What follows belongs to an exercise in optimizing a design on an open flow for small area; a production flow would make more cautious choices.
At most, simulation tests tie the RTL to the original design; equivalence was not proved.
Some runs may be left out. An edit can pass the tests and still lose a function that they never use.
Only the layout flow was run in runs 2 to 4, 6 and 7; the RTL was not checked for function there.

==> design.v <==
module bin2bcd_unit(clk, rst, ModIn, ModOut, Q);
    input clk, rst, ModIn;
    output ModOut;
    output [3:0] Q;
    reg [3:0] bcd;
    assign Q = bcd;
    assign ModOut = (bcd >= 5)?(1'b1):(1'b0);
    always @(posedge clk) begin
        if (rst == 1'b1) bcd <= 4'b0000;
        else begin
            case (bcd) 
                4'b0000 : begin bcd <= {3'b000, ModIn}; end
                4'b0001 : begin bcd <= {3'b001, ModIn}; end
                4'b0010 : begin bcd <= {3'b010, ModIn}; end
                4'b0011 : begin bcd <= {3'b011, ModIn}; end
                4'b0100 : begin bcd <= {3'b100, ModIn}; end
                4'b0101 : begin bcd <= {3'b000, ModIn}; end
                4'b0110 : begin bcd <= {3'b001, ModIn}; end
                4'b0111 : begin bcd <= {3'b010, ModIn}; end
                4'b1000 : begin bcd <= {3'b011, ModIn}; end
                4'b1001 : begin bcd <= {3'b100, ModIn}; end
                default : begin bcd <= 4'b0000; end
            endcase
        end
    end
endmodule
module bin2bcd #(parameter Ndigit = 2)(clk, rst, in, out);
    input clk, rst;
    input in;
    output [Ndigit*4 - 1:0] out;
    wire [Ndigit:0] m;
    assign m[0] = in;
    generate
        genvar i;
        for (i = 0; i < Ndigit; i = i + 1) begin
            bin2bcd_unit d(clk, rst, m[i], m[i+1], out[i*4+3:i*4]);
        end
    endgenerate
endmodule
module TX8(clk, rst, data, txd, start, busy);
    input clk, rst, start;
    input [7:0] data;
    output      txd, busy;
    reg [11:0]   cnt;  
    reg [3:0]   n_bit;
    reg 	       r_busy;
    reg [10:0]   tdata;
    assign txd = tdata[0], busy = r_busy;
    always @(posedge clk) begin
        if (rst == 1'b1) begin
            cnt <= 0; n_bit <= 0;
            r_busy <= 0;
            tdata <= 11'b11111111111;   
        end
        else begin
            if (r_busy == 0 && start == 1) begin
                r_busy <= 1;
                tdata <= {2'b11, data, 1'b0};   
            end
            if (r_busy == 1) begin
                cnt <= cnt + 1;
                if (cnt == 208 - 1) begin
                    cnt <= 0;
                    n_bit <= n_bit + 1;
                    tdata[10:0] <= {1'b0, tdata[10:1]};   
                    if (n_bit == 10) begin   
                        r_busy <= 0;
                        n_bit <= 0;
                        cnt <= 0;
                        tdata <= 10'b1111111111;
                    end
                end
            end
        end
    end
endmodule
module RX8(clk, rst, rxd, data, ready);
    input clk, rst, rxd;
    output [7:0] data;
    output 	ready;
    reg [11:0]   cnt;  
    reg [3:0]   n_bit;
    reg [9:0]   rdata;
    reg [2:0]   rxdb0;  
    reg 	       rxdb;
    reg 	       r_ready;
    reg [7:0]   data;
    assign ready = r_ready;
    always @(rxdb0) begin
        case (rxdb0)
            3'b000 : rxdb <= 0;
            3'b001 : rxdb <= 0;
            3'b010 : rxdb <= 0;
            3'b011 : rxdb <= 1;
            3'b100 : rxdb <= 0;
            3'b101 : rxdb <= 1;
            3'b110 : rxdb <= 1;
            3'b111 : rxdb <= 1;
        endcase
    end
    always @(posedge clk) begin
        if (rst == 1'b1) begin
            cnt <= 0; n_bit <= 0;
            r_ready <= 0;
            rdata <= 0; rxdb0 <= 0;
            data <= 0;
        end
        else begin
            if (n_bit == 0 && rxd == 0) begin
                n_bit <= 1;
            end
            if (n_bit != 0) begin
                cnt <= cnt + 1;
                if (cnt == (208/4)-1) rxdb0[0] <= rxd;
                if (cnt == (208/2)-1) rxdb0[1] <= rxd;
                if (cnt == (208*3/4)-1) rxdb0[2] <= rxd;
                if (cnt == 208 - 1) begin
                    cnt <= 0;
                    n_bit <= n_bit + 1;
                    rdata[9:0] <= {rxdb, rdata[9:1]};
                    if (n_bit == 9) begin
                        r_ready <= 0;
                    end
                    if (n_bit == 10) begin
                        data <= rdata[9:2];
                        r_ready <= 1;
                        n_bit <= 0;
                        cnt <= 0;
                    end
                end
            end
        end
    end
endmodule
module FSd1 (clk24M, rst_n, mix_in, lo_out, mix_out, sig_in, TXD, RXD, led);
    input clk24M, rst_n;
    input [2:0] mix_in;
    input [2:0] sig_in;
    output[2:0] lo_out, mix_out;
    input RXD;
    output TXD;
    output [1:0] led;
    reg [11:0] lo_cnt[0:2];
    reg [11:0] lo_cycle[0:2];
    reg [2:0] r_lo;
    reg [11:0] raw_cnt[0:2], raw_cnt_work[0:2];
    reg [23:0] sig_cnt[0:2], sig_cnt_work[0:2];
    reg mix_in_p[0:2], sig_in_p[0:2];
    wire rst = ~rst_n;
    wire tx_busy, rx_ready;
    reg tx_start;
    wire [7:0] tx_data, rx_data;
    reg [7:0] tx_state;
    reg [4:0] data_b;
    reg [7:0] data_h;
    reg [1:0] rx_f_receiving;
    reg [5:0] rx_byte;
    reg [11:0] r_lo_cycle;
    reg [3:0] rx_data_b;
    reg f_send;
    reg [1:0] r_lo_channel;
    wire w_txd;
    reg f_tx_data_ready;
    reg [5:0] bcd_conversion_count;
    wire [31:0] bcd_out;
    reg [31:0] bcd_out_reg;
    reg bcd_in;
    reg f_bcd_data_ready, f_bcd_converting;
    reg [2:0] bcd_state;
    reg [23:0] bcd_in_data;
    wire bcd_rst;
    reg f_send_frame;
    RX8 irx8(clk24M, rst, RXD, rx_data, rx_ready);
    TX8 itx8(clk24M, rst, tx_data, w_txd, tx_start, tx_busy);
    assign TXD = (f_send_frame == 1)?(w_txd):(1'b1);
    bin2bcd #(.Ndigit(8)) i0(clk24M, bcd_rst, bcd_in, bcd_out);  
    assign bcd_rst = (f_bcd_converting == 1)?(0):(1);
    integer i;
    always @(posedge clk24M) begin
        for (i = 0; i < 3; i = i + 1) begin
            if (rst == 1'b1) begin
                lo_cnt[i] <= 0; lo_cycle[i] <= 100;
                raw_cnt[i] <= 0; raw_cnt_work[i] <= 0; mix_in_p[i] <= mix_in[i];
                sig_cnt[i] <= 0; sig_cnt_work[i] <= 0; sig_in_p[i] <= sig_in[i];
                r_lo[i] <= 1'b0;
            end
            else begin
                lo_cnt[i] <= lo_cnt[i] + 1;
                if (lo_cnt[i] == lo_cycle[i] - 1) begin  
                    r_lo[i] <= 1'b1; lo_cnt[i] <= 0;
                end
                else if (lo_cnt[i] == lo_cycle[i]/2 - 1) r_lo[i] <= 1'b0;
                if (mix_in_p[i] == 0 && mix_in[i] == 1) begin
                    raw_cnt[i] <= raw_cnt_work[i];
                    raw_cnt_work[i] <= 0;
                end
                else raw_cnt_work[i] <= raw_cnt_work[i] + 1;
                mix_in_p[i] <= mix_in[i];
                if (sig_in_p[i] == 0 && sig_in[i] == 1) begin
                    sig_cnt[i] <= sig_cnt_work[i];
                    sig_cnt_work[i] <= 0;
                end
                else sig_cnt_work[i] <= sig_cnt_work[i] + 1;
                sig_in_p[i] <= sig_in[i];
            end
        end
        if (rst == 1'b1) begin
            tx_start <= 0; tx_state <= 0; data_b <= 0;
            rx_f_receiving <= 0; rx_byte <= 0;
            f_send <= 0; f_send_frame <= 0;
            f_tx_data_ready <= 0; bcd_conversion_count <= 0;
            f_bcd_data_ready <= 0; bcd_state <= 0;
            bcd_in_data <= 0; f_bcd_converting <= 0;
            bcd_out_reg <= 0; bcd_in <= 0;
        end
        else begin  
        if (f_bcd_data_ready == 0 && f_bcd_converting == 0) begin
            f_bcd_converting <= 1;
            case (bcd_state)
                0  : bcd_in_data <= {12'h000, raw_cnt[0]};
                1  : bcd_in_data <= {12'h000, raw_cnt[1]};
                2  : bcd_in_data <= {12'h000, raw_cnt[2]};
                3  : bcd_in_data <= sig_cnt[0];
                4  : bcd_in_data <= sig_cnt[1];
                5  : bcd_in_data <= sig_cnt[2];
                default: bcd_in_data <= 0;
            endcase
        end
        else if (f_bcd_converting == 1) begin
            if (bcd_conversion_count <= 23) bcd_in <= bcd_in_data[23 - bcd_conversion_count];
            else bcd_in <= 0;
            if (bcd_conversion_count == 25) begin
                bcd_out_reg <= bcd_out;
                bcd_conversion_count <= 0;
                f_bcd_converting <= 0;
                f_bcd_data_ready <= 1; 
                if (bcd_state == 5) bcd_state <= 0;
                else bcd_state <= bcd_state + 1;
            end
            else bcd_conversion_count <= bcd_conversion_count + 1;
        end
        if (tx_busy == 0 && tx_start == 0 && f_bcd_data_ready == 1) begin
            case (tx_state) 
                0  : data_b <= bcd_out_reg[15:12];
                1  : data_b <= bcd_out_reg[11: 8];
                2  : data_b <= bcd_out_reg[ 7: 4];
                3  : begin data_b <= bcd_out_reg[ 3: 0]; f_bcd_data_ready <= 0; end
                4  : data_b <= 5'h12;
                5  : data_b <= bcd_out_reg[15:12];
                6  : data_b <= bcd_out_reg[11: 8];
                7  : data_b <= bcd_out_reg[ 7: 4];
                8  : begin data_b <= bcd_out_reg[ 3: 0]; f_bcd_data_ready <= 0; end
                9  : data_b <= 5'h12;
                10 : data_b <= bcd_out_reg[15:12];
                11 : data_b <= bcd_out_reg[11: 8];
                12 : data_b <= bcd_out_reg[ 7: 4];
                13 : begin data_b <= bcd_out_reg[ 3: 0]; f_bcd_data_ready <= 0; end
                14 : data_b <= 5'h12;
                15 : data_b <= bcd_out_reg[31:28];
                16 : data_b <= bcd_out_reg[27:24];
                17 : data_b <= bcd_out_reg[23:20];
                18 : data_b <= bcd_out_reg[19:16];
                19 : data_b <= bcd_out_reg[15:12];
                20 : data_b <= bcd_out_reg[11: 8];
                21 : data_b <= bcd_out_reg[ 7: 4];
                22 : begin data_b <= bcd_out_reg[ 3: 0]; f_bcd_data_ready <= 0; end
                23 : data_b <= 5'h12;
                24 : data_b <= bcd_out_reg[31:28];
                25 : data_b <= bcd_out_reg[27:24];
                26 : data_b <= bcd_out_reg[23:20];
                27 : data_b <= bcd_out_reg[19:16];
                28 : data_b <= bcd_out_reg[15:12];
                29 : data_b <= bcd_out_reg[11: 8];
                30 : data_b <= bcd_out_reg[ 7: 4];
                31 : begin data_b <= bcd_out_reg[ 3: 0]; f_bcd_data_ready <= 0; end
                32 : data_b <= 5'h12;
                33 : data_b <= bcd_out_reg[31:28];
                34 : data_b <= bcd_out_reg[27:24];
                35 : data_b <= bcd_out_reg[23:20];
                36 : data_b <= bcd_out_reg[19:16];
                37 : data_b <= bcd_out_reg[15:12];
                38 : data_b <= bcd_out_reg[11: 8];
                39 : data_b <= bcd_out_reg[ 7: 4];
                40 : begin data_b <= bcd_out_reg[ 3: 0]; f_bcd_data_ready <= 0; end
                41 : data_b <= 5'h10;
                42  : data_b <= 5'h11;
            endcase
            if (tx_state == 42) begin
                tx_state <= 0;
                f_send_frame <= f_send;
            end
            else tx_state <= tx_state + 1;
            tx_start <= 1;
        end
        else tx_start <= 0;
        if (rx_f_receiving == 0 && rx_ready == 1) rx_f_receiving <= 1;
        if (rx_f_receiving == 1) begin
            rx_f_receiving <= 2;
            rx_byte <= rx_byte + 1;
            if (rx_byte == 0) begin
                if (rx_data == 8'h20) begin
                    f_send <= ~f_send;
                    rx_byte <= 0;
                end
                else r_lo_channel <= rx_data_b[1:0];
            end
            if (rx_byte == 1) r_lo_cycle[11:8] <= rx_data_b;
            if (rx_byte == 2) r_lo_cycle[7:4] <= rx_data_b;
            if (rx_byte == 3) r_lo_cycle[3:0] <= rx_data_b;
            if (rx_byte == 4) begin
                lo_cycle[r_lo_channel] <= r_lo_cycle;
                rx_byte <= 0;
            end
        end
        if (rx_f_receiving == 2 && rx_ready == 0) rx_f_receiving <= 0;
        end  
    end
    assign led[0] = (rx_byte == 1)?(1'b0):(1'b1);  
    assign led[1] = (rx_byte == 0)?(1'b1):(1'b0);  
    assign tx_data = data_h;
    always @(data_b) begin
        case (data_b) 
            5'h0 : data_h <= 8'h30;
            5'h1 : data_h <= 8'h31;
            5'h2 : data_h <= 8'h32;
            5'h3 : data_h <= 8'h33;
            5'h4 : data_h <= 8'h34;
            5'h5 : data_h <= 8'h35;
            5'h6 : data_h <= 8'h36;
            5'h7 : data_h <= 8'h37;
            5'h8 : data_h <= 8'h38;
            5'h9 : data_h <= 8'h39;
            5'ha : data_h <= 8'h41;
            5'hb : data_h <= 8'h42;
            5'hc : data_h <= 8'h43;
            5'hd : data_h <= 8'h44;
            5'he : data_h <= 8'h45;
            5'hf : data_h <= 8'h46;
            5'h10 : data_h <= 8'h0d;  
            5'h11 : data_h <= 8'h0a;  
            5'h12 : data_h <= 8'h2c;  
            default: data_h <= 8'h20;  
        endcase
    end
    always @(rx_data) begin 
        case (rx_data)
            8'h30 : rx_data_b <= 4'h0;
            8'h31 : rx_data_b <= 4'h1;
            8'h32 : rx_data_b <= 4'h2;
            8'h33 : rx_data_b <= 4'h3;
            8'h34 : rx_data_b <= 4'h4;
            8'h35 : rx_data_b <= 4'h5;
            8'h36 : rx_data_b <= 4'h6;
            8'h37 : rx_data_b <= 4'h7;
            8'h38 : rx_data_b <= 4'h8;
            8'h39 : rx_data_b <= 4'h9;
            8'h41 : rx_data_b <= 4'ha;  
            8'h42 : rx_data_b <= 4'hb;
            8'h43 : rx_data_b <= 4'hc;
            8'h44 : rx_data_b <= 4'hd;
            8'h45 : rx_data_b <= 4'he;
            8'h46 : rx_data_b <= 4'hf;
            8'h61 : rx_data_b <= 4'ha;  
            8'h62 : rx_data_b <= 4'hb;
            8'h63 : rx_data_b <= 4'hc;
            8'h64 : rx_data_b <= 4'hd;
            8'h65 : rx_data_b <= 4'he;
            8'h66 : rx_data_b <= 4'hf;
            default : rx_data_b <= 0;
        endcase
    end
    wire [2:0] w_mix_sig, w_mix_lo, w_mix_out;
    assign w_mix_sig = mix_in;
    assign w_mix_lo = r_lo;
    assign w_mix_out = w_mix_sig ^ w_mix_lo;
    assign mix_out = w_mix_out;
    assign lo_out = r_lo;
endmodule
==> run.sh <==
#!/bin/bash
# synth_recipe.tcl (not shown) runs the flow's synth.tcl, then flattens the netlist and writes it again
# the make line also repeats each setting of config.mk as NAME=value (left out here)
make -C /OpenROAD-flow-scripts/flow DESIGN_CONFIG=/design/flow/config.mk WORK_HOME=/design/flow/orfs CLKGATE_MAP_FILE= SYNTH_SCRIPT=/design/flow/synth_recipe.tcl finish
==> config.mk <==
export PLATFORM = sky130hd
export DESIGN_NAME = FSd1
export DESIGN_NICKNAME = FSd1
export VERILOG_FILES = /design/flow/design.v
export SDC_FILE = /design/flow/constraint.sdc
export NUM_CORES = 4
export LEC_CHECK = 0
export CAP_MARGIN = 20
export CORE_MARGIN = 2
export CORE_UTILIZATION = 40
export SLEW_MARGIN = 20
==> constraint.sdc <==
create_clock -name core_clock -period 10.0 [get_ports {clk24M}]
set_input_delay 2.0000 -clock core_clock [delete_from_list [all_inputs] [get_ports {clk24M}]]
set_output_delay 2.0000 -clock core_clock [all_outputs]
set_load 0.01 [all_outputs]
==> run notes, run 1 <==
syn avg cell area between 8 and 9 um2; Detail Placement HPWL 36900 um; total core area 58800 um2; cells on worst reg2reg path 13; Critical path buffers and inverters 2; Critical Path End mix_out[1]; Main synth FF type dfxtp_1; clk slew on worst S/H paths ~0.060 ns; Starting Density 40.3%; CTS root buf clkbuf_16; Levels on crit path 3; DR vias/cell 5.33; Nets 2776; clock sink count 506; largest net degree at the start of global routing 140; worst-path cell chain clkdlybuf4s50_1 -> xor2_1 -> clkdlybuf4s50_1; WHS Path Cells 2; status finished clean; wire length per cell between 15 and 20 um; most used cell, CP clkdlybuf4s50_1; fraction of registers with async set/reset 0%; TritonCTS clock tree done; Post-CTS Hold Buffers 0; Final Non-Filler Cells 3545; total gr overflow 0; Clock Tree Buf Depth 3; CP max stage cell clkdlybuf4s50_1
==> run 1: metrics by stage <==
| stage | utilization (%) | instance area, um2 |
|---|---|---|
| 2_1_floorplan | - | 23700 |
| 3_3_place_gp | 41.3 | 24300 |
| 3_5_place_dp | 41.3 | 24300 |
| 4_1_cts | 44.5 | 26200 |
| 5_1_grt | 44.5 | 26200 |
| 6_report | 44.5 | 26200 |
==> run 1: layout make-up <==
cell class | instances | area share (%)
repair buffers | 29 | 0.975
clock inverters | 19 | 0.794
multi-input cells | 2073 | 46.6
well taps | 773 | 3.70
clock buffers | 84 | 6.43
inverters | 61 | 0.894
flip-flops and latches | 506 | 40.6
==> run 1: logic make-up after synthesis <==
family          Yosys count  synth area share, %
simple gates           1251                 24.8
mux                      58                 3.24
fa+ha+maj                40                 2.11
compound gates          482                 12.4
buf+inv                 216                 3.60
xor+xnor                242                 8.95
flops                   506                 44.9
==> run 1: routing by layer <==
| layer | GRT usage, % | part of all wire [%] |
|---|---|---|
| met5 | 0 | 0 |
| met2 | 29.0 | 47 |
| met3 | 2.87 | 4.1 |
| met1 | 23.0 | 47 |
| met4 | 4.40 | 2.0 |
==> run 1: synth_stat cells, types with 7 or more instances <==
cell	instances	share of area, %
a21oi_1	247	5.2
a222oi_1	24	1.0
a22oi_1	20	0.63
a31oi_1	10	0.26
and2_1	26	0.69
and3_1	53	1.4
and4_1	22	0.81
buf_1	10	0.16
clkbuf_1	133	2.1
dfxtp_1	456	39
edfxtp_1	50	6.3
ha_1	40	2.1
inv_1	61	0.97
mux2_2	15	0.71
mux2i_1	29	1.2
mux4_2	13	1.2
nand2_1	463	7.3
nand2b_1	32	0.85
nand3_1	102	2.2
nand3b_1	10	0.32
nand4_1	37	0.98
nor2_1	333	5.3
nor2b_1	23	0.61
nor3_1	48	1.0
nor3b_1	17	0.54
nor4_1	15	0.40
o211ai_1	15	0.48
o21ai_0	83	1.8
o31ai_1	7	0.22
or2_2	12	0.32
or3_1	24	0.63
xnor2_1	107	4.0
xor2_1	135	5.0
==> run 1: tightest hold or removal path: stages (launching register included) <==
cell and delay [ns]:
dfxtp_1 0.30, nand2_1 0.05, a21oi_1 0.05
**Run 1: cell classes on the final placement**

Drawn at 2 px/um.
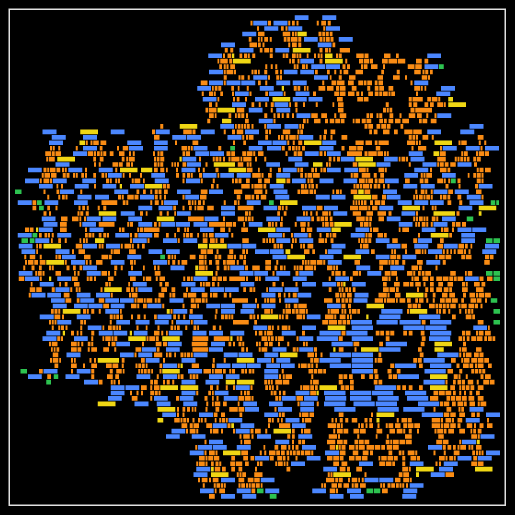
- green: other buffers and delay cells (cells 29; share of their area 1.0%)
- orange: combinational and other logic (cells 2134; share of their area 49%)
- blue: flops (cells 506; share of their area 42%)
- yellow: clock drivers and dummy loads (cells 103; share of their area 7.5%)

**Run 1: ports around the boundary**

Drawn at 1.5 px/um. Pins as bars across the die edge, other pins in gray.
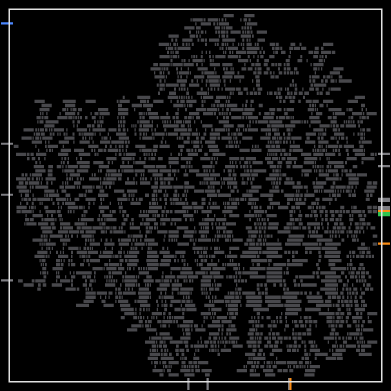
- green: `led` (pins 2; direction output; edge right)
- blue: `clk24M` (pins 1; direction input; edge left)
- orange: `lo_out` (pins 3; direction output; edge 2 right, 1 bottom)

**Run 1: sizing map**

Drawn at 2 px/um.
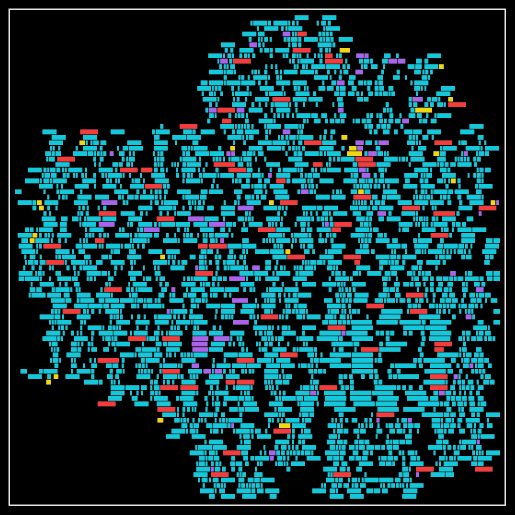
- purple: _2 cells (cells 68)
- red: _6 and larger (cells 75)
- cyan: _0 and _1 cells (cells 2605)
- yellow: _3 and _4 cells (cells 24)

## Run 2: files that changed since run 1, shown whole
==> design.v <==
module FSd1 (clk24M, rst_n, mix_in, lo_out, mix_out, sig_in, TXD, RXD, led);
    input clk24M, rst_n;
    input [2:0] mix_in;
    input [2:0] sig_in;
    output [2:0] lo_out, mix_out;
    input RXD;
    output TXD;
    output [1:0] led;
    wire rst = ~rst_n;
    reg [11:0] r_lo_cycle;
    reg [1:0]  r_lo_channel;
    reg [2:0]  rx_byte;
    wire       lo_wr;
    wire [11:0] rc0, rc1, rc2;
    wire [23:0] sc0, sc1, sc2;
    wire [2:0]  lo;
    genvar gi;
    generate
        for (gi = 0; gi < 3; gi = gi + 1) begin : ch
            reg [11:0] lo_cnt, lo_cyc;
            reg        r_lo;
            reg        mp, sp;
            reg [11:0] rw, rc;
            reg [23:0] sw, sc;
            wire [12:0] inc = {1'b0, lo_cnt} + 13'd1;
            wire m1 = (inc == {1'b0, lo_cyc});
            wire m2 = (inc == {2'b00, lo_cyc[11:1]});
            always @(posedge clk24M) begin
                mp <= mix_in[gi];
                sp <= sig_in[gi];
                if (rst) begin
                    lo_cnt <= 12'd0; lo_cyc <= 12'd100; r_lo <= 1'b0;
                    rw <= 12'd0; rc <= 12'd0;
                    sw <= 24'd0; sc <= 24'd0;
                end else begin
                    lo_cnt <= m1 ? 12'd0 : inc[11:0];
                    if (m1) r_lo <= 1'b1;
                    else if (m2) r_lo <= 1'b0;
                    if (lo_wr && r_lo_channel == gi) lo_cyc <= r_lo_cycle;
                    if (!mp && mix_in[gi]) begin rc <= rw; rw <= 12'd0; end
                    else rw <= rw + 12'd1;
                    if (!sp && sig_in[gi]) begin sc <= sw; sw <= 24'd0; end
                    else sw <= sw + 24'd1;
                end
            end
            assign lo[gi] = r_lo;
        end
    endgenerate
    assign rc0 = ch[0].rc; assign rc1 = ch[1].rc; assign rc2 = ch[2].rc;
    assign sc0 = ch[0].sc; assign sc1 = ch[1].sc; assign sc2 = ch[2].sc;
    assign lo_out = lo;
    assign mix_out = mix_in ^ lo;
    reg [31:0] R;
    reg        conv, ready;
    reg [7:0]  cnt;    
    reg [3:0]  tph;    
    reg [2:0]  g;      
    reg [3:0]  p;      
    reg [3:0]  db;     
    reg        f_send, f_send_frame;
    wire idle = (tph == 4'd11);
    wire busy = (tph <= 4'd10);
    wire fire = idle && ready;
    function [3:0] a3(input [3:0] d, input en);
        a3 = (en && d >= 4'd5) ? d + 4'd3 : d;
    endfunction
    wire [4:0] k = cnt[4:0];
    wire en23 = k[4] | k[3];
    wire en45 = k[4];
    wire en6  = k[4] & k[2];
    wire [31:0] Rc = {R[31:28],
                      a3(R[27:24], en6),
                      a3(R[23:20], en45), a3(R[19:16], en45),
                      a3(R[15:12], en23), a3(R[11:8], en23),
                      a3(R[7:4], 1'b1), a3(R[3:0], 1'b1)};
    reg [23:0] val;
    always @(*) begin
        case (g)
            3'd0: val = {12'd0, rc0};
            3'd1: val = {12'd0, rc1};
            3'd2: val = {12'd0, rc2};
            3'd3: val = sc0;
            3'd4: val = sc1;
            default: val = sc2;
        endcase
    end
    reg [3:0] digit;
    always @(*) begin
        case (p[2:0])
            3'd0: digit = R[3:0];
            3'd1: digit = R[7:4];
            3'd2: digit = R[11:8];
            3'd3: digit = R[15:12];
            3'd4: digit = R[19:16];
            3'd5: digit = R[23:20];
            3'd6: digit = R[27:24];
            default: digit = R[31:28];
        endcase
    end
    always @(posedge clk24M) begin
        if (rst) begin
            conv <= 1'b0; ready <= 1'b0; cnt <= 8'd0; tph <= 4'd11;
            g <= 3'd0; p <= 4'd3; f_send_frame <= 1'b0;
        end else begin
            if (!ready && !conv) begin
                conv <= 1'b1;
                R <= {val, 8'd0};
            end else if (conv) begin
                if (cnt <= 8'd23) R <= {Rc[30:0], Rc[31]};
                if (cnt == 8'd25) begin
                    conv <= 1'b0;
                    ready <= 1'b1;
                end
            end
            if (busy) cnt <= (cnt == 8'd207) ? 8'd0 : cnt + 8'd1;
            else if (conv) cnt <= (cnt == 8'd25) ? 8'd0 : cnt + 8'd1;
            else cnt <= 8'd0;
            if (fire) tph <= 4'd15;
            else if (tph == 4'd15 || (busy && cnt == 8'd207)) tph <= tph + 4'd1;
            if (fire) begin
                if (!p[3]) begin
                    db <= digit;
                    if (p[2:0] == 3'd0) begin
                        ready <= 1'b0;
                        g <= (g == 3'd5) ? 3'd0 : g + 3'd1;
                        p <= 4'd8;
                    end else p <= p - 4'd1;
                end else if (!p[0]) begin
                    if (g == 3'd0) begin
                        db <= 4'd13;             
                        p <= 4'd9;
                    end else begin
                        db <= 4'd12;             
                        p <= (g[2] | (g[1] & g[0])) ? 4'd7 : 4'd3;
                    end
                end else begin
                    db <= 4'd10;                 
                    p <= 4'd3;
                    f_send_frame <= f_send;
                end
            end
        end
    end
    wire isdig = ~db[3] | (~db[2] & ~db[1]);
    wire [7:0] ch_bits = {2'b00, isdig | (db[3] & db[2] & ~db[0]), isdig, db};
    reg txd;
    always @(*) begin
        case (tph)
            4'd0: txd = 1'b0;
            4'd1: txd = ch_bits[0];
            4'd2: txd = ch_bits[1];
            4'd3: txd = ch_bits[2];
            4'd4: txd = ch_bits[3];
            4'd5: txd = ch_bits[4];
            4'd6: txd = ch_bits[5];
            4'd7: txd = ch_bits[6];
            4'd8: txd = ch_bits[7];
            default: txd = 1'b1;
        endcase
    end
    assign TXD = f_send_frame ? txd : 1'b1;
    reg [7:0] rcnt;
    reg [3:0] rnb;
    reg [7:0] rdat;
    reg       rs;
    reg       st1, st2;
    wire      rlast = rnb[3] & rnb[1];       
    always @(posedge clk24M) begin
        if (rst) begin
            rcnt <= 8'd0; rnb <= 4'd0; st1 <= 1'b0; st2 <= 1'b0;
        end else begin
            st1 <= 1'b0;
            st2 <= st1;
            if (rnb == 4'd0) begin
                if (!RXD) rnb <= 4'd1;
            end else begin
                rcnt <= rcnt + 8'd1;
                if (!rlast) begin
                    if (rcnt == 8'd51) rdat <= {RXD, rdat[7:1]};
                    if (rcnt == 8'd103) rs <= RXD;
                    if (rcnt == 8'd155) rdat[7] <= (rdat[7] & rs) | (rdat[7] & RXD) | (rs & RXD);
                end
                if (rcnt == 8'd207) begin
                    rcnt <= 8'd0;
                    rnb <= rnb + 4'd1;
                    if (rlast) begin
                        rnb <= 4'd0;
                        st1 <= 1'b1;
                    end
                end
            end
        end
    end
    reg [3:0] hex;
    always @(*) begin
        case (rdat)
            8'h30: hex = 4'h0; 8'h31: hex = 4'h1; 8'h32: hex = 4'h2; 8'h33: hex = 4'h3;
            8'h34: hex = 4'h4; 8'h35: hex = 4'h5; 8'h36: hex = 4'h6; 8'h37: hex = 4'h7;
            8'h38: hex = 4'h8; 8'h39: hex = 4'h9;
            8'h41: hex = 4'ha; 8'h42: hex = 4'hb; 8'h43: hex = 4'hc;
            8'h44: hex = 4'hd; 8'h45: hex = 4'he; 8'h46: hex = 4'hf;
            8'h61: hex = 4'ha; 8'h62: hex = 4'hb; 8'h63: hex = 4'hc;
            8'h64: hex = 4'hd; 8'h65: hex = 4'he; 8'h66: hex = 4'hf;
            default: hex = 4'h0;
        endcase
    end
    assign lo_wr = st2 && (rx_byte == 3'd4);
    always @(posedge clk24M) begin
        if (rst) begin
            rx_byte <= 3'd0; f_send <= 1'b0;
        end else if (st2) begin
            case (rx_byte)
                3'd0: begin
                    if (rdat == 8'h20) f_send <= ~f_send;
                    else begin
                        r_lo_channel <= hex[1:0];
                        rx_byte <= 3'd1;
                    end
                end
                3'd4: rx_byte <= 3'd0;
                default: begin
                    r_lo_cycle <= {r_lo_cycle[7:0], hex};
                    rx_byte <= rx_byte + 3'd1;
                end
            endcase
        end
    end
    assign led[0] = (rx_byte == 3'd1) ? 1'b0 : 1'b1;
    assign led[1] = (rx_byte == 3'd0) ? 1'b1 : 1'b0;
endmodule
==> config.mk <==
export PLATFORM = sky130hd
export DESIGN_NAME = FSd1
export DESIGN_NICKNAME = FSd1
export VERILOG_FILES = /design/flow/design.v
export SDC_FILE = /design/flow/constraint.sdc
export NUM_CORES = 4
export LEC_CHECK = 0
export ABC_AREA = 1
export CAP_MARGIN = 20
export CORE_MARGIN = 2
export CORE_UTILIZATION = 40
export SLEW_MARGIN = 20
**Run 2: cell classes on the final placement**

Drawn at 2 px/um.
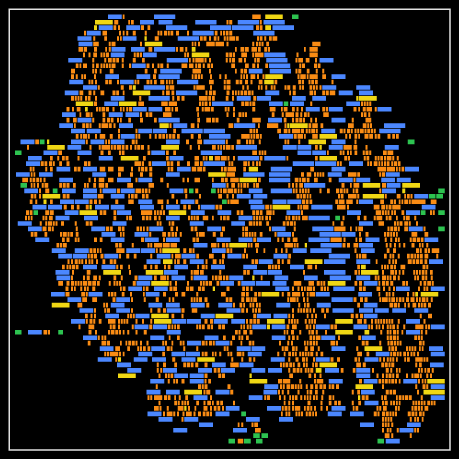
final core utilization: 45.0%
Seq area share: 41.0%
post-route cell area: 20800 um2
total core area: 46300 um2

**Run 2: ports around the boundary**

Drawn at 1.5 px/um. Pins as bars across the die edge, other pins in gray.
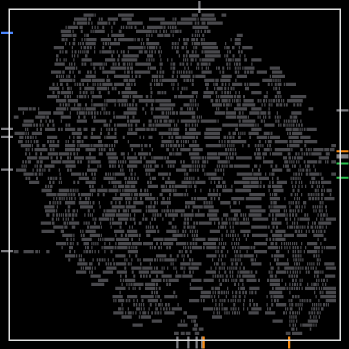
- green: `led` (pins 2; direction output; edge right)
- orange: `lo_out` (pins 3; direction output; edge 2 bottom, 1 right)
- blue: `clk24M` (pins 1; direction input; edge left)
- all pins by edge: 6 right, 6 bottom, 5 left, 1 top
Die W: 220 um
die height: 220 um
Port Buffers: 17

==> run notes, run 2 <==
status finished clean; worst-path cell chain clkdlybuf4s50_1 -> xor2_1 -> clkdlybuf4s50_1; Top Metal Used met4; Synth area leader dfxtp_1; fraction of registers with async set/reset 0% (unchanged); CP max stage cell clkdlybuf4s50_1; DR WL met2 20700 um (-17%); wl on met1 21300 um (-16%); syn avg cell area 7.39 um2 (-13%); DR vias/cell 5.13 (-3.8%); Final Non-Filler Cells 3161 (-11%); WHS Path Cells 2 (unchanged); total gr overflow 0 (unchanged); most used cell, CP clkdlybuf4s50_1; clock sink count 396 (-22%); Detail Placement HPWL 32300 um (-12%); commonest cells in the netlist nand2_1, nor2_1, dfxtp_1, inv_1, o21ai_0; cells on worst reg2reg path 5 (-8); Nets 2567 (-7.5%); Main synth FF type dfxtp_1; Starting Density 40.2% (-0.057 points); post-synthesis simple-gate area fraction 26.4% (+1.6 points); met3 routed WL 1980 um (-9.7%); TritonCTS clock tree done; Post-Synth XOR/XNOR Area 1.60% (-7.4 points); CTS root buf clkbuf_16; adder-cell share of the synthesized area 2.49% (+0.38 points)
**Run 2: signal wires by layer**

Drawn at 2 px/um. Two of the layers only.
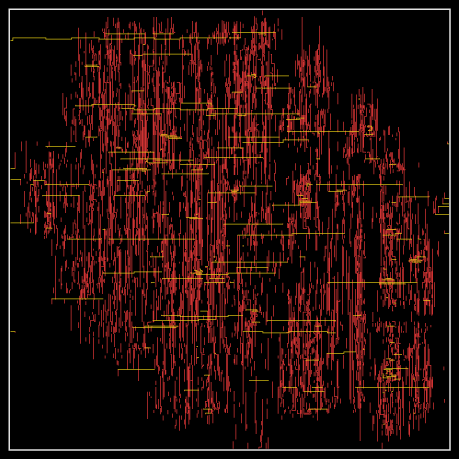
- yellow: metal 3 (wire length 1980 um)
- red: metal 2 (wire length 20.7 mm)
wire length per cell: 14.3 um
Post-Route WL: 45100 um
routed vias: 16200

**Run 2: track usage over the die**

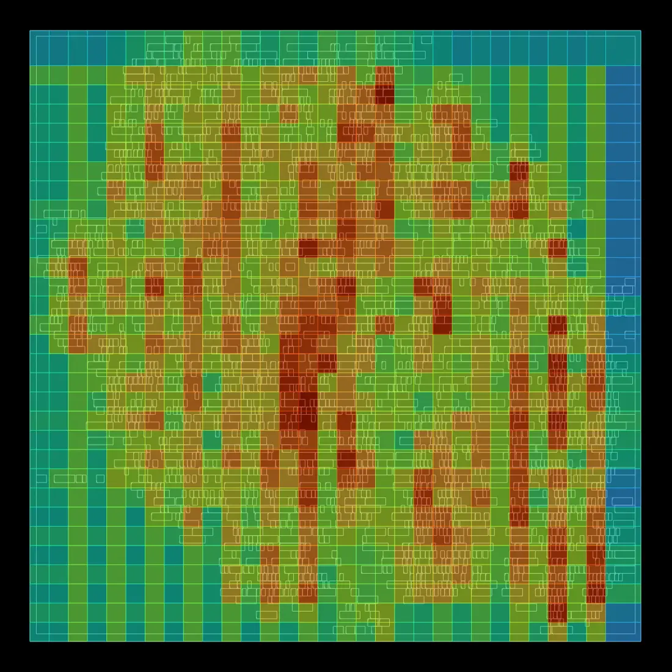
All-Layer GR Usage: 18.7%
GR Util met2: 31.6%
met1 Usage GRT: 24.8%
met3 GRT Util: 2.90%

[run 2: kinds of logic (layout without fill, tap and decap cells)]
group,Yosys count,count (layout)
AND/OR/NAND/NOR,1133,1133
AO/OA/AOI/OAI,556,556
flip-flops,396,396
buffers and inverters,358,397
adder cells (fa/ha/maj),37,37
XOR/XNOR,34,34
multiplexers,1,1
[run 2: stage by stage]
stage | worst slack, ns
finish | 4.78
global route | 4.70
CTS | 4.78
detailed placement | 4.78
global placement | 4.77
floorplan | 5.49
[run 2: layout make-up]
type	instances	share of cell area, %
multi-input cells	1761	41.9
flip-flops and latches	396	41.0
clock buffers	63	6.34
inverters	289	5.22
well taps	607	3.65
repair buffers	27	1.17
clock inverters	18	0.734
[run 2: worst max-delay path by stage]
| stage | from | endpoint | slack, ns | cells after the start |
|---|---|---|---|---|
| final | mix_in[0] | mix_out[0] | 4.78 | 3 |
| after global routing | mix_in[0] | mix_out[0] | 4.70 | 3 |
| after CTS | mix_in[0] | mix_out[0] | 4.78 | 3 |
| after detailed placement | mix_in[0] | mix_out[0] | 4.78 | 3 |
| after global placement | mix_in[0] | mix_out[0] | 4.77 | 3 |
| after floorplan | rst_n | R[0] | 5.49 | 4 |
[run 2: per-layer routing]
metal	vias to the layer above	global-route usage [%]
li1	8379	-
met1	7413	24.8
met2	341	31.6
met3	77	2.90
met4	0	5.35
met5	-	0
[run 2: worst reg2reg max path, cell delays in order, from the launching register on]
cell and delay [ns]:
dfxtp_1 0.71, inv_1 0.24, nor2_2 0.87, inv_1 0.64
o21ai_0 0.42, o22ai_1 0.13
## Run 3: what changed since run 2
--- a/config.mk
+++ b/config.mk
@@ -10,3 +10,5 @@
 export CORE_MARGIN = 2
 export CORE_UTILIZATION = 40
+export CTS_BUF_LIST = sky130_fd_sc_hd__clkbuf_4
+export CTS_CLUSTER_SIZE = 30
 export SLEW_MARGIN = 20
**Run 3: ports around the boundary**

Drawn at 1.5 px/um. Pins as bars across the die edge, other pins in gray.
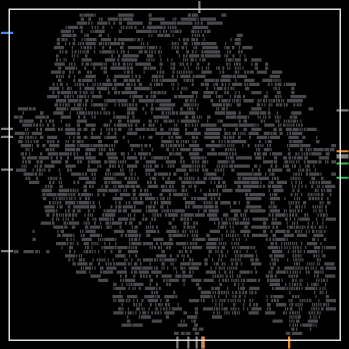

**Run 3: track usage over the die**

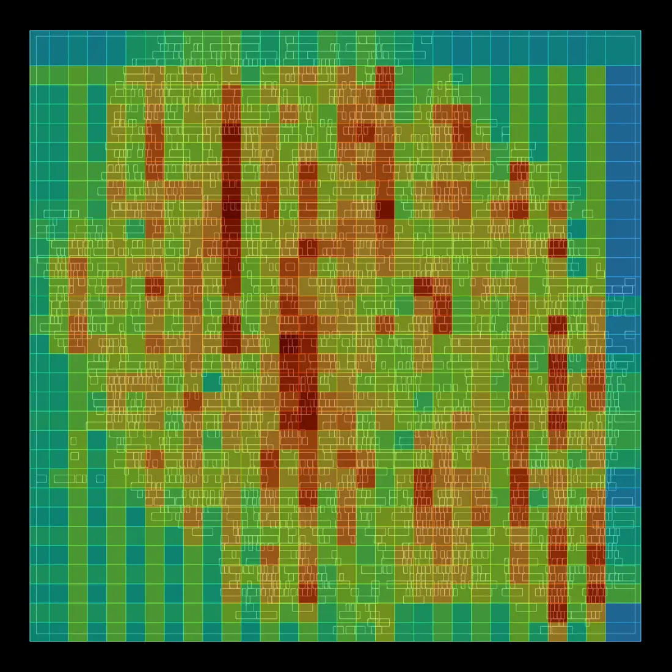
All-Layer GR Usage: 18.9%
final core utilization: 44.8%
Top Usage Layer GRT: met2
met1 Usage GRT: 24.4%

==> run notes, run 3 <==
Clk Latency, worst-skew pair ~0.8 ns; Netlist cell types between 50 and 60; Max Freq 191 MHz; share of Yosys cell area claimed by the top area cell type a little over a third; most used cell, CP clkdlybuf4s50_1; final setup fails 0; Fill cells 4684; cells on worst reg2reg path 5 (unchanged); Port Buffers 17 (unchanged); commonest cells in the netlist nand2_1, nor2_1, dfxtp_1, inv_1, o21ai_0; FF-to-FF End R[11]; RSZ-0062 raised after global routing no; R2R Setup Slk 6.68 ns; die height 220 um (unchanged); cell family with most CP delay buffers and inverters; Nets 2626 (+2.3%); # DRC 0; CP Capture Type primary output; total gr overflow 0 (unchanged); Place WS 4.78 ns (unchanged); Die W 220 um (unchanged); initial antenna violation count 2; WHS Path Cells 2 (unchanged); top cells by area, synth dfxtp_1, edfxtp_1, nand2_1; fraction of registers with async set/reset 0% (unchanged); total core area 46300 um2 (unchanged); max_slew headroom 26.0%; commonest non-fill, non-tap cells in the layout nand2_1, nor2_1, dfxtp_1; syn avg cell area 7.39 um2 (unchanged); startpoint types input port; # IOs 18; Levels on crit path 3 (unchanged); Post-CTS Hold Buffers 0; Starting Density 40.2% (unchanged); Iter 0 DRT Violations 1360; first-pass GRT wire length 75100 um; status finished clean; placed cell area 19300 um2; Critical Path RT 8.00 ns; DR vias/cell 5.04 (-1.8%); CP max stage cell clkdlybuf4s50_1; Final Max Tran Viols 0; Final WS setup 4.77 ns (-0.00243 ns); Synth Cell Area 18600 um2; Setup CP Type input port to primary output; r2r startpoint g[2]; Detail Placement HPWL 32300 um (unchanged); TritonCTS clock tree done; Worst path max stage delay 0.55 ns; layout cells sized above 1 9.71%; Synth area leader dfxtp_1; final period utilization 52.3%; worst-path cell chain clkdlybuf4s50_1 -> xor2_1 -> clkdlybuf4s50_1; Syn Nets about 2600; clock sink count 396 (unchanged); most common cell after layout, fill and taps aside nand2_1; CTS root buf clkbuf_4; Main synth FF type dfxtp_1; Hold Violations, Final 0
**Run 3: signal wires by layer**

Drawn at 2 px/um. Two of the layers only.
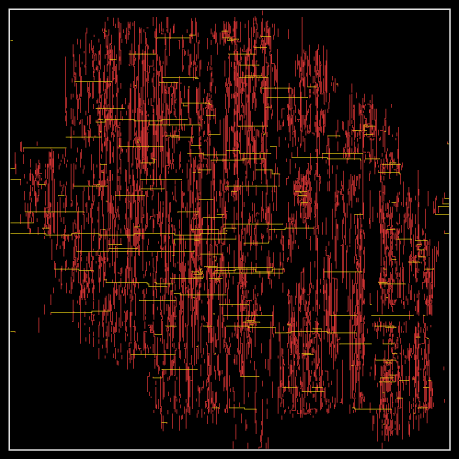
Post-Route WL: 45000 um
wire length per cell: 13.7 um
routed vias: 16500

**Run 3: sizing map**

Drawn at 2 px/um.
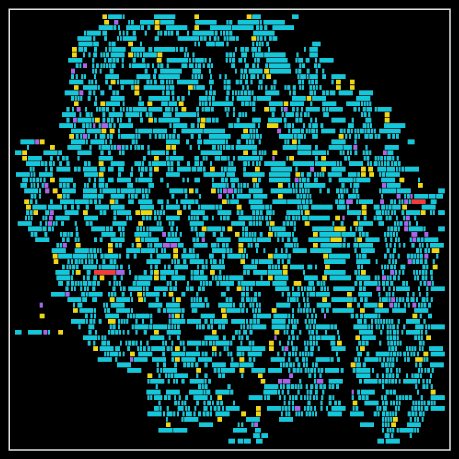
post-route cell area: 20700 um2
area grow syn2layout: 11.5%
nonclk buf count: 27

==> run 3: logic make-up (layout without fill, tap and decap cells) <==
kind of cell | Yosys count | count (layout) | synth area share [%]
AND/OR/NAND/NOR | 1133 | 1133 | 26.4
AO/OA/AOI/OAI | 556 | 556 | 16.3
flip-flops | 396 | 396 | 45.8
buffers and inverters | 358 | 509 | 7.42
adder cells (fa/ha/maj) | 37 | 37 | 2.49
XOR/XNOR | 34 | 34 | 1.60
multiplexers | 1 | 1 | 0.0538
other | 0 | 3 | 0
==> run 3: layout make-up <==
cell class	count	area, um2	area share (%)
Antenna cell	3	7.51	0.0362
Sequential cell	396	8520	41.1
Inverter	289	1080	5.23
Tap cell	607	759	3.66
Clock buffer	168	1260	6.09
Timing Repair Buffer	27	243	1.17
Clock inverter	25	128	0.616
Multi-Input combinational cell	1761	8720	42.1
==> run 3: stage by stage <==
| step | cells | utilization (%) |
|---|---|---|
| after global placement | 3080 | 41.8 |
| after global routing | 3276 | 44.8 |
| after detailed placement | 3080 | 41.8 |
| after floorplan | 2515 | - |
| final | 3276 | 44.8 |
| after CTS | 3273 | 44.8 |
==> run 3: how the worst max path moves through the flow <==
stage	from	end	slack (ns)
floorplan	rst_n	R[0]	5.49
global placement	mix_in[0]	mix_out[0]	4.77
detailed placement	mix_in[0]	mix_out[0]	4.78
CTS	mix_in[0]	mix_out[0]	4.78
global route	mix_in[0]	mix_out[0]	4.70
finish	mix_in[0]	mix_out[0]	4.77
==> run 3: per-layer routing <==
| layer | global-route usage (%) | up-vias | wire [um] |
|---|---|---|---|
| met1 | 24.4 | 7449 | 21200 |
| met2 | 31.1 | 363 | 20600 |
| met4 | 7.43 | 0 | 1310 |
| met3 | 3.78 | 96 | 1950 |
| li1 | - | 8590 | - |
| met5 | 0 | - | 0 |
==> run 3: tightest hold or removal path: stages, from the launching register on <==
cell and delay, ns:
dfxtp_1 0.31, nand2_1 0.06, inv_1 0.03
## Run 4: what changed since run 3
--- a/config.mk
+++ b/config.mk
@@ -9,6 +9,7 @@
 export CAP_MARGIN = 20
 export CORE_MARGIN = 2
-export CORE_UTILIZATION = 40
-export CTS_BUF_LIST = sky130_fd_sc_hd__clkbuf_4
+export CORE_UTILIZATION = 60
+export CTS_BUF_LIST = sky130_fd_sc_hd__clkbuf_16
+export CTS_CLUSTER_DIAMETER = 120
 export CTS_CLUSTER_SIZE = 30
 export SLEW_MARGIN = 20
**Run 4: cell classes on the final placement**

Drawn at 2 px/um.
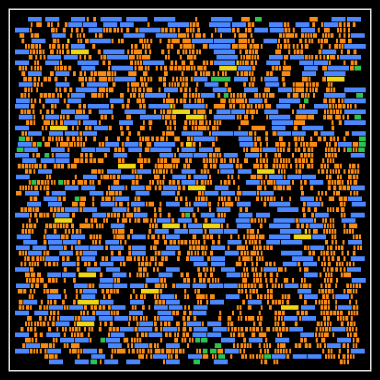
- green: other buffers and delay cells (cells 29; share of their area 1.5%)
- orange: combinational and other logic (cells 2050; share of their area 51%)
- blue: flops (cells 396; share of their area 45%)
- yellow: clock drivers and dummy loads (cells 24; share of their area 2.5%)
Rows: 64
total core area: 30600 um2
final core utilization: 64.0%
Seq area share: 43.5%
post-route cell area: 19600 um2

**Run 4: sizing map**

Drawn at 3 px/um.
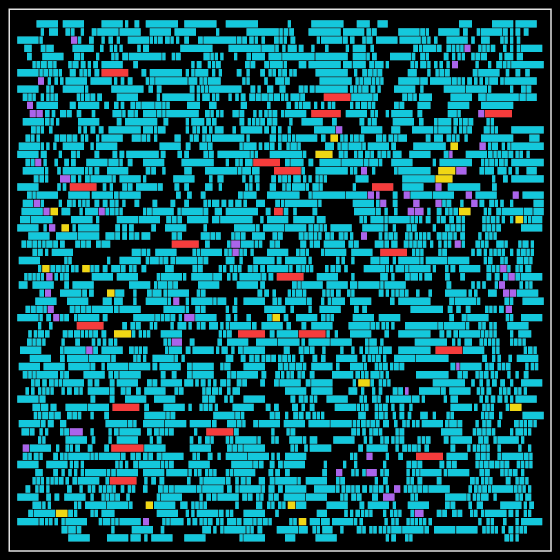
nonclk buf count: 29
Final WS setup: 4.77 ns

==> run notes, run 4 <==
total gr overflow 0 (unchanged); final period utilization 52.3% (about the same); top cells by area, synth dfxtp_1, edfxtp_1, nand2_1; Max Freq 191 MHz (about the same); initial antenna violation count 0 (-2); Detail Placement HPWL 31400 um (-2.7%); die height 180 um (-18%); status finished clean; # DRC 0 (unchanged); Netlist cell types 57 (unchanged); placed cell area 19100 um2 (-1.3%); # IOs 18 (unchanged); adder-cell share of the synthesized area 2.49% (unchanged); Synth area leader dfxtp_1; CP Capture Type primary output; most common cell after layout, fill and taps aside nand2_1; commonest non-fill, non-tap cells in the layout nand2_1, nor2_1, dfxtp_1; Post-CTS Hold Buffers 0 (unchanged); TritonCTS clock tree done; CP max stage cell clkdlybuf4s50_1; Port Buffers 17 (unchanged); CTS root buf clkbuf_16; Syn Nets 2561 (unchanged); post-synthesis mux area share 0.0538% (unchanged); ANT cells 0 (-3); syn avg cell area 7.39 um2 (unchanged); Fill cells 2788 (-40%); max_slew headroom 26.4% (+0.45 points)
**Run 4: signal wires by layer**

Drawn at 2 px/um. Two of the layers only.
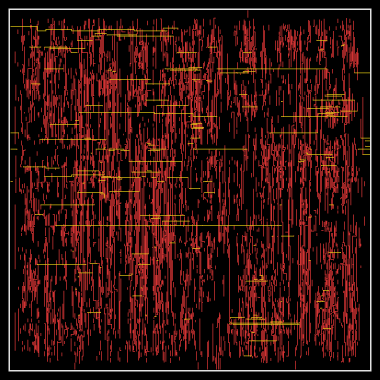
- red: metal 2 (wire length 20.4 mm)
- yellow: metal 3 (wire length 1470 um)
routed vias: 16200
Post-Route WL: 42800 um
All-Layer GR Usage: 25.9%
wire length per cell: 14.8 um

**Run 4: track usage over the die**

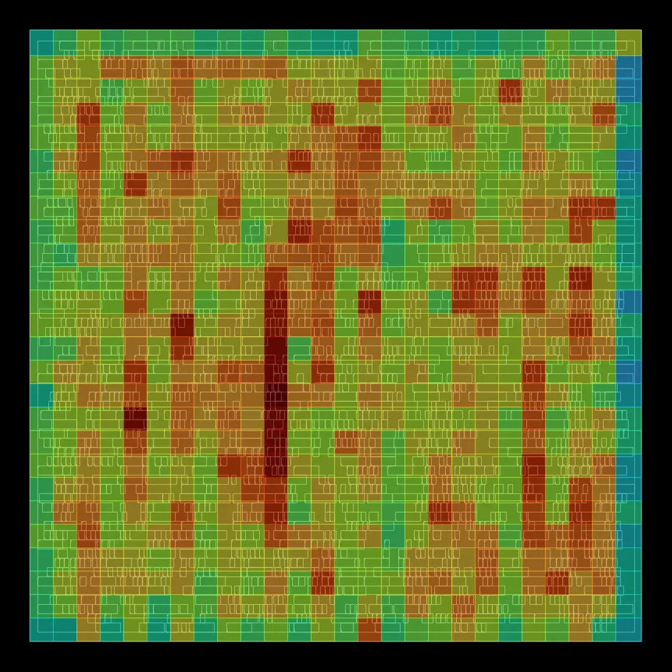
met1 Usage GRT: 34.8%
GR Util met2: 45.4%
met3 GRT Util: 1.96%

[run 4: through the flow]
stage               instances  utilization, %  hold WS [ns]
floorplan                2515               -         0.390
global placement         2870            62.3         0.399
detailed placement       2870            62.3         0.404
CTS                      2894            63.9         0.431
global route             2895            64.0         0.447
finish                   2895            64.0         0.431
[run 4: path summary, 6_finish.rpt]
check | from | to | slack, ns
max | mix_in[2] | mix_out[2] | 4.77
min reg2reg | st1 | st2 | 0.43
min | st1 | st2 | 0.43
max reg2reg | g[2] | R[19] | 6.72
[run 4: kinds of logic after synthesis]
group                      count (synthesis)
muxes                                      1
xor gates and xnor gates                  34
buffers and inverters                    358
adders and majority gates                 37
AOI/OAI and AO/OA                        556
and+or+nand+nor                         1133
DFF                                      396
[run 4: per-layer routing]
| layer | global-route usage [%] | routed length, um | up-vias |
|---|---|---|---|
| met2 | 45.4 | 20400 | 295 |
| met5 | 0 | 0 | - |
| met4 | 6.68 | 1040 | 0 |
| li1 | - | - | 8319 |
| met1 | 34.8 | 19900 | 7478 |
| met3 | 1.96 | 1470 | 60 |
[run 4: worst reg2reg max path, cell delays in order (launching register included)]
cell and delay, ns:
dfxtp_1 0.71, inv_1 0.24, nor2_2 0.84, inv_1 0.62, o21ai_0 0.47, o32ai_1 0.15
[run 4: cell type report]
class,count,area [um2],area share (%)
multi-input cells,1761,8720,44.5
repair buffers,29,278,1.42
inverters,289,1080,5.54
flip-flops and latches,396,8520,43.5
clock inverters,7,57.6,0.294
well taps,396,495,2.53
clock buffers,17,425,2.17
## Run 5: what changed since run 4
--- a/design.v
+++ b/design.v
@@ -8,4 +8,7 @@
     output [1:0] led;
     wire rst = ~rst_n;
+    reg rst_d;
+    always @(posedge clk24M) rst_d <= rst;
+    wire [11:0] lo_cyc_d = rst ? 12'd100 : r_lo_cycle;
     reg [11:0] r_lo_cycle;
     reg [1:0]  r_lo_channel;
@@ -29,16 +32,17 @@
                 mp <= mix_in[gi];
                 sp <= sig_in[gi];
+                if (rst || (lo_wr && r_lo_channel == gi)) lo_cyc <= lo_cyc_d;
+                if (rst_d || (!mp && mix_in[gi])) rc <= rw;
+                if (rst_d || (!sp && sig_in[gi])) sc <= sw;
                 if (rst) begin
-                    lo_cnt <= 12'd0; lo_cyc <= 12'd100; r_lo <= 1'b0;
-                    rw <= 12'd0; rc <= 12'd0;
-                    sw <= 24'd0; sc <= 24'd0;
+                    lo_cnt <= 12'd0; r_lo <= 1'b0;
+                    rw <= 12'd0; sw <= 24'd0;
                 end else begin
                     lo_cnt <= m1 ? 12'd0 : inc[11:0];
                     if (m1) r_lo <= 1'b1;
                     else if (m2) r_lo <= 1'b0;
-                    if (lo_wr && r_lo_channel == gi) lo_cyc <= r_lo_cycle;
-                    if (!mp && mix_in[gi]) begin rc <= rw; rw <= 12'd0; end
+                    if (!mp && mix_in[gi]) rw <= 12'd0;
                     else rw <= rw + 12'd1;
-                    if (!sp && sig_in[gi]) begin sc <= sw; sw <= 24'd0; end
+                    if (!sp && sig_in[gi]) sw <= 24'd0;
                     else sw <= sw + 24'd1;
                 end
@@ -51,5 +55,5 @@
     assign lo_out = lo;
     assign mix_out = mix_in ^ lo;
-    reg [31:0] R;
+    reg [28:0] R;
     reg        conv, ready;
     reg [7:0]  cnt;    
@@ -66,16 +70,16 @@
     endfunction
     wire [4:0] k = cnt[4:0];
-    wire en23 = k[4] | k[3];
-    wire en45 = k[4];
-    wire en6  = k[4] & k[2];
-    wire [31:0] Rc = {R[31:28],
-                      a3(R[27:24], en6),
-                      a3(R[23:20], en45), a3(R[19:16], en45),
-                      a3(R[15:12], en23), a3(R[11:8], en23),
-                      a3(R[7:4], 1'b1), a3(R[3:0], 1'b1)};
+    wire [28:0] Rc = {R[28],
+                      a3(R[27:24], k[4] & k[2] & k[1] & k[0]),    
+                      a3(R[23:20], k[4] & (k[2] | (k[1] & k[0]))),  
+                      a3(R[19:16], k[4]),                         
+                      a3(R[15:12], k[4] | (k[3] & k[2])),         
+                      a3(R[11:8], k[4] | k[3]),                   
+                      a3(R[7:4], k[4] | k[3] | k[2]),             
+                      a3(R[3:0], 1'b1)};
     reg [23:0] val;
     always @(*) begin
         case (g)
-            3'd0: val = {12'd0, rc0};
+            3'd0: val = rst_d ? 24'd0 : {12'd0, rc0};
             3'd1: val = {12'd0, rc1};
             3'd2: val = {12'd0, rc2};
@@ -95,5 +99,5 @@
             3'd5: digit = R[23:20];
             3'd6: digit = R[27:24];
-            default: digit = R[31:28];
+            default: digit = {3'd0, R[28]};
         endcase
     end
@@ -105,7 +109,7 @@
             if (!ready && !conv) begin
                 conv <= 1'b1;
-                R <= {val, 8'd0};
+                R <= {val, 5'd0};
             end else if (conv) begin
-                if (cnt <= 8'd23) R <= {Rc[30:0], Rc[31]};
+                if (cnt <= 8'd23) R <= {Rc[27:0], Rc[28]};
                 if (cnt == 8'd25) begin
                     conv <= 1'b0;
@@ -167,6 +171,7 @@
     wire      rlast = rnb[3] & rnb[1];       
     always @(posedge clk24M) begin
+        rcnt <= (rst || rnb == 4'd0 || rcnt == 8'd207) ? 8'd0 : rcnt + 8'd1;
         if (rst) begin
-            rcnt <= 8'd0; rnb <= 4'd0; st1 <= 1'b0; st2 <= 1'b0;
+            rnb <= 4'd0; st1 <= 1'b0; st2 <= 1'b0;
         end else begin
             st1 <= 1'b0;
@@ -175,5 +180,4 @@
                 if (!RXD) rnb <= 4'd1;
             end else begin
-                rcnt <= rcnt + 8'd1;
                 if (!rlast) begin
                     if (rcnt == 8'd51) rdat <= {RXD, rdat[7:1]};
@@ -182,5 +186,4 @@
                 end
                 if (rcnt == 8'd207) begin
-                    rcnt <= 8'd0;
                     rnb <= rnb + 4'd1;
                     if (rlast) begin
==> flow/run.sh (new file) <==
#!/bin/bash
# Layout flow: the standard flow (standard.sh), with two synthesis changes
# that leave the registers as the standard synthesis makes them:
#  - ABC maps the logic with the area script in flow/abc_area.script
#    (a scripts folder that links every ORFS script but that one);
#  - adders are left to ABC as plain logic (ADDER_MAP_FILE empty).
set -euo pipefail
W=$PWD
mkdir -p "$W/scripts"
for f in "$FLOW_HOME"/scripts/*; do
  ln -sfn "$f" "$W/scripts/$(basename "$f")"
done
rm -f "$W/scripts/abc_area.script"
cp "$W/flow/abc_area.script" "$W/scripts/abc_area.script"
export SCRIPTS_DIR="$W/scripts"
bash standard.sh ADDER_MAP_FILE= synth > "$W/synth.log" 2>&1
bash standard.sh ADDER_MAP_FILE= finish > "$W/layout.log" 2>&1
==> flow/abc_area.script (new file) <==
strash
&get -n
&deepsyn -T 30
&put
dch -f
amap
topo
dnsize -c
==> standard.sh (new file) <==
#!/bin/bash
# synth_recipe.tcl (not shown) runs the flow's synth.tcl, then flattens the netlist and writes it again
# the make line also repeats each setting of config.mk as NAME=value (left out here)
make -C /OpenROAD-flow-scripts/flow DESIGN_CONFIG=/design/flow/config.mk WORK_HOME=/design/flow/orfs CLKGATE_MAP_FILE= SYNTH_SCRIPT=/design/flow/synth_recipe.tcl "${@:-finish}"
removed: run.sh
**Run 5: signal wires by layer**

Drawn at 3 px/um. Two of the layers only.
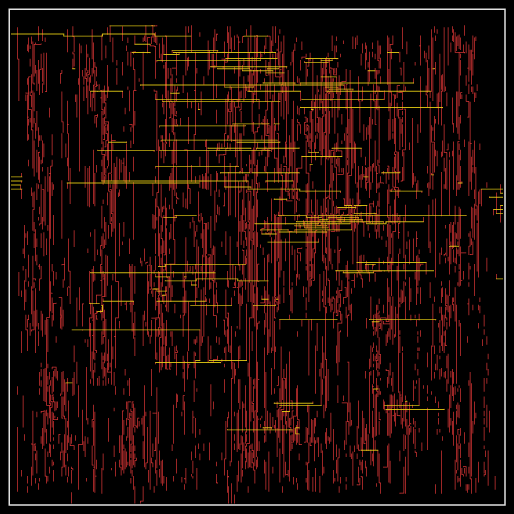
- yellow: metal 3 (wire length 1850 um)
- red: metal 2 (wire length 13600 um)

**Run 5: sizing map**

Drawn at 3 px/um.
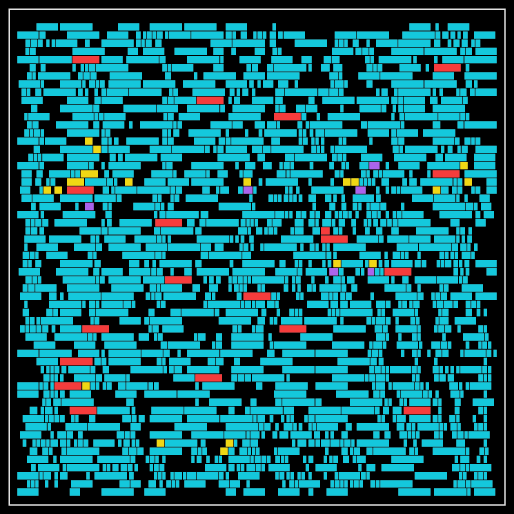
- purple: _2 cells (cells 6)
- yellow: _3 and _4 cells (cells 19)
- red: _6 and larger (cells 19)
- cyan: _0 and _1 cells (cells 1524)
Final WS setup: 4.75 ns
area grow syn2layout: 8.00%
nonclk buf count: 34
post-route cell area: 16700 um2

==> run notes, run 5 <==
Netlist cell types 43 (-25%); top cells by area, synth edfxtp_1, dfxtp_1, nor2_1; Post-CTS Hold Buffers 0 (unchanged); Syn Nets 1516 (-41%); hold endpoint rcnt[0]; Detail Placement HPWL 22400 um (-29%); R2R Setup Slk 6.25 ns (-0.47 ns); CP Capture Type primary output; most common cell after layout, fill and taps aside nor2_1; total gr overflow 0 (unchanged); post-synthesis mux area share 0% (-0.054 points); # DRC 0 (unchanged); All-Layer GR Usage 23.3% (-2.6 points); adder-cell share of the synthesized area 0% (-2.5 points); initial antenna violation count 1 (+1); status finished clean; final period utilization 52.5% (+0.20 points); FF-to-FF End ch[2].lo_cnt[3]; TritonCTS clock tree done; wire length per cell 16.5 um (+11%); Synth area leader edfxtp_1; syn avg cell area 10.3 um2 (+39%); CTS root buf clkbuf_16; Post-Route WL 31300 um (-27%); Fill cells 2023 (-27%); Final min period 5.25 ns; die height 165 um (-8.5%); ANT cells 0 (unchanged); # IOs 18 (unchanged)
**Run 5: cell classes on the final placement**

Drawn at 3 px/um.
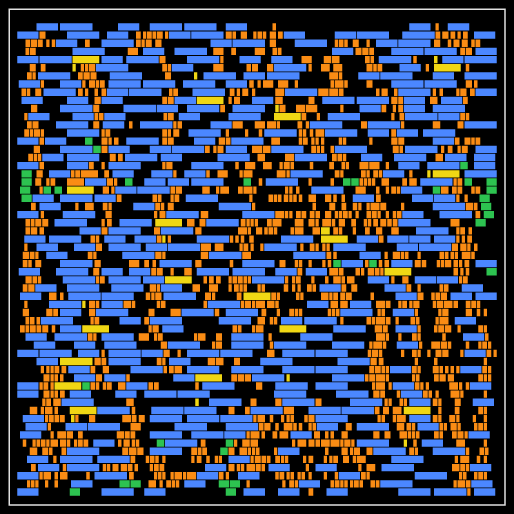
- blue: flops (cells 394; share of their area 61%)
- green: other buffers and delay cells (cells 34; share of their area 1.8%)
- yellow: clock drivers and dummy loads (cells 30; share of their area 3.1%)
- orange: combinational and other logic (cells 1110; share of their area 35%)
final core utilization: 66.3%
Seq area share: 59.1%
Rows: 58
total core area: 25300 um2

**Run 5: track usage over the die**

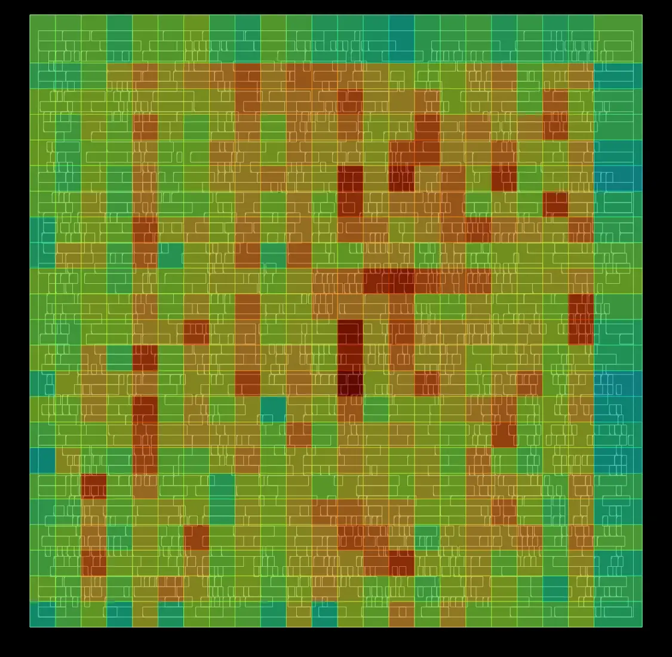
GR Util met2: 36.0%
met3 GRT Util: 3.09%

[run 5: changes by cell type after synthesis, moves of 59 or more]
| cell | change |
|---|---|
| a21oi_1 | -177 |
| and3_1 | +89 |
| clkbuf_1 | -59 |
| clkinv_1 | +156 |
| dfxtp_1 | -143 |
| edfxtp_1 | +141 |
| inv_1 | -284 |
| nand2_1 | -372 |
| nand3_1 | -147 |
| nor2_1 | -80 |
| nor3_1 | +98 |
| o21ai_0 | -169 |
[run 5: worst max-delay path, stage by stage]
cell and delay (ns):
clkdlybuf4s50_1 0.54, nor2_1 0.05, a21oi_1 0.11, clkdlybuf4s50_1 0.54
[run 5: cells by family (layout without fill, tap and decap cells)]
kind of cell,count (synthesis),after routing
AOI/OAI and AO/OA,293,293
DFF,394,394
buffers and inverters,160,221
xor gates and xnor gates,1,1
and+or+nand+nor,659,659
[run 5: layer usage]
metal,part of all wire [%],wire length (um),GRT usage (%),vias up
met5,0,0,0,-
met4,1.5,482,4.55,0
met3,5.9,1850,3.09,33
met2,43,13600,36.0,261
met1,49,15400,35.7,5250
li1,-,-,-,5606
[run 5: per-stage QoR]
step,area (um2),setup slack (ns),hold WS [ns],instances
CTS,16700,4.74,0.445,1898
finish,16700,4.75,0.440,1898
detailed placement,16200,4.74,0.427,1868
global route,16700,4.66,0.465,1898
global placement,16200,4.77,0.425,1868
floorplan,15500,5.42,0.414,1507
[run 5: worst max-delay path by stage]
stage	from	end	slack, ns	cells past startpoint
floorplan	rst_n	R[0]	5.42	2
CTS	mix_in[1]	mix_out[1]	4.74	4
detailed placement	mix_in[1]	mix_out[1]	4.74	4
finish	mix_in[1]	mix_out[1]	4.75	4
global route	mix_in[0]	mix_out[0]	4.66	4
global placement	mix_in[0]	mix_out[0]	4.77	4
[run 5: layout make-up]
type,count,area (um2),share of cell area [%]
Sequential cell,394,9890,59.1
Multi-Input combinational cell,953,5050,30.2
Inverter,157,589,3.52
Clock buffer,17,425,2.54
Tap cell,330,413,2.47
Timing Repair Buffer,34,298,1.78
Clock inverter,13,80.1,0.478
## Run 6: what changed since run 5
--- a/design.v
+++ b/design.v
@@ -66,16 +66,24 @@
     wire busy = (tph <= 4'd10);
     wire fire = idle && ready;
-    function [3:0] a3(input [3:0] d, input en);
-        a3 = (en && d >= 4'd5) ? d + 4'd3 : d;
+    function [3:0] dd(input [3:0] d, input en);
+        reg g;
+        begin
+            g = en & (d[3] | (d[2] & (d[1] | d[0])));
+            dd = {g | d[3],
+                  g ? (d[3] & d[0]) : d[2],
+                  d[1] ^ (g & ~d[0]),
+                  d[0] ^ g};
+        end
     endfunction
     wire [4:0] k = cnt[4:0];
-    wire [28:0] Rc = {R[28],
-                      a3(R[27:24], k[4] & k[2] & k[1] & k[0]),    
-                      a3(R[23:20], k[4] & (k[2] | (k[1] & k[0]))),  
-                      a3(R[19:16], k[4]),                         
-                      a3(R[15:12], k[4] | (k[3] & k[2])),         
-                      a3(R[11:8], k[4] | k[3]),                   
-                      a3(R[7:4], k[4] | k[3] | k[2]),             
-                      a3(R[3:0], 1'b1)};
+    wire crot = conv && cnt <= 8'd23;    
+    wire [3:0] c0 = dd(R[3:0], crot);
+    wire [3:0] c1 = dd(R[7:4], crot & (k[4] | k[3] | k[2]));              
+    wire [3:0] c2 = dd(R[11:8], crot & (k[4] | k[3]));                   
+    wire [3:0] c3 = dd(R[15:12], crot & (k[4] | (k[3] & k[2])));         
+    wire [3:0] c4 = dd(R[19:16], crot & k[4]);                           
+    wire [3:0] c5 = dd(R[23:20], crot & k[4] & (k[2] | (k[1] & k[0])));  
+    wire [3:0] c6 = dd(R[27:24], crot & k[4] & k[2] & k[1] & k[0]);      
+    wire [28:0] Rn = {c6, c5, c4, c3, c2, c1, c0, R[28]};
     reg [23:0] val;
     always @(*) begin
@@ -89,17 +97,8 @@
         endcase
     end
-    reg [3:0] digit;
-    always @(*) begin
-        case (p[2:0])
-            3'd0: digit = R[3:0];
-            3'd1: digit = R[7:4];
-            3'd2: digit = R[11:8];
-            3'd3: digit = R[15:12];
-            3'd4: digit = R[19:16];
-            3'd5: digit = R[23:20];
-            3'd6: digit = R[27:24];
-            default: digit = {3'd0, R[28]};
-        endcase
-    end
+    wire raw = !g[2] && !(g[1] & g[0]);
+    wire [3:0] digit = raw ? R[15:12] : {R[2:0] & {3{p[2:0] != 3'd7}}, R[28]};
+    wire isdig = ~db[3] | (~db[2] & ~db[1]);
+    wire drot = tph == 4'd0 && cnt <= 8'd3 && isdig;
     always @(posedge clk24M) begin
         if (rst) begin
@@ -110,6 +109,8 @@
                 conv <= 1'b1;
                 R <= {val, 5'd0};
-            end else if (conv) begin
-                if (cnt <= 8'd23) R <= {Rc[27:0], Rc[28]};
+            end else if (crot || drot) begin
+                R <= Rn;
+            end
+            if (conv) begin
                 if (cnt == 8'd25) begin
                     conv <= 1'b0;
@@ -146,5 +147,4 @@
         end
     end
-    wire isdig = ~db[3] | (~db[2] & ~db[1]);
     wire [7:0] ch_bits = {2'b00, isdig | (db[3] & db[2] & ~db[0]), isdig, db};
     reg txd;
--- a/flow/run.sh
+++ b/flow/run.sh
@@ -4,5 +4,6 @@
 #  - ABC maps the logic with the area script in flow/abc_area.script
 #    (a scripts folder that links every ORFS script but that one);
-#  - adders are left to ABC as plain logic (ADDER_MAP_FILE empty).
+#  - adders are left to ABC as plain logic (ADDER_MAP_FILE empty);
+# and the port buffers are the smallest buffer, sky130_fd_sc_hd__buf_1.
 set -euo pipefail
 W=$PWD
@@ -14,4 +15,5 @@
 cp "$W/flow/abc_area.script" "$W/scripts/abc_area.script"
 export SCRIPTS_DIR="$W/scripts"
+export BUFFER_PORTS_ARGS="-buffer_cell sky130_fd_sc_hd__buf_1"
 bash standard.sh ADDER_MAP_FILE= synth > "$W/synth.log" 2>&1
 bash standard.sh ADDER_MAP_FILE= finish > "$W/layout.log" 2>&1
==> config.mk (replaced) <==
export PLATFORM = sky130hd
export DESIGN_NAME = FSd1
export DESIGN_NICKNAME = FSd1
export VERILOG_FILES = /design/flow/design.v
export SDC_FILE = /design/flow/constraint.sdc
export NUM_CORES = 4
export LEC_CHECK = 0
export ABC_AREA = 1
export CAP_MARGIN = 0
export CORE_MARGIN = 2
export CORE_UTILIZATION = 60
export CTS_BUF_LIST = sky130_fd_sc_hd__clkbuf_8
export CTS_CLUSTER_DIAMETER = 100
export CTS_CLUSTER_SIZE = 16
export SLEW_MARGIN = 0
**Run 6: sizing map**

Drawn at 3 px/um.
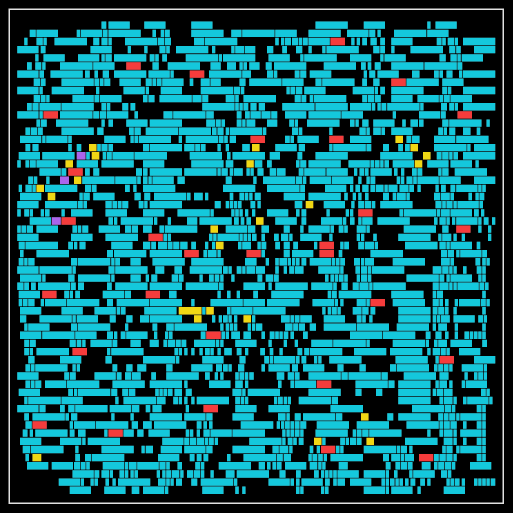
- cyan: _0 and _1 cells (cells 1509)
- yellow: _3 and _4 cells (cells 24)
- purple: _2 cells (cells 3)
- red: _6 and larger (cells 29)

**Run 6: cell classes on the final placement**

Drawn at 3 px/um.
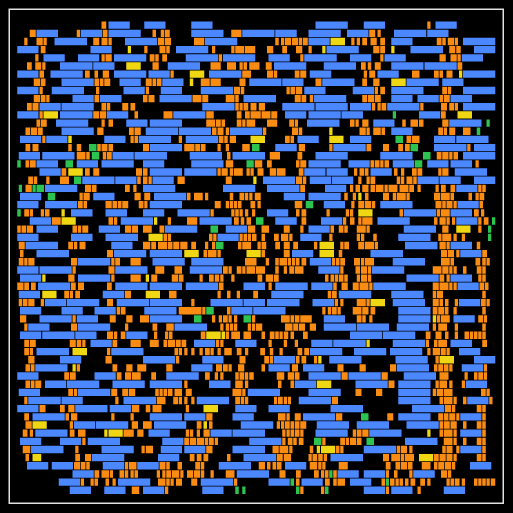
Seq area share: 59.8%
post-route cell area: 16500 um2
final core utilization: 65.6%

==> run notes, run 6 <==
Reg area 9890 um2 (unchanged); # DRC 0 (unchanged); Netlist cell types 43 (unchanged); worst-path maximum fanout 4; total gr overflow 0 (unchanged); Place WS 5.46 ns (+0.718 ns); Main synth FF type edfxtp_1; clock sink count between 300 and 400; initial antenna violation count 0 (-1); CP Capture Type primary output; H-tree depth 1; met1 Usage GRT 32.7% (-3.0 points); Syn Nets 1486 (-2.0%); syn avg cell area 10.4 um2 (+1.3%); Synth area leader edfxtp_1; final setup fails 0; cells on worst reg2reg path 13; placed cell area 16000 um2 (-1.1%); final period utilization 45.7% (-6.8 points); Worst Tran Pin Value roughly 1.1 ns; total core area 25200 um2 (-0.29%); GR Util met2 38.0% (+2.0 points); Top Usage Layer GRT met2; met3 GRT Util 2.47% (-0.61 points); status finished clean; clk slew on worst S/H paths 0.08 ns; ANT cells 0 (unchanged); startpoint types input port; Detail Placement HPWL 21500 um (-4.0%); Final min period 4.57 ns (-0.676 ns); CTS root buf clkbuf_8; area grow syn2layout 7.38%; # IOs 18 (unchanged); Multi-input gate area 4930 um2 (-2.4%); Final WS setup 5.43 ns (+0.676 ns); Post-CTS Hold Buffers 0 (unchanged); top cells by area, synth edfxtp_1, dfxtp_1, nor2_1; Setup CP Type input port to primary output; Rows 58 (unchanged); commonest cells in the netlist nor2_1, edfxtp_1, dfxtp_1, clkinv_1, nor3_1
**Run 6: ports around the boundary**

Drawn at 2 px/um. Pins as bars across the die edge, other pins in gray.
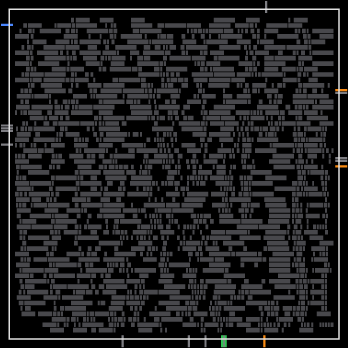
die height: 164 um
Die W: 164 um

**Run 6: signal wires by layer**

Drawn at 3 px/um. Two of the layers only.
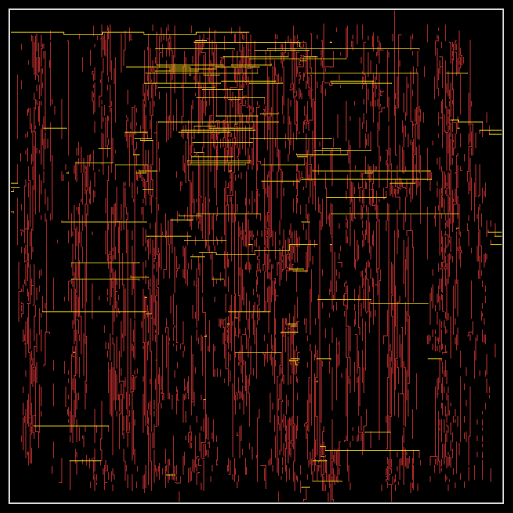
- yellow: metal 3 (wire length 1620 um)
- red: metal 2 (wire length 13800 um)
routed vias: 10800
Post-Route WL: 30000 um
wire length per cell: 15.9 um

## run 6: changes by cell type in the layout (fill, tap and decap cells not counted), moves of 11 or more
| cell | change |
|---|---|
| clkdlybuf4s50_1 | -17 |
| nor2b_1 | +12 |
| clkbuf_8 | +29 |
| nor2_1 | -14 |
| buf_1 | +17 |
| clkbuf_16 | -17 |
| inv_1 | +11 |
## run 6: routing by layer
layer,wire (um),vias to the layer above
met5,0,-
met4,647,0
met3,1620,36
met2,13800,242
met1,14000,5014
li1,-,5503
## run 6: worst max-delay path, cell delays in order
cell and delay [ns]:
buf_1 0.15, nor2_1 0.06, a21oi_1 0.18, buf_1 0.18
## run 6: metrics by stage
step	instances	hold WS (ns)	util [%]
5_1_grt	1895	0.463	65.6
6_report	1895	0.443	65.6
2_1_floorplan	1477	0.414	-
3_3_place_gp	1843	0.420	63.7
4_1_cts	1895	0.444	65.6
3_5_place_dp	1843	0.431	63.7
## run 6: layout make-up
| cell class | count | area share (%) |
|---|---|---|
| Inverter | 153 | 3.47 |
| Clock buffer | 29 | 2.41 |
| Timing Repair Buffer | 39 | 1.39 |
| Clock inverter | 23 | 0.553 |
| Sequential cell | 394 | 59.8 |
| Tap cell | 330 | 2.50 |
| Multi-Input combinational cell | 927 | 29.8 |
## run 6: cells by family (layout without fill, tap and decap cells)
kind of cell,Yosys count,after routing,share of synthesized area [%]
xor+xnor,1,1,0.0569
flops,394,394,64.2
buf+inv,156,244,3.88
simple gates,651,651,19.9
compound gates,275,275,12.0
## run 6: path summary, 6_finish.rpt
kind | endpoint | slack, ns | from
setup / recovery | mix_out[2] | 5.43 | mix_in[2]
hold / removal | rcnt[0] | 0.44 | rcnt[0]
setup reg to reg | ch[2].lo_cnt[7] | 6.05 | ch[2].lo_cnt[0]
hold reg to reg | rcnt[0] | 0.44 | rcnt[0]
## Run 7: what changed since run 6
--- a/config.mk
+++ b/config.mk
@@ -10,6 +10,6 @@
 export CORE_MARGIN = 2
 export CORE_UTILIZATION = 60
-export CTS_BUF_LIST = sky130_fd_sc_hd__clkbuf_8
-export CTS_CLUSTER_DIAMETER = 100
-export CTS_CLUSTER_SIZE = 16
+export CTS_BUF_LIST = sky130_fd_sc_hd__clkbuf_16
+export CTS_CLUSTER_DIAMETER = 120
+export CTS_CLUSTER_SIZE = 30
 export SLEW_MARGIN = 0
**Run 7: signal wires by layer**

Drawn at 3 px/um. Two of the layers only.
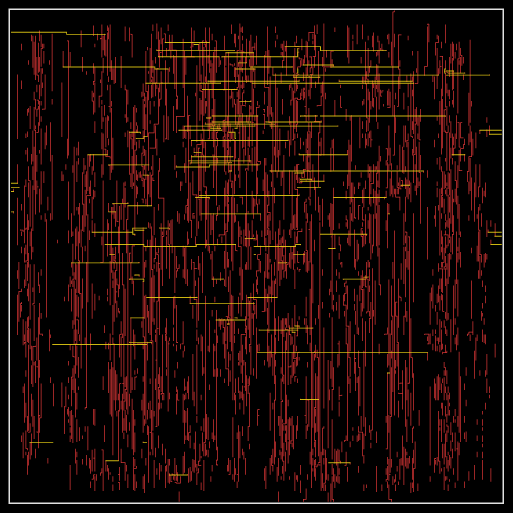
- yellow: metal 3 (wire length 1410 um)
- red: metal 2 (wire length 13900 um)

**Run 7: sizing map**

Drawn at 3 px/um.
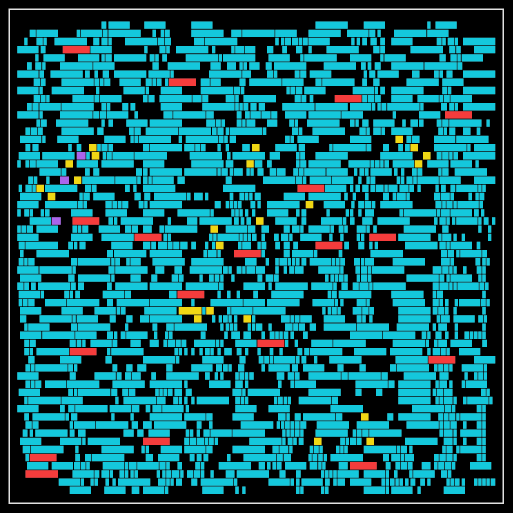
post-route cell area: 16500 um2
Final WS setup: 5.43 ns
area grow syn2layout: 7.35%
nonclk buf count: 39

==> run notes, run 7 <==
Synth Cell Area around 15000 um2; Post-CTS Hold Buffers 0 (unchanged); Clock Tree Buf Depth 3; Final Non-Filler Cells 1869 (-1.4%); Max Freq 219 MHz; Die W 164 um (unchanged); initial antenna violation count 0 (unchanged); most used cell, CP buf_1; worst-path cell chain buf_1 -> nor2_1 -> a21oi_1 -> buf_1; Final min period 4.57 ns (-0.000760 ns); Post-Route WL 29800 um (-0.69%); Worst Tran Pin Value 1.13 ns (-0.0144 ns); commonest cells in the netlist nor2_1, edfxtp_1, dfxtp_1, clkinv_1, nor3_1; Detail Placement HPWL 21500 um (unchanged); clk slew on worst S/H paths 0.10 ns (+0.02 ns); CP Capture Type primary output; final setup fails 0 (unchanged); hold_sp ch[2].sw[22]; routed vias 10800 (-0.42%); CTS root buf clkbuf_16; Final Max Tran Viols 0; Setup CP Type input port to primary output; Netlist cell types 43 (unchanged); ANT cells 0 (unchanged); cell family with most CP delay buffers and inverters; Critical path buffers and inverters 2 (unchanged); Main synth FF type edfxtp_1; CP max stage cell a21oi_1; hold endpoint ch[2].sc[22]; synthesis-stage register bit count 394; Syn Nets 1486 (unchanged); final period utilization 45.7% (about the same); H-tree depth 1 (unchanged); r2r startpoint ch[2].lo_cnt[0]; total gr overflow 0 (unchanged); status finished clean; wire length per cell 16.0 um (+0.69%); top cells by area, synth edfxtp_1, dfxtp_1, nor2_1; Rows 58 (unchanged); worst-path maximum fanout 4 (unchanged); syn avg cell area 10.4 um2 (unchanged); clock sink count 394 (unchanged); largest net degree at the start of global routing 38; # IOs 18 (unchanged); Seq/Total Area, Yosys 64.2%; die height 164 um (unchanged); placed cell area 16000 um2 (unchanged); Placed Instances 1843 (unchanged); Worst path max stage delay 0.18 ns (about the same); cells on worst reg2reg path 13 (unchanged); RSZ-0062 raised after global routing no; startpoint types input port; Synth area leader edfxtp_1; FF-to-FF End ch[2].lo_cnt[7]; # DRC 0 (unchanged)
**Run 7: cell classes on the final placement**

Drawn at 3 px/um.
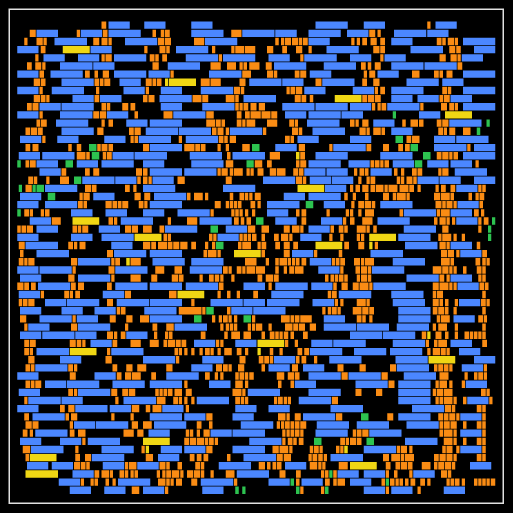
total core area: 25200 um2
final core utilization: 65.6%
Seq area share: 59.8%

**Run 7: ports around the boundary**

Drawn at 2 px/um. Pins as bars across the die edge, other pins in gray.
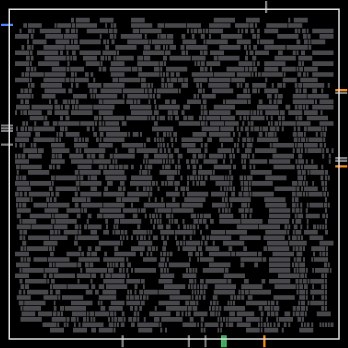

[run 7: changes by cell type in the layout (fill, tap and decap cells not counted), sizes merged]
| cell | delta |
|---|---|
| inv | -14 |
| clkbuf | -12 |
[run 7: how the worst max path moves through the flow]
stage	start	endpoint	slack (ns)	cells past startpoint
after floorplan	rst_n	R[0]	5.34	2
after global placement	mix_in[2]	mix_out[2]	5.47	4
after detailed placement	mix_in[2]	mix_out[2]	5.46	4
after CTS	mix_in[2]	mix_out[2]	5.46	4
after global routing	mix_in[2]	mix_out[2]	5.39	4
final	mix_in[2]	mix_out[2]	5.43	4
[run 7: per-layer routing]
metal	wire length [um]	global-route usage, %	up-vias
li1	-	-	5475
met5	0	0	-
met2	13900	37.9	213
met4	554	4.82	0
met1	14000	32.5	5036
met3	1410	2.15	26
[run 7: cells by family (layout without fill, tap and decap cells)]
logic type / count (synthesis) / after routing / synth area share [%]
xor gates and xnor gates: 1 / 1 / 0.0569
DFF: 394 / 394 / 64.2
buffers and inverters: 156 / 218 / 3.88
and+or+nand+nor: 651 / 651 / 19.9
AOI/OAI and AO/OA: 275 / 275 / 12.0
[run 7: worst reg2reg max path: stages, from the launching register on]
cell and delay (ns):
dfxtp_1 0.37, nand2_1 0.09, clkinv_1 0.07, o21ai_0 0.36, o22ai_1 0.13, a2111oi_0 0.30
o221ai_1 0.19, nor3_1 0.23, o221ai_1 0.13, a221o_1 0.27, or4_1 0.49, a2111oi_0 0.49
or2_0 0.63, nor2_1 0.10
[run 7: layout make-up]
type,instances,area [um2]
multi-input combinational,927,4930
inverter,153,574
timing repair buffer,39,229
clock buffer,17,425
sequential,394,9890
clock inverter,9,60.1
fill,2003,8660
tap,330,413
[run 7: through the flow]
stage / setup slack, ns / hold slack, ns / utilization, %
2_1_floorplan: 5.34 / 0.414 / -
3_3_place_gp: 5.47 / 0.420 / 63.7
3_5_place_dp: 5.46 / 0.431 / 63.7
4_1_cts: 5.46 / 0.426 / 65.6
5_1_grt: 5.39 / 0.435 / 65.6
6_report: 5.43 / 0.423 / 65.6
## Run 8: what changed since run 7
--- a/design.v
+++ b/design.v
@@ -56,5 +56,5 @@
     assign mix_out = mix_in ^ lo;
     reg [28:0] R;
-    reg        conv, ready;
+    reg        conv;
     reg [7:0]  cnt;    
     reg [3:0]  tph;    
@@ -65,4 +65,6 @@
     wire idle = (tph == 4'd11);
     wire busy = (tph <= 4'd10);
+    wire start = rst_d || (tph == 4'd15 && p == 4'd8);
+    wire ready = !conv && !start;
     wire fire = idle && ready;
     function [3:0] dd(input [3:0] d, input en);
@@ -101,10 +103,12 @@
     wire isdig = ~db[3] | (~db[2] & ~db[1]);
     wire drot = tph == 4'd0 && cnt <= 8'd3 && isdig;
+    always @(posedge clk24M)
+        cnt <= (cnt == 8'd207 || (!busy && !conv)) ? 8'd0 : cnt + 8'd1;
     always @(posedge clk24M) begin
         if (rst) begin
-            conv <= 1'b0; ready <= 1'b0; cnt <= 8'd0; tph <= 4'd11;
+            conv <= 1'b0; tph <= 4'd11;
             g <= 3'd0; p <= 4'd3; f_send_frame <= 1'b0;
         end else begin
-            if (!ready && !conv) begin
+            if (start) begin
                 conv <= 1'b1;
                 R <= {val, 5'd0};
@@ -113,12 +117,6 @@
             end
             if (conv) begin
-                if (cnt == 8'd25) begin
-                    conv <= 1'b0;
-                    ready <= 1'b1;
-                end
-            end
-            if (busy) cnt <= (cnt == 8'd207) ? 8'd0 : cnt + 8'd1;
-            else if (conv) cnt <= (cnt == 8'd25) ? 8'd0 : cnt + 8'd1;
-            else cnt <= 8'd0;
+                if (cnt == 8'd25) conv <= 1'b0;
+            end
             if (fire) tph <= 4'd15;
             else if (tph == 4'd15 || (busy && cnt == 8'd207)) tph <= tph + 4'd1;
@@ -127,5 +125,4 @@
                     db <= digit;
                     if (p[2:0] == 3'd0) begin
-                        ready <= 1'b0;
                         g <= (g == 3'd5) ? 3'd0 : g + 3'd1;
                         p <= 4'd8;
@@ -164,32 +161,28 @@
     end
     assign TXD = f_send_frame ? txd : 1'b1;
+    localparam [7:0] R0 = 8'h01, R51 = 8'h0a, R103 = 8'h86, R155 = 8'h77, R207 = 8'hab;
     reg [7:0] rcnt;
     reg [3:0] rnb;
     reg [7:0] rdat;
     reg       rs;
-    reg       st1, st2;
-    wire      rlast = rnb[3] & rnb[1];       
+    reg       st2;
+    wire      ridle = (rnb == 4'd0) || (rnb == 4'd11);
+    wire      rlast = (rnb == 4'd10);
     always @(posedge clk24M) begin
-        rcnt <= (rst || rnb == 4'd0 || rcnt == 8'd207) ? 8'd0 : rcnt + 8'd1;
+        rcnt <= (rst || ridle || rcnt == R207) ? R0 :
+                {rcnt[6:0], rcnt[7] ^ rcnt[5] ^ rcnt[4] ^ rcnt[3]};
         if (rst) begin
-            rnb <= 4'd0; st1 <= 1'b0; st2 <= 1'b0;
+            rnb <= 4'd0; st2 <= 1'b0;
         end else begin
-            st1 <= 1'b0;
-            st2 <= st1;
-            if (rnb == 4'd0) begin
-                if (!RXD) rnb <= 4'd1;
+            st2 <= (rnb == 4'd11);
+            if (ridle) begin
+                rnb <= RXD ? 4'd0 : 4'd1;
             end else begin
                 if (!rlast) begin
-                    if (rcnt == 8'd51) rdat <= {RXD, rdat[7:1]};
-                    if (rcnt == 8'd103) rs <= RXD;
-                    if (rcnt == 8'd155) rdat[7] <= (rdat[7] & rs) | (rdat[7] & RXD) | (rs & RXD);
-                end
-                if (rcnt == 8'd207) begin
-                    rnb <= rnb + 4'd1;
-                    if (rlast) begin
-                        rnb <= 4'd0;
-                        st1 <= 1'b1;
-                    end
-                end
+                    if (rcnt == R51) rdat <= {RXD, rdat[7:1]};
+                    if (rcnt == R103) rs <= RXD;
+                    if (rcnt == R155) rdat[7] <= (rdat[7] & rs) | (rdat[7] & RXD) | (rs & RXD);
+                end
+                if (rcnt == R207) rnb <= rnb + 4'd1;
             end
         end
**Run 8: ports around the boundary**

Drawn at 2 px/um. Pins as bars across the die edge, other pins in gray.
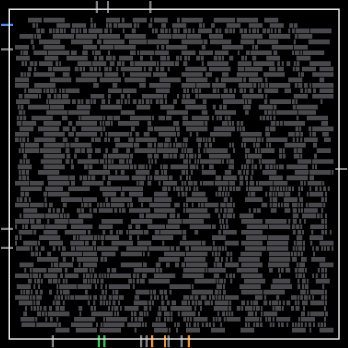
Die W: 164 um
die height: 164 um

**Run 8: sizing map**

Drawn at 3 px/um.
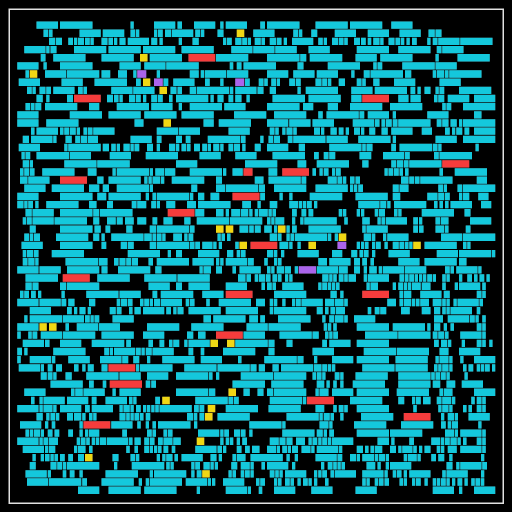
nonclk buf count: 41
Final WS setup: 5.50 ns

==> run notes, run 8 <==
Max Freq 222 MHz (+1.6%); clock sink count 392 (-0.51%); Final Non-Filler Cells 1873 (+0.21%); final period utilization 45.0% (-0.71 points); Setup CP Type input port to primary output; worst-path maximum fanout 3 (-1); CP Capture Type primary output; status finished clean; worst-path cell chain buf_1 -> clkinv_1 -> o22ai_1 -> buf_1; CTS root buf clkbuf_16; # IOs 18 (unchanged); Post-CTS Hold Buffers 0 (unchanged); ANT cells 0 (unchanged); Placed Instances 1843 (unchanged); Seq/Total Area, Yosys 64.0% (-0.24 points); Synth area leader edfxtp_1; synthesis-stage register bit count 392 (-0.51%); CP max stage cell buf_1; final setup fails 0 (unchanged); most used cell, CP buf_1; Fill cells 2064 (+3.0%); Netlist cell types 48 (+12%); initial antenna violation count 0 (unchanged); syn avg cell area 10.4 um2 (+0.10%); # DRC 0 (unchanged); Clock Tree Buf Depth 3 (unchanged); commonest cells in the netlist nor2_1, edfxtp_1, dfxtp_1, clkinv_1, nor3_1; Place WS 5.49 ns (+0.0255 ns); Worst Tran Pin Value 1.24 ns (+0.114 ns); Detail Placement HPWL 21300 um (-0.87%); Worst path max stage delay 0.17 ns (about the same); largest net degree at the start of global routing 33 (-13%); Post-Route WL 29600 um (-0.94%); area grow syn2layout 7.55%; Syn Nets 1484 (-0.13%); Final min period 4.50 ns (-0.0707 ns); startpoint types input port
**Run 8: track usage over the die**

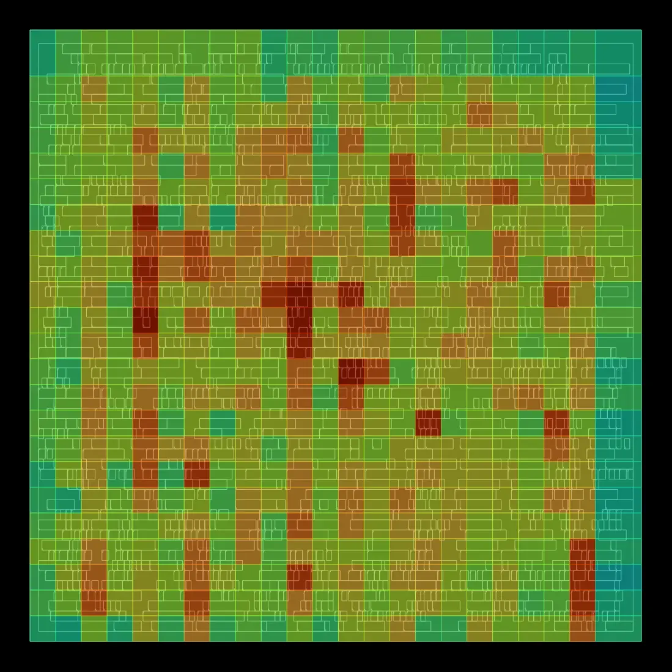
All-Layer GR Usage: 22.1%
wire length per cell: 15.8 um

**Run 8: signal wires by layer**

Drawn at 3 px/um. Two of the layers only.
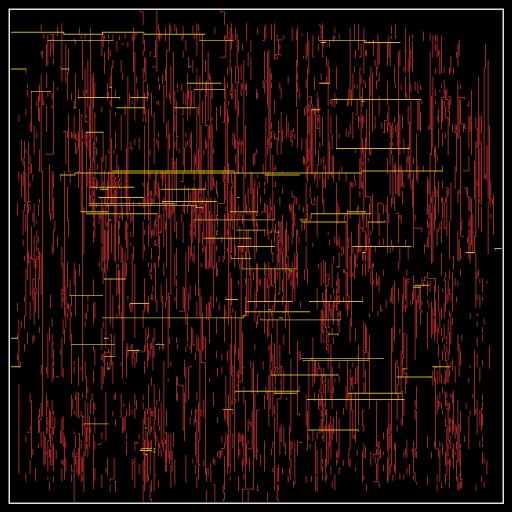
- yellow: metal 3 (wire length 1190 um)
- red: metal 2 (wire length 13600 um)

## run 8: final timing paths
path,start,to,slack (ns),cells past startpoint
max,mix_in[1],mix_out[1],5.50,4
min,ch[1].rw[6],ch[1].rc[6],0.43,0
max reg2reg,tph[0],g[2],5.98,11
min reg2reg,ch[1].rw[6],ch[1].rc[6],0.43,0
## run 8: layer usage
layer  up-vias  GRT usage, %  wire [um]
met5         -             0          0
met4         0          4.43        487
met3        35          2.25       1190
met2       186          36.7      13600
met1      4867          31.9      14200
li1       5494             -          -
## run 8: stage by stage
step | utilization, % | hold WS (ns) | area, um2
6_report | 65.7 | 0.428 | 16600
5_1_grt | 65.7 | 0.446 | 16600
4_1_cts | 65.7 | 0.428 | 16600
3_5_place_dp | 63.7 | 0.427 | 16000
3_3_place_gp | 63.7 | 0.422 | 16000
2_1_floorplan | - | 0.417 | 15400
## run 8: logic make-up (layout without fill, tap and decap cells)
| group | after synthesis | after routing | share of synthesized area, % |
|---|---|---|---|
| flops | 392 | 392 | 64.0 |
| buf+inv | 152 | 220 | 3.78 |
| compound gates | 281 | 281 | 12.3 |
| xor+xnor | 5 | 5 | 0.285 |
| simple gates | 645 | 645 | 19.6 |
## run 8: final cells by class
type	count	area, um2	share of cell area (%)
tap	330	413	2.49
inverter	149	559	3.38
multi-input combinational	931	4980	30.1
clock inverter	13	80.1	0.484
sequential	392	9850	59.5
clock buffer	17	425	2.57
timing repair buffer	41	244	1.47
## run 8: critical path, delay by kind of cell
kind            cells  cell delay, ns
buf+inv             3            0.39
compound gates      1            0.11
## Run 9: what changed since run 8
==> flow/abc_area.script (replaced) <==
strash
&get -n
&deepsyn -T 30
&put
dch -f
amap
topo
stime -c
buffer -c
upsize -c
dnsize -c
**Run 9: cell classes on the final placement**

Drawn at 3 px/um.
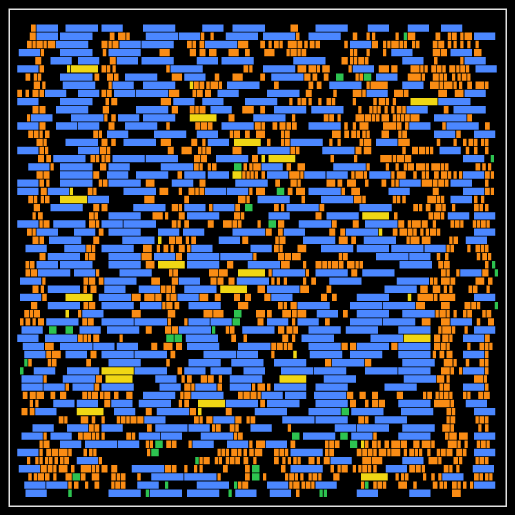
- green: other buffers and delay cells (cells 38; share of their area 1.4%)
- orange: combinational and other logic (cells 1080; share of their area 35%)
- yellow: clock drivers and dummy loads (cells 30; share of their area 3.1%)
- blue: flops (cells 392; share of their area 61%)

**Run 9: sizing map**

Drawn at 3 px/um.
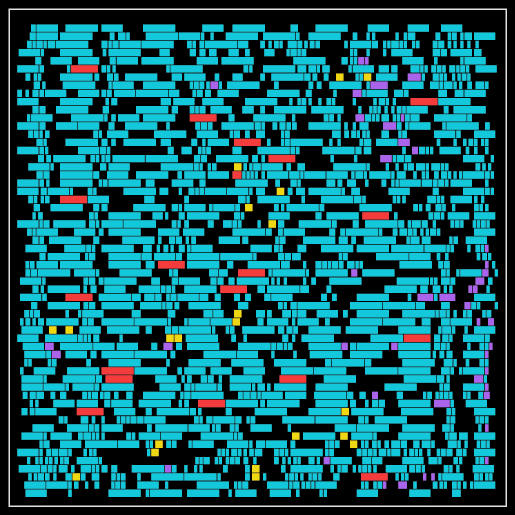
- cyan: _0 and _1 cells (cells 1455)
- purple: _2 cells (cells 45)
- yellow: _3 and _4 cells (cells 21)
- red: _6 and larger (cells 19)
area grow syn2layout: 6.41%
Final WS setup: 5.35 ns
post-route cell area: 16600 um2
nonclk buf count: 38

==> run notes, run 9 <==
CP Capture Type primary output; commonest cells in the netlist nor2_1, edfxtp_1, dfxtp_1, inv_1, nor3_1; Die W 165 um (+0.62%); ANT cells 0 (unchanged); Seq/Total Area, Yosys 63.2% (-0.81 points); initial antenna violation count 0 (unchanged); Worst path max stage delay 0.30 ns (+0.13 ns); Clock Tree Buf Depth 3 (unchanged); clock sink count 392 (unchanged); die height 165 um (+0.62%); Synth area leader edfxtp_1; CP max stage cell buf_1; Netlist cell types 64 (+33%); Max Freq 215 MHz (-3.1%); Worst Tran Pin Value 1.16 ns (-0.0892 ns); largest net degree at the start of global routing 34 (+3.0%); Final min period 4.65 ns (+0.145 ns); status finished clean; CTS root buf clkbuf_16; # IOs 18 (unchanged); final period utilization 46.5% (+1.5 points); Detail Placement HPWL 22600 um (+6.2%); startpoint types input port; final setup fails 0 (unchanged); Setup CP Type input port to primary output; Place WS 5.31 ns (-0.177 ns)
**Run 9: track usage over the die**

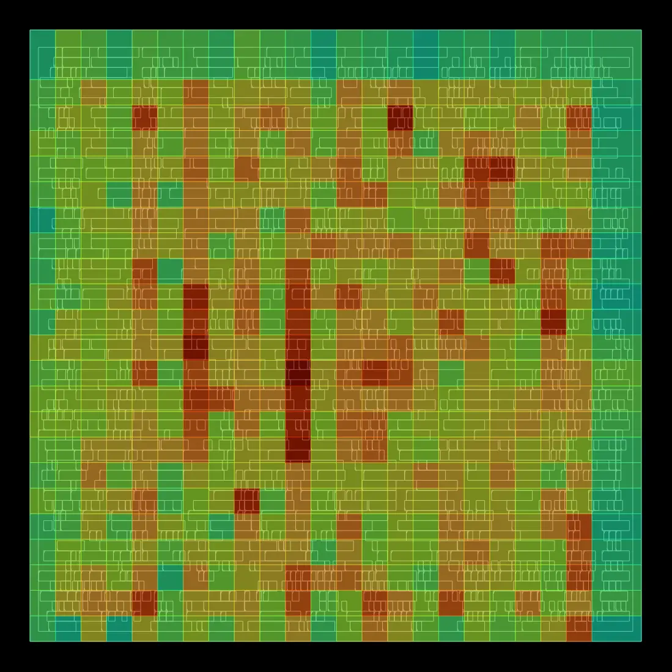
met1 Usage GRT: 34.0%
All-Layer GR Usage: 23.5%
GR Util met2: 38.0%
final core utilization: 65.5%
wire length per cell: 16.7 um

**Run 9: signal wires by layer**

Drawn at 3 px/um. Two of the layers only.
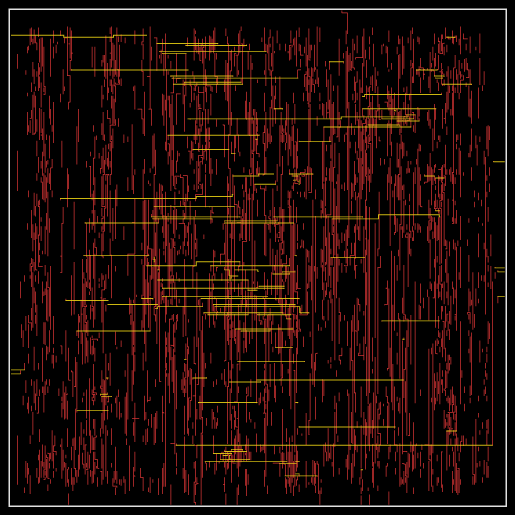
routed vias: 10700
Post-Route WL: 31300 um

run 9: cell count changes after synthesis, sizes merged:
cell    change
buf         +5
clkinv    -148
inv       +148
clkbuf     +27
run 9: worst max-delay path: cells and delay by family:
family / cells / cell delay, ns
AOI/OAI and AO/OA: 1 / 0.12
buffers and inverters: 2 / 0.46
and+or+nand+nor: 1 / 0.07
run 9: layout make-up:
class                      count  area [um2]  area share [%]
sequential                   392        9850            59.4
multi-input combinational    931        5030            30.4
inverter                     149         561            3.38
clock buffer                  17         425            2.57
tap                          330         413            2.49
timing repair buffer          38         221            1.34
clock inverter                13        80.1           0.483
run 9: metrics by stage:
step | hold slack, ns | std cells
finish | 0.455 | 1870
floorplan | 0.417 | 1507
global route | 0.469 | 1870
detailed placement | 0.429 | 1840
global placement | 0.433 | 1840
CTS | 0.455 | 1870
run 9: cells by family (layout without fill, tap and decap cells):
logic type / Yosys count / count (layout) / synth area share (%)
compound gates: 281 / 281 / 12.4
buf+inv: 184 / 217 / 4.59
xor+xnor: 5 / 5 / 0.281
simple gates: 645 / 645 / 19.5
flops: 392 / 392 / 63.2
run 9: path summary, 6_finish.rpt:
kind	depth (start not counted)	start	slack [ns]	end
worst min register to register	0	r_lo_cycle[5]	0.46	r_lo_cycle[9]
worst max-delay path	4	mix_in[0]	5.35	mix_out[0]
worst min-delay path	0	r_lo_cycle[5]	0.46	r_lo_cycle[9]
worst max register to register	12	tph[0]	6.48	g[1]
run 9: per-layer routing:
metal,GRT usage (%),part of all wire (%),up-vias
met4,5.85,2.2,0
met5,0,0,-
li1,-,-,5446
met1,34.0,48,5050
met3,3.17,5.5,42
met2,38.0,45,199
## Run 10: what changed since run 9
==> flow/abc_area.script (replaced) <==
strash
&get -n
&deepsyn -T 30
&dch -f
&nf -R 1000 -p -F 8 -C 32
&put
topo
dnsize -c
**Run 10: track usage over the die**

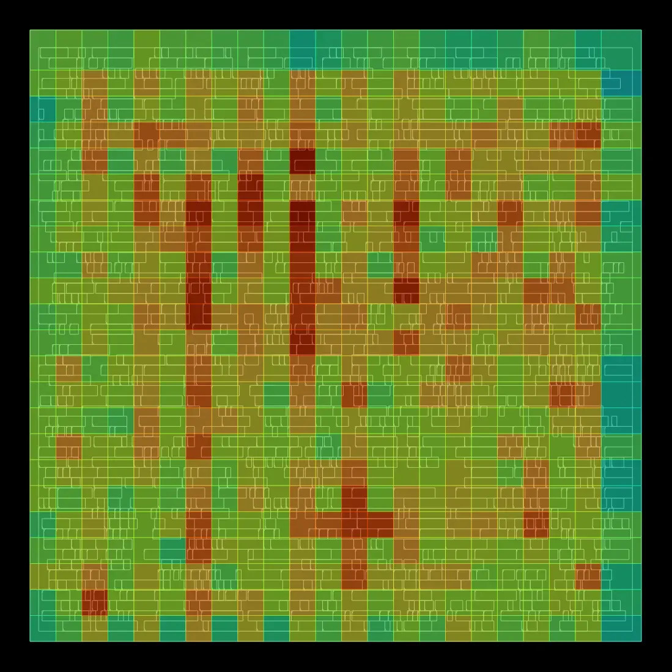
met1 Usage GRT: 34.6%
GR Util met2: 35.6%
All-Layer GR Usage: 22.7%
wire length per cell: 18.0 um

**Run 10: ports around the boundary**

Drawn at 2 px/um. Pins as bars across the die edge, other pins in gray.
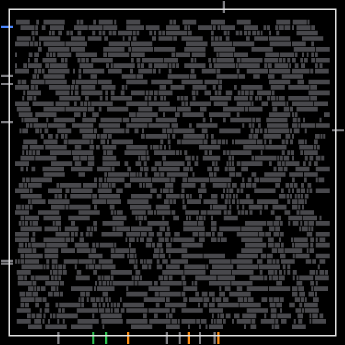
- orange: `lo_out` (pins 3; direction output; edge bottom)
- green: `led` (pins 2; direction output; edge bottom)
- blue: `clk24M` (pins 1; direction input; edge left)

==> run notes, run 10 <==
post-route cell area 16100 um2 (-2.7%); initial antenna violation count 0 (unchanged); Die W 162 um (-1.6%); # IOs 18 (unchanged); Worst path max stage delay 0.17 ns (-0.13 ns); worst-path cell chain buf_1 -> xor2_1 -> buf_1; Final min period 4.46 ns (-0.185 ns); ANT cells 0 (unchanged); CTS root buf clkbuf_16; Seq/Total Area, Yosys 65.4% (+2.2 points); DR WL met2 13400 um (-4.3%); r2r startpoint ch[1].sw[0]; WHS Path Cells 0 (unchanged); met3 routed WL 1190 um (-31%); clock sink count 392 (unchanged); wl on met1 14600 um (-1.9%); FF-to-FF End ch[1].sw[23]; placed cell area 15600 um2; final core utilization 66.0% (+0.50 points); hold_sp r_lo_cycle[6]; Setup CP Type input port to primary output; Netlist cell types 48 (-25%); hold endpoint r_lo_cycle[10]; final setup fails 0 (unchanged); Critical path buffers and inverters 2 (unchanged); startpoint types input port; area grow syn2layout 7.13%; Detail Placement HPWL 20600 um (-8.9%); status finished clean; R2R Setup Slk 5.98 ns (-0.50 ns); die height 162 um (-1.6%); Synth area leader edfxtp_1; commonest cells in the netlist edfxtp_1, dfxtp_1, nor2_1, a21oi_1, o21ai_0; Top Metal Used met4; WHS 0.455 ns (-0.000371 ns); CP Capture Type primary output; Max Freq 224 MHz (+4.1%)
**Run 10: sizing map**

Drawn at 4 px/um.
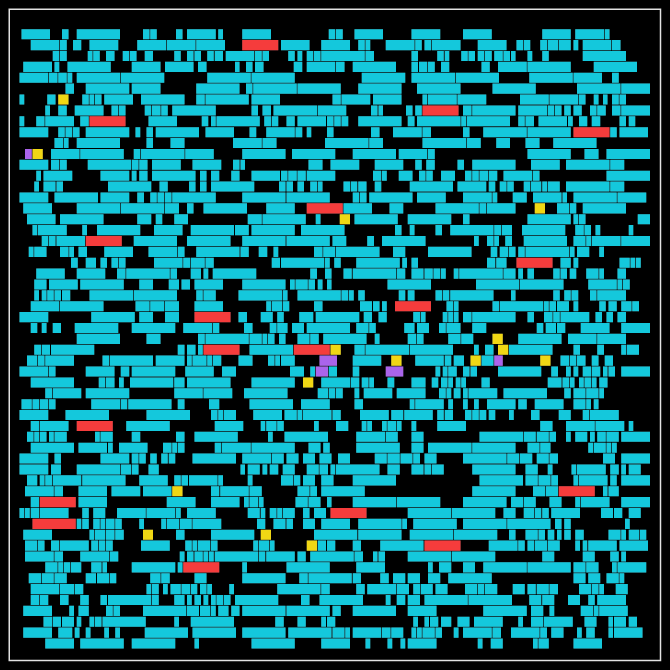
- cyan: _0 and _1 cells (cells 1289)
- yellow: _3 and _4 cells (cells 15)
- purple: _2 cells (cells 5)
- red: _6 and larger (cells 18)

**Run 10: signal wires by layer**

Drawn at 3 px/um. Two of the layers only.
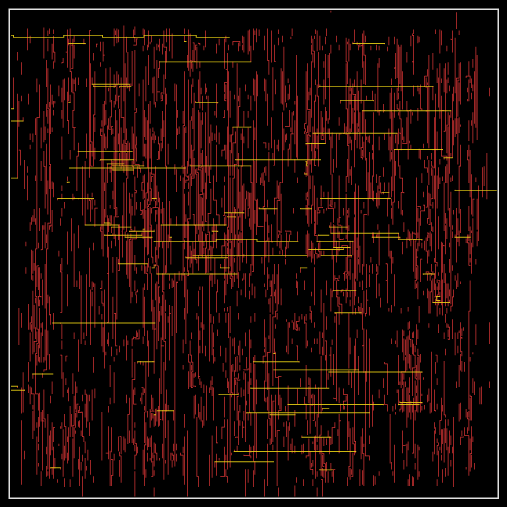
Post-Route WL: 29700 um
routed vias: 9781

run 10: cell count changes after synthesis, sizes merged, moves of 51 or more:
cell   delta
nor2    -142
a21oi    +83
nor3     -56
and3     -51
inv     -148
run 10: cell type report:
| class | count | area [um2] |
|---|---|---|
| flip-flops and latches | 392 | 9850 |
| fillers | 1860 | 8320 |
| multi-input cells | 866 | 5180 |
| clock buffers | 17 | 425 |
| well taps | 324 | 405 |
| repair buffers | 32 | 178 |
| clock inverters | 12 | 71.3 |
| inverters | 8 | 30.0 |
run 10: through the flow:
stage	setup slack [ns]	std cells
2_1_floorplan	5.78	1269
3_3_place_gp	5.56	1622
3_5_place_dp	5.55	1622
4_1_cts	5.53	1651
5_1_grt	5.50	1651
6_report	5.54	1651
run 10: layer usage:
| layer | track usage [%] | vias up |
|---|---|---|
| met1 | 34.6 | 4690 |
| met3 | 2.83 | 34 |
| met5 | 0 | - |
| met2 | 35.6 | 182 |
| met4 | 4.38 | 0 |
| li1 | - | 4875 |
run 10: cells by family (layout without fill, tap and decap cells):
kind of cell | count (synthesis) | in the layout | share of synthesized area (%)
DFF | 392 | 392 | 65.4
and+or+nand+nor | 442 | 442 | 14.8
AOI/OAI and AO/OA | 317 | 317 | 13.2
buffers and inverters | 11 | 69 | 0.349
xor gates and xnor gates | 105 | 105 | 6.10
muxes | 2 | 2 | 0.133
run 10: worst max path at each step:
| stage | cells after the start | slack (ns) | start | end |
|---|---|---|---|---|
| 2_1_floorplan | 1 | 5.78 | mix_in[0] | mix_out[0] |
| 3_3_place_gp | 3 | 5.56 | mix_in[2] | mix_out[2] |
| 3_5_place_dp | 3 | 5.55 | mix_in[1] | mix_out[1] |
| 4_1_cts | 3 | 5.53 | mix_in[2] | mix_out[2] |
| 5_1_grt | 3 | 5.50 | mix_in[2] | mix_out[2] |
| 6_report | 3 | 5.54 | mix_in[2] | mix_out[2] |
## Run 11: what changed since run 10
--- a/config.mk
+++ b/config.mk
@@ -10,6 +10,6 @@
 export CORE_MARGIN = 2
 export CORE_UTILIZATION = 60
-export CTS_BUF_LIST = sky130_fd_sc_hd__clkbuf_16
-export CTS_CLUSTER_DIAMETER = 120
-export CTS_CLUSTER_SIZE = 30
+export CTS_BUF_LIST = sky130_fd_sc_hd__clkbuf_4
+export CTS_CLUSTER_DIAMETER = 60
+export CTS_CLUSTER_SIZE = 10
 export SLEW_MARGIN = 0
**Run 11: ports around the boundary**

Drawn at 2 px/um. Pins as bars across the die edge, other pins in gray.
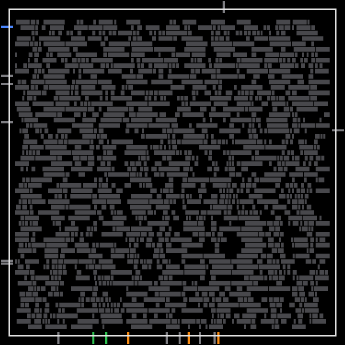
- blue: `clk24M` (pins 1; direction input; edge left)
- orange: `lo_out` (pins 3; direction output; edge bottom)
- green: `led` (pins 2; direction output; edge bottom)
- all pins by edge: 10 bottom, 6 left, 1 right, 1 top

**Run 11: signal wires by layer**

Drawn at 3 px/um. Two of the layers only.
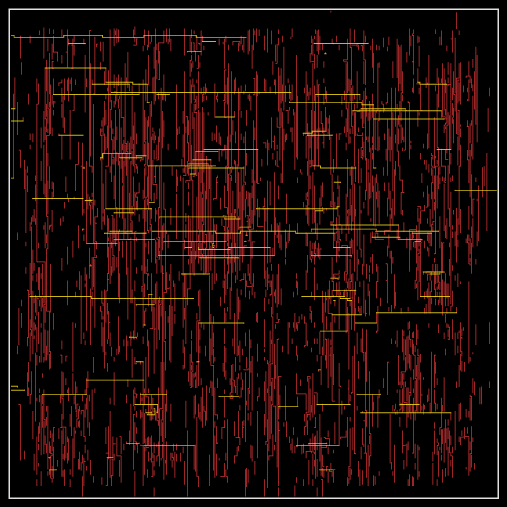
- red: metal 2 (wire length 13700 um)
- yellow: metal 3 (wire length 1350 um)
All-Layer GR Usage: 23.3%
wire length per cell: 17.7 um
Post-Route WL: 30200 um
routed vias: 10000

==> run notes, run 11 <==
CTS root buf clkbuf_4; area grow syn2layout 8.06%; status finished clean; placed cell area 15600 um2 (unchanged); Multi-input gate area 5180 um2 (unchanged); die height 162 um (unchanged); Seq/Total Area, Yosys 65.4% (unchanged); CP Capture Type primary output; Critical Path End mix_out[2]; setup TNS 0 ns; WHS 0.443 ns (-0.0116 ns); Fill cells 1876 (+0.86%); initial antenna violation count 1 (+1); Netlist cell types 48 (unchanged); Detail Placement HPWL 20600 um (unchanged); final period utilization 44.4%; startpoint types input port; FF-to-FF End ch[1].sw[23]; commonest cells in the netlist edfxtp_1, dfxtp_1, nor2_1, a21oi_1, o21ai_0; R2R Setup Slk 5.98 ns (about the same); Die W 162 um (unchanged); final setup fails 0 (unchanged); clock sink count 392 (unchanged); Reg area 9850 um2 (unchanged); Max Freq 225 MHz (+0.40%); GPL Wtd Cong 0.804; Final min period 4.44 ns (-0.0178 ns); # IOs 18 (unchanged); Setup CP Type input port to primary output; Synth area leader edfxtp_1
**Run 11: cell classes on the final placement**

Drawn at 3 px/um.
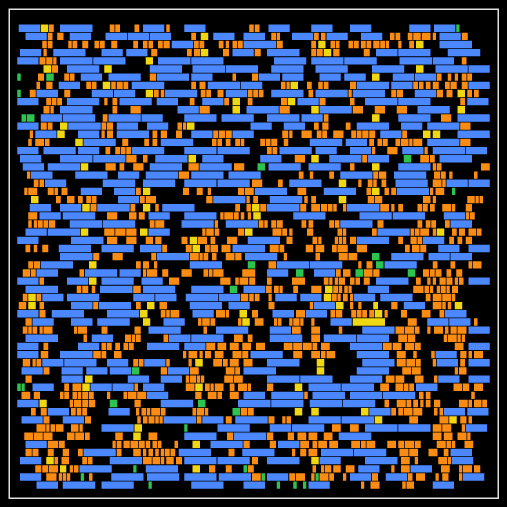
- green: other buffers and delay cells (cells 32; share of their area 1.1%)
- blue: flops (cells 392; share of their area 62%)
- yellow: clock drivers and dummy loads (cells 82; share of their area 4.0%)
- orange: combinational and other logic (cells 874; share of their area 33%)
total core area: 24500 um2
post-route cell area: 16300 um2
final core utilization: 66.6%

**Run 11: track usage over the die**

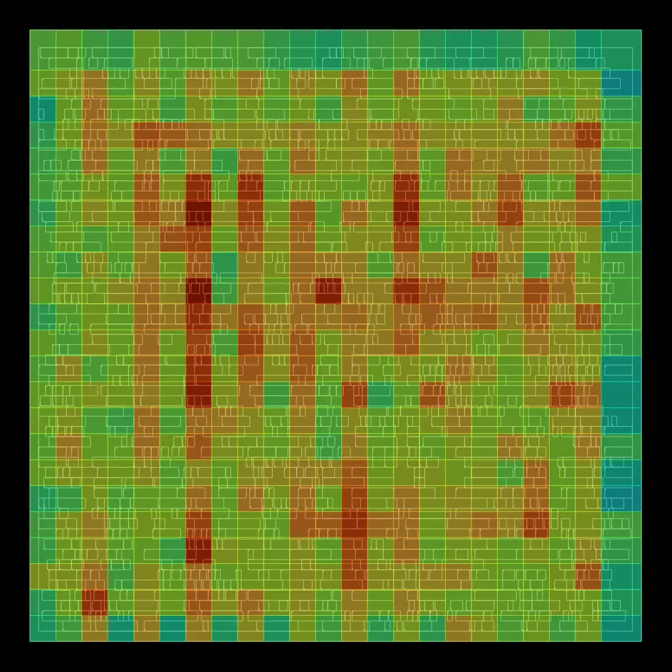
met3 GRT Util: 3.21%
GR Util met2: 36.2%

run 11: changes by cell type in the layout (fill, tap and decap cells not counted), sizes merged:
| cell | delta |
|---|---|
| bufinv | +1 |
| clkbuf | +62 |
| diode | +1 |
| inv | -10 |
run 11: stage by stage:
step                      std cells  util [%]  setup WS [ns]
after global routing           1705      66.6           5.50
after detailed placement       1622      64.0           5.55
after floorplan                1269         -           5.78
final                          1705      66.6           5.56
after global placement         1622      64.0           5.56
after CTS                      1704      66.5           5.55
run 11: kinds of logic after synthesis:
kind of cell,count (synthesis),share of synthesized area [%]
AND/OR/NAND/NOR,442,14.8
multiplexers,2,0.133
AO/OA/AOI/OAI,317,13.2
buffers and inverters,11,0.349
flip-flops,392,65.4
XOR/XNOR,105,6.10
run 11: metal layers:
layer / GRT usage, % / routed length (um)
met5: 0 / 0
met1: 35.0 / 14700
met2: 36.2 / 13700
met4: 5.63 / 425
met3: 3.21 / 1350
run 11: how the worst min path moves through the flow:
stage                              from             end  slack, ns  depth (start not counted)
after global routing      r_lo_cycle[7]  r_lo_cycle[11]       0.47                          0
final                       ch[2].rw[3]     ch[2].rc[3]       0.44                          0
after global placement    r_lo_cycle[6]  r_lo_cycle[10]       0.42                          0
after detailed placement  r_lo_cycle[6]  r_lo_cycle[10]       0.43                          0
after CTS                 r_lo_cycle[5]   r_lo_cycle[9]       0.45                          0
after floorplan                  f_send          f_send       0.42                          1
run 11: worst max-delay path: stages:
cell and delay, ns:
buf_1 0.13, xor2_1 0.16, buf_1 0.16
run 11: final cells by class:
cell class | instances | share of cell area [%]
antenna | 1 | 0.0154
tap | 324 | 2.49
multi-input combinational | 866 | 31.8
clock inverter | 3 | 0.254
timing repair buffer | 32 | 1.09
clock buffer | 79 | 3.64
inverter | 8 | 0.184
sequential | 392 | 60.5

==> gallery <==
Cell classes on the final placement.
Plate I
Drawn at 3 px/um.
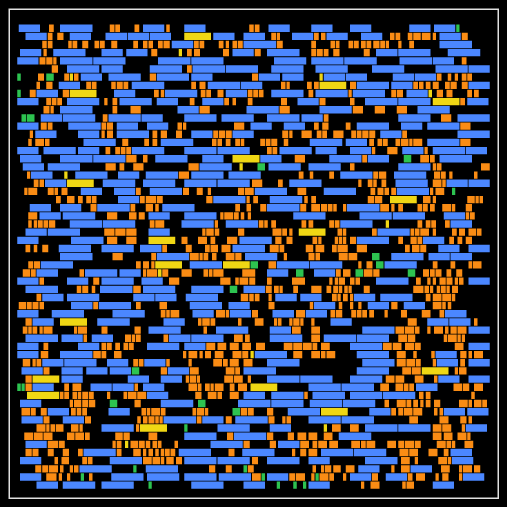
Plate II
Drawn at 3 px/um.
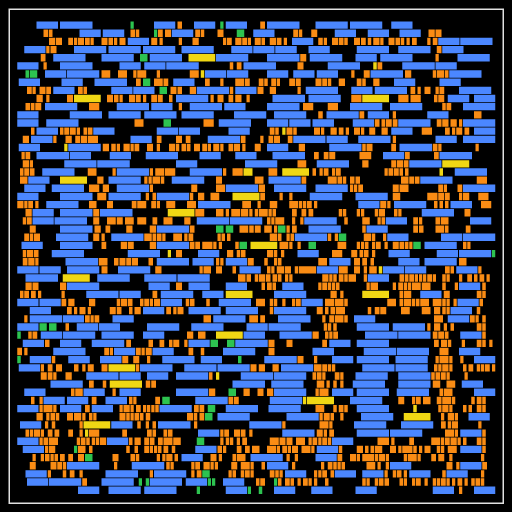
Plate III
Drawn at 2 px/um.
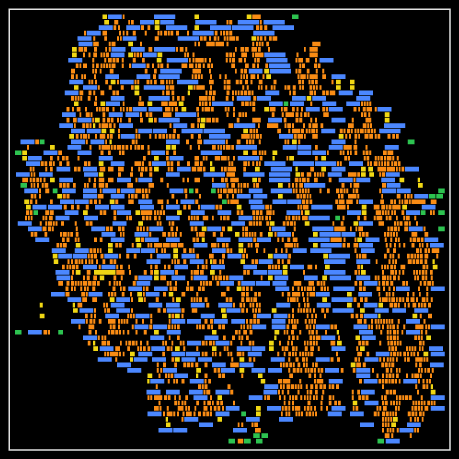
Of these, largest die: Plate III
Of these, most cells: Plate III
For run 8, see Plate II.
For run 3, see Plate III.
For run 10, see Plate I.


==> notes/layouts.md <==
Pictures saved along the way, in no particular order.

Track usage over the die.
(a)
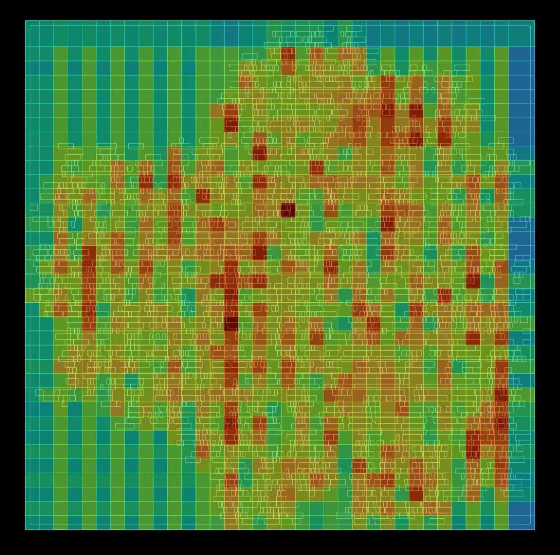
(b)
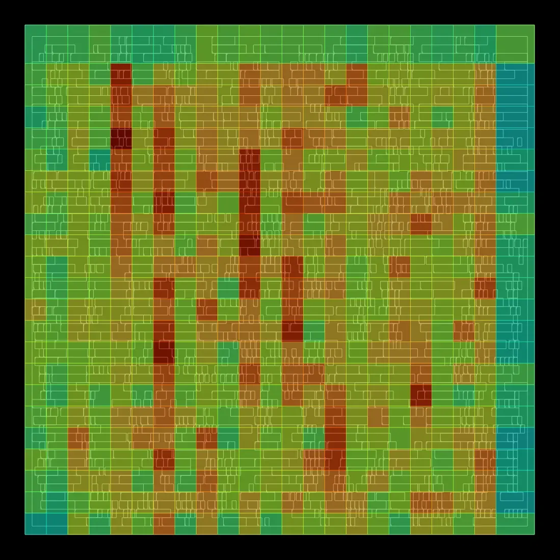
The one with the highest utilization is (b).
(b) comes from run 7.
(a) comes from run 1.

[afterwards: timing with drivers on the ports]
Ports are ideal in the flow. The routed layouts listed here were re-timed in OpenROAD.
Step 1 sets driving cells, clkbuf_16 on the clock port and buf_2 on the other inputs (assumed; they add their load-dependent delay and slew).
Step 2 also shifts input and output timing later by t, the mid clock arrival at the registers, as if the neighbouring blocks saw the same clock.
Slacks: ideal ports / drivers / drivers and shift; pairs: ideal ports / drivers.
| run | shift t [ns] | setup WS [ns] | hold WS [ns] | slew at the worst register clock pin (ns) |
|---|---|---|---|---|
| run 1 | 0.654 | 4.714 / 4.684 / 4.684 | 0.451 / 0.451 / 0.451 | 0.07 / 0.07 |
| run 2 | 0.621 | 4.777 / 4.750 / 4.750 | 0.428 / 0.428 / 0.428 | 0.06 / 0.06 |
| run 3 | 0.839 | 4.774 / 4.747 / 4.747 | 0.438 / 0.438 / 0.438 | 0.08 / 0.08 |
| run 4 | 0.573 | 4.770 / 4.747 / 4.747 | 0.431 / 0.431 / 0.431 | 0.12 / 0.12 |
| run 5 | 0.566 | 4.750 / 4.721 / 4.721 | 0.440 / 0.440 / 0.440 | 0.12 / 0.12 |
| run 6 | 0.625 | 5.426 / 5.384 / 5.384 | 0.443 / 0.443 / 0.443 | 0.11 / 0.11 |
| run 7 | 0.556 | 5.427 / 5.383 / 5.383 | 0.423 / 0.423 / 0.423 | 0.12 / 0.12 |
| run 8 | 0.555 | 5.498 / 5.475 / 5.475 | 0.428 / 0.428 / 0.428 | 0.12 / 0.12 |
| run 9 | 0.563 | 5.353 / 5.322 / 5.322 | 0.455 / 0.455 / 0.455 | 0.12 / 0.12 |
| run 10 | 0.554 | 5.538 / 5.517 / 5.517 | 0.455 / 0.455 / 0.455 | 0.12 / 0.12 |
| run 11 | 0.711 | 5.555 / 5.534 / 5.534 | 0.443 / 0.443 / 0.443 | 0.12 / 0.12 |
After both steps every run listed still meets setup and hold. For run 7, which loses most, drivers alone change the setup slack by -0.044 ns; drivers and shift together by -0.044 ns.
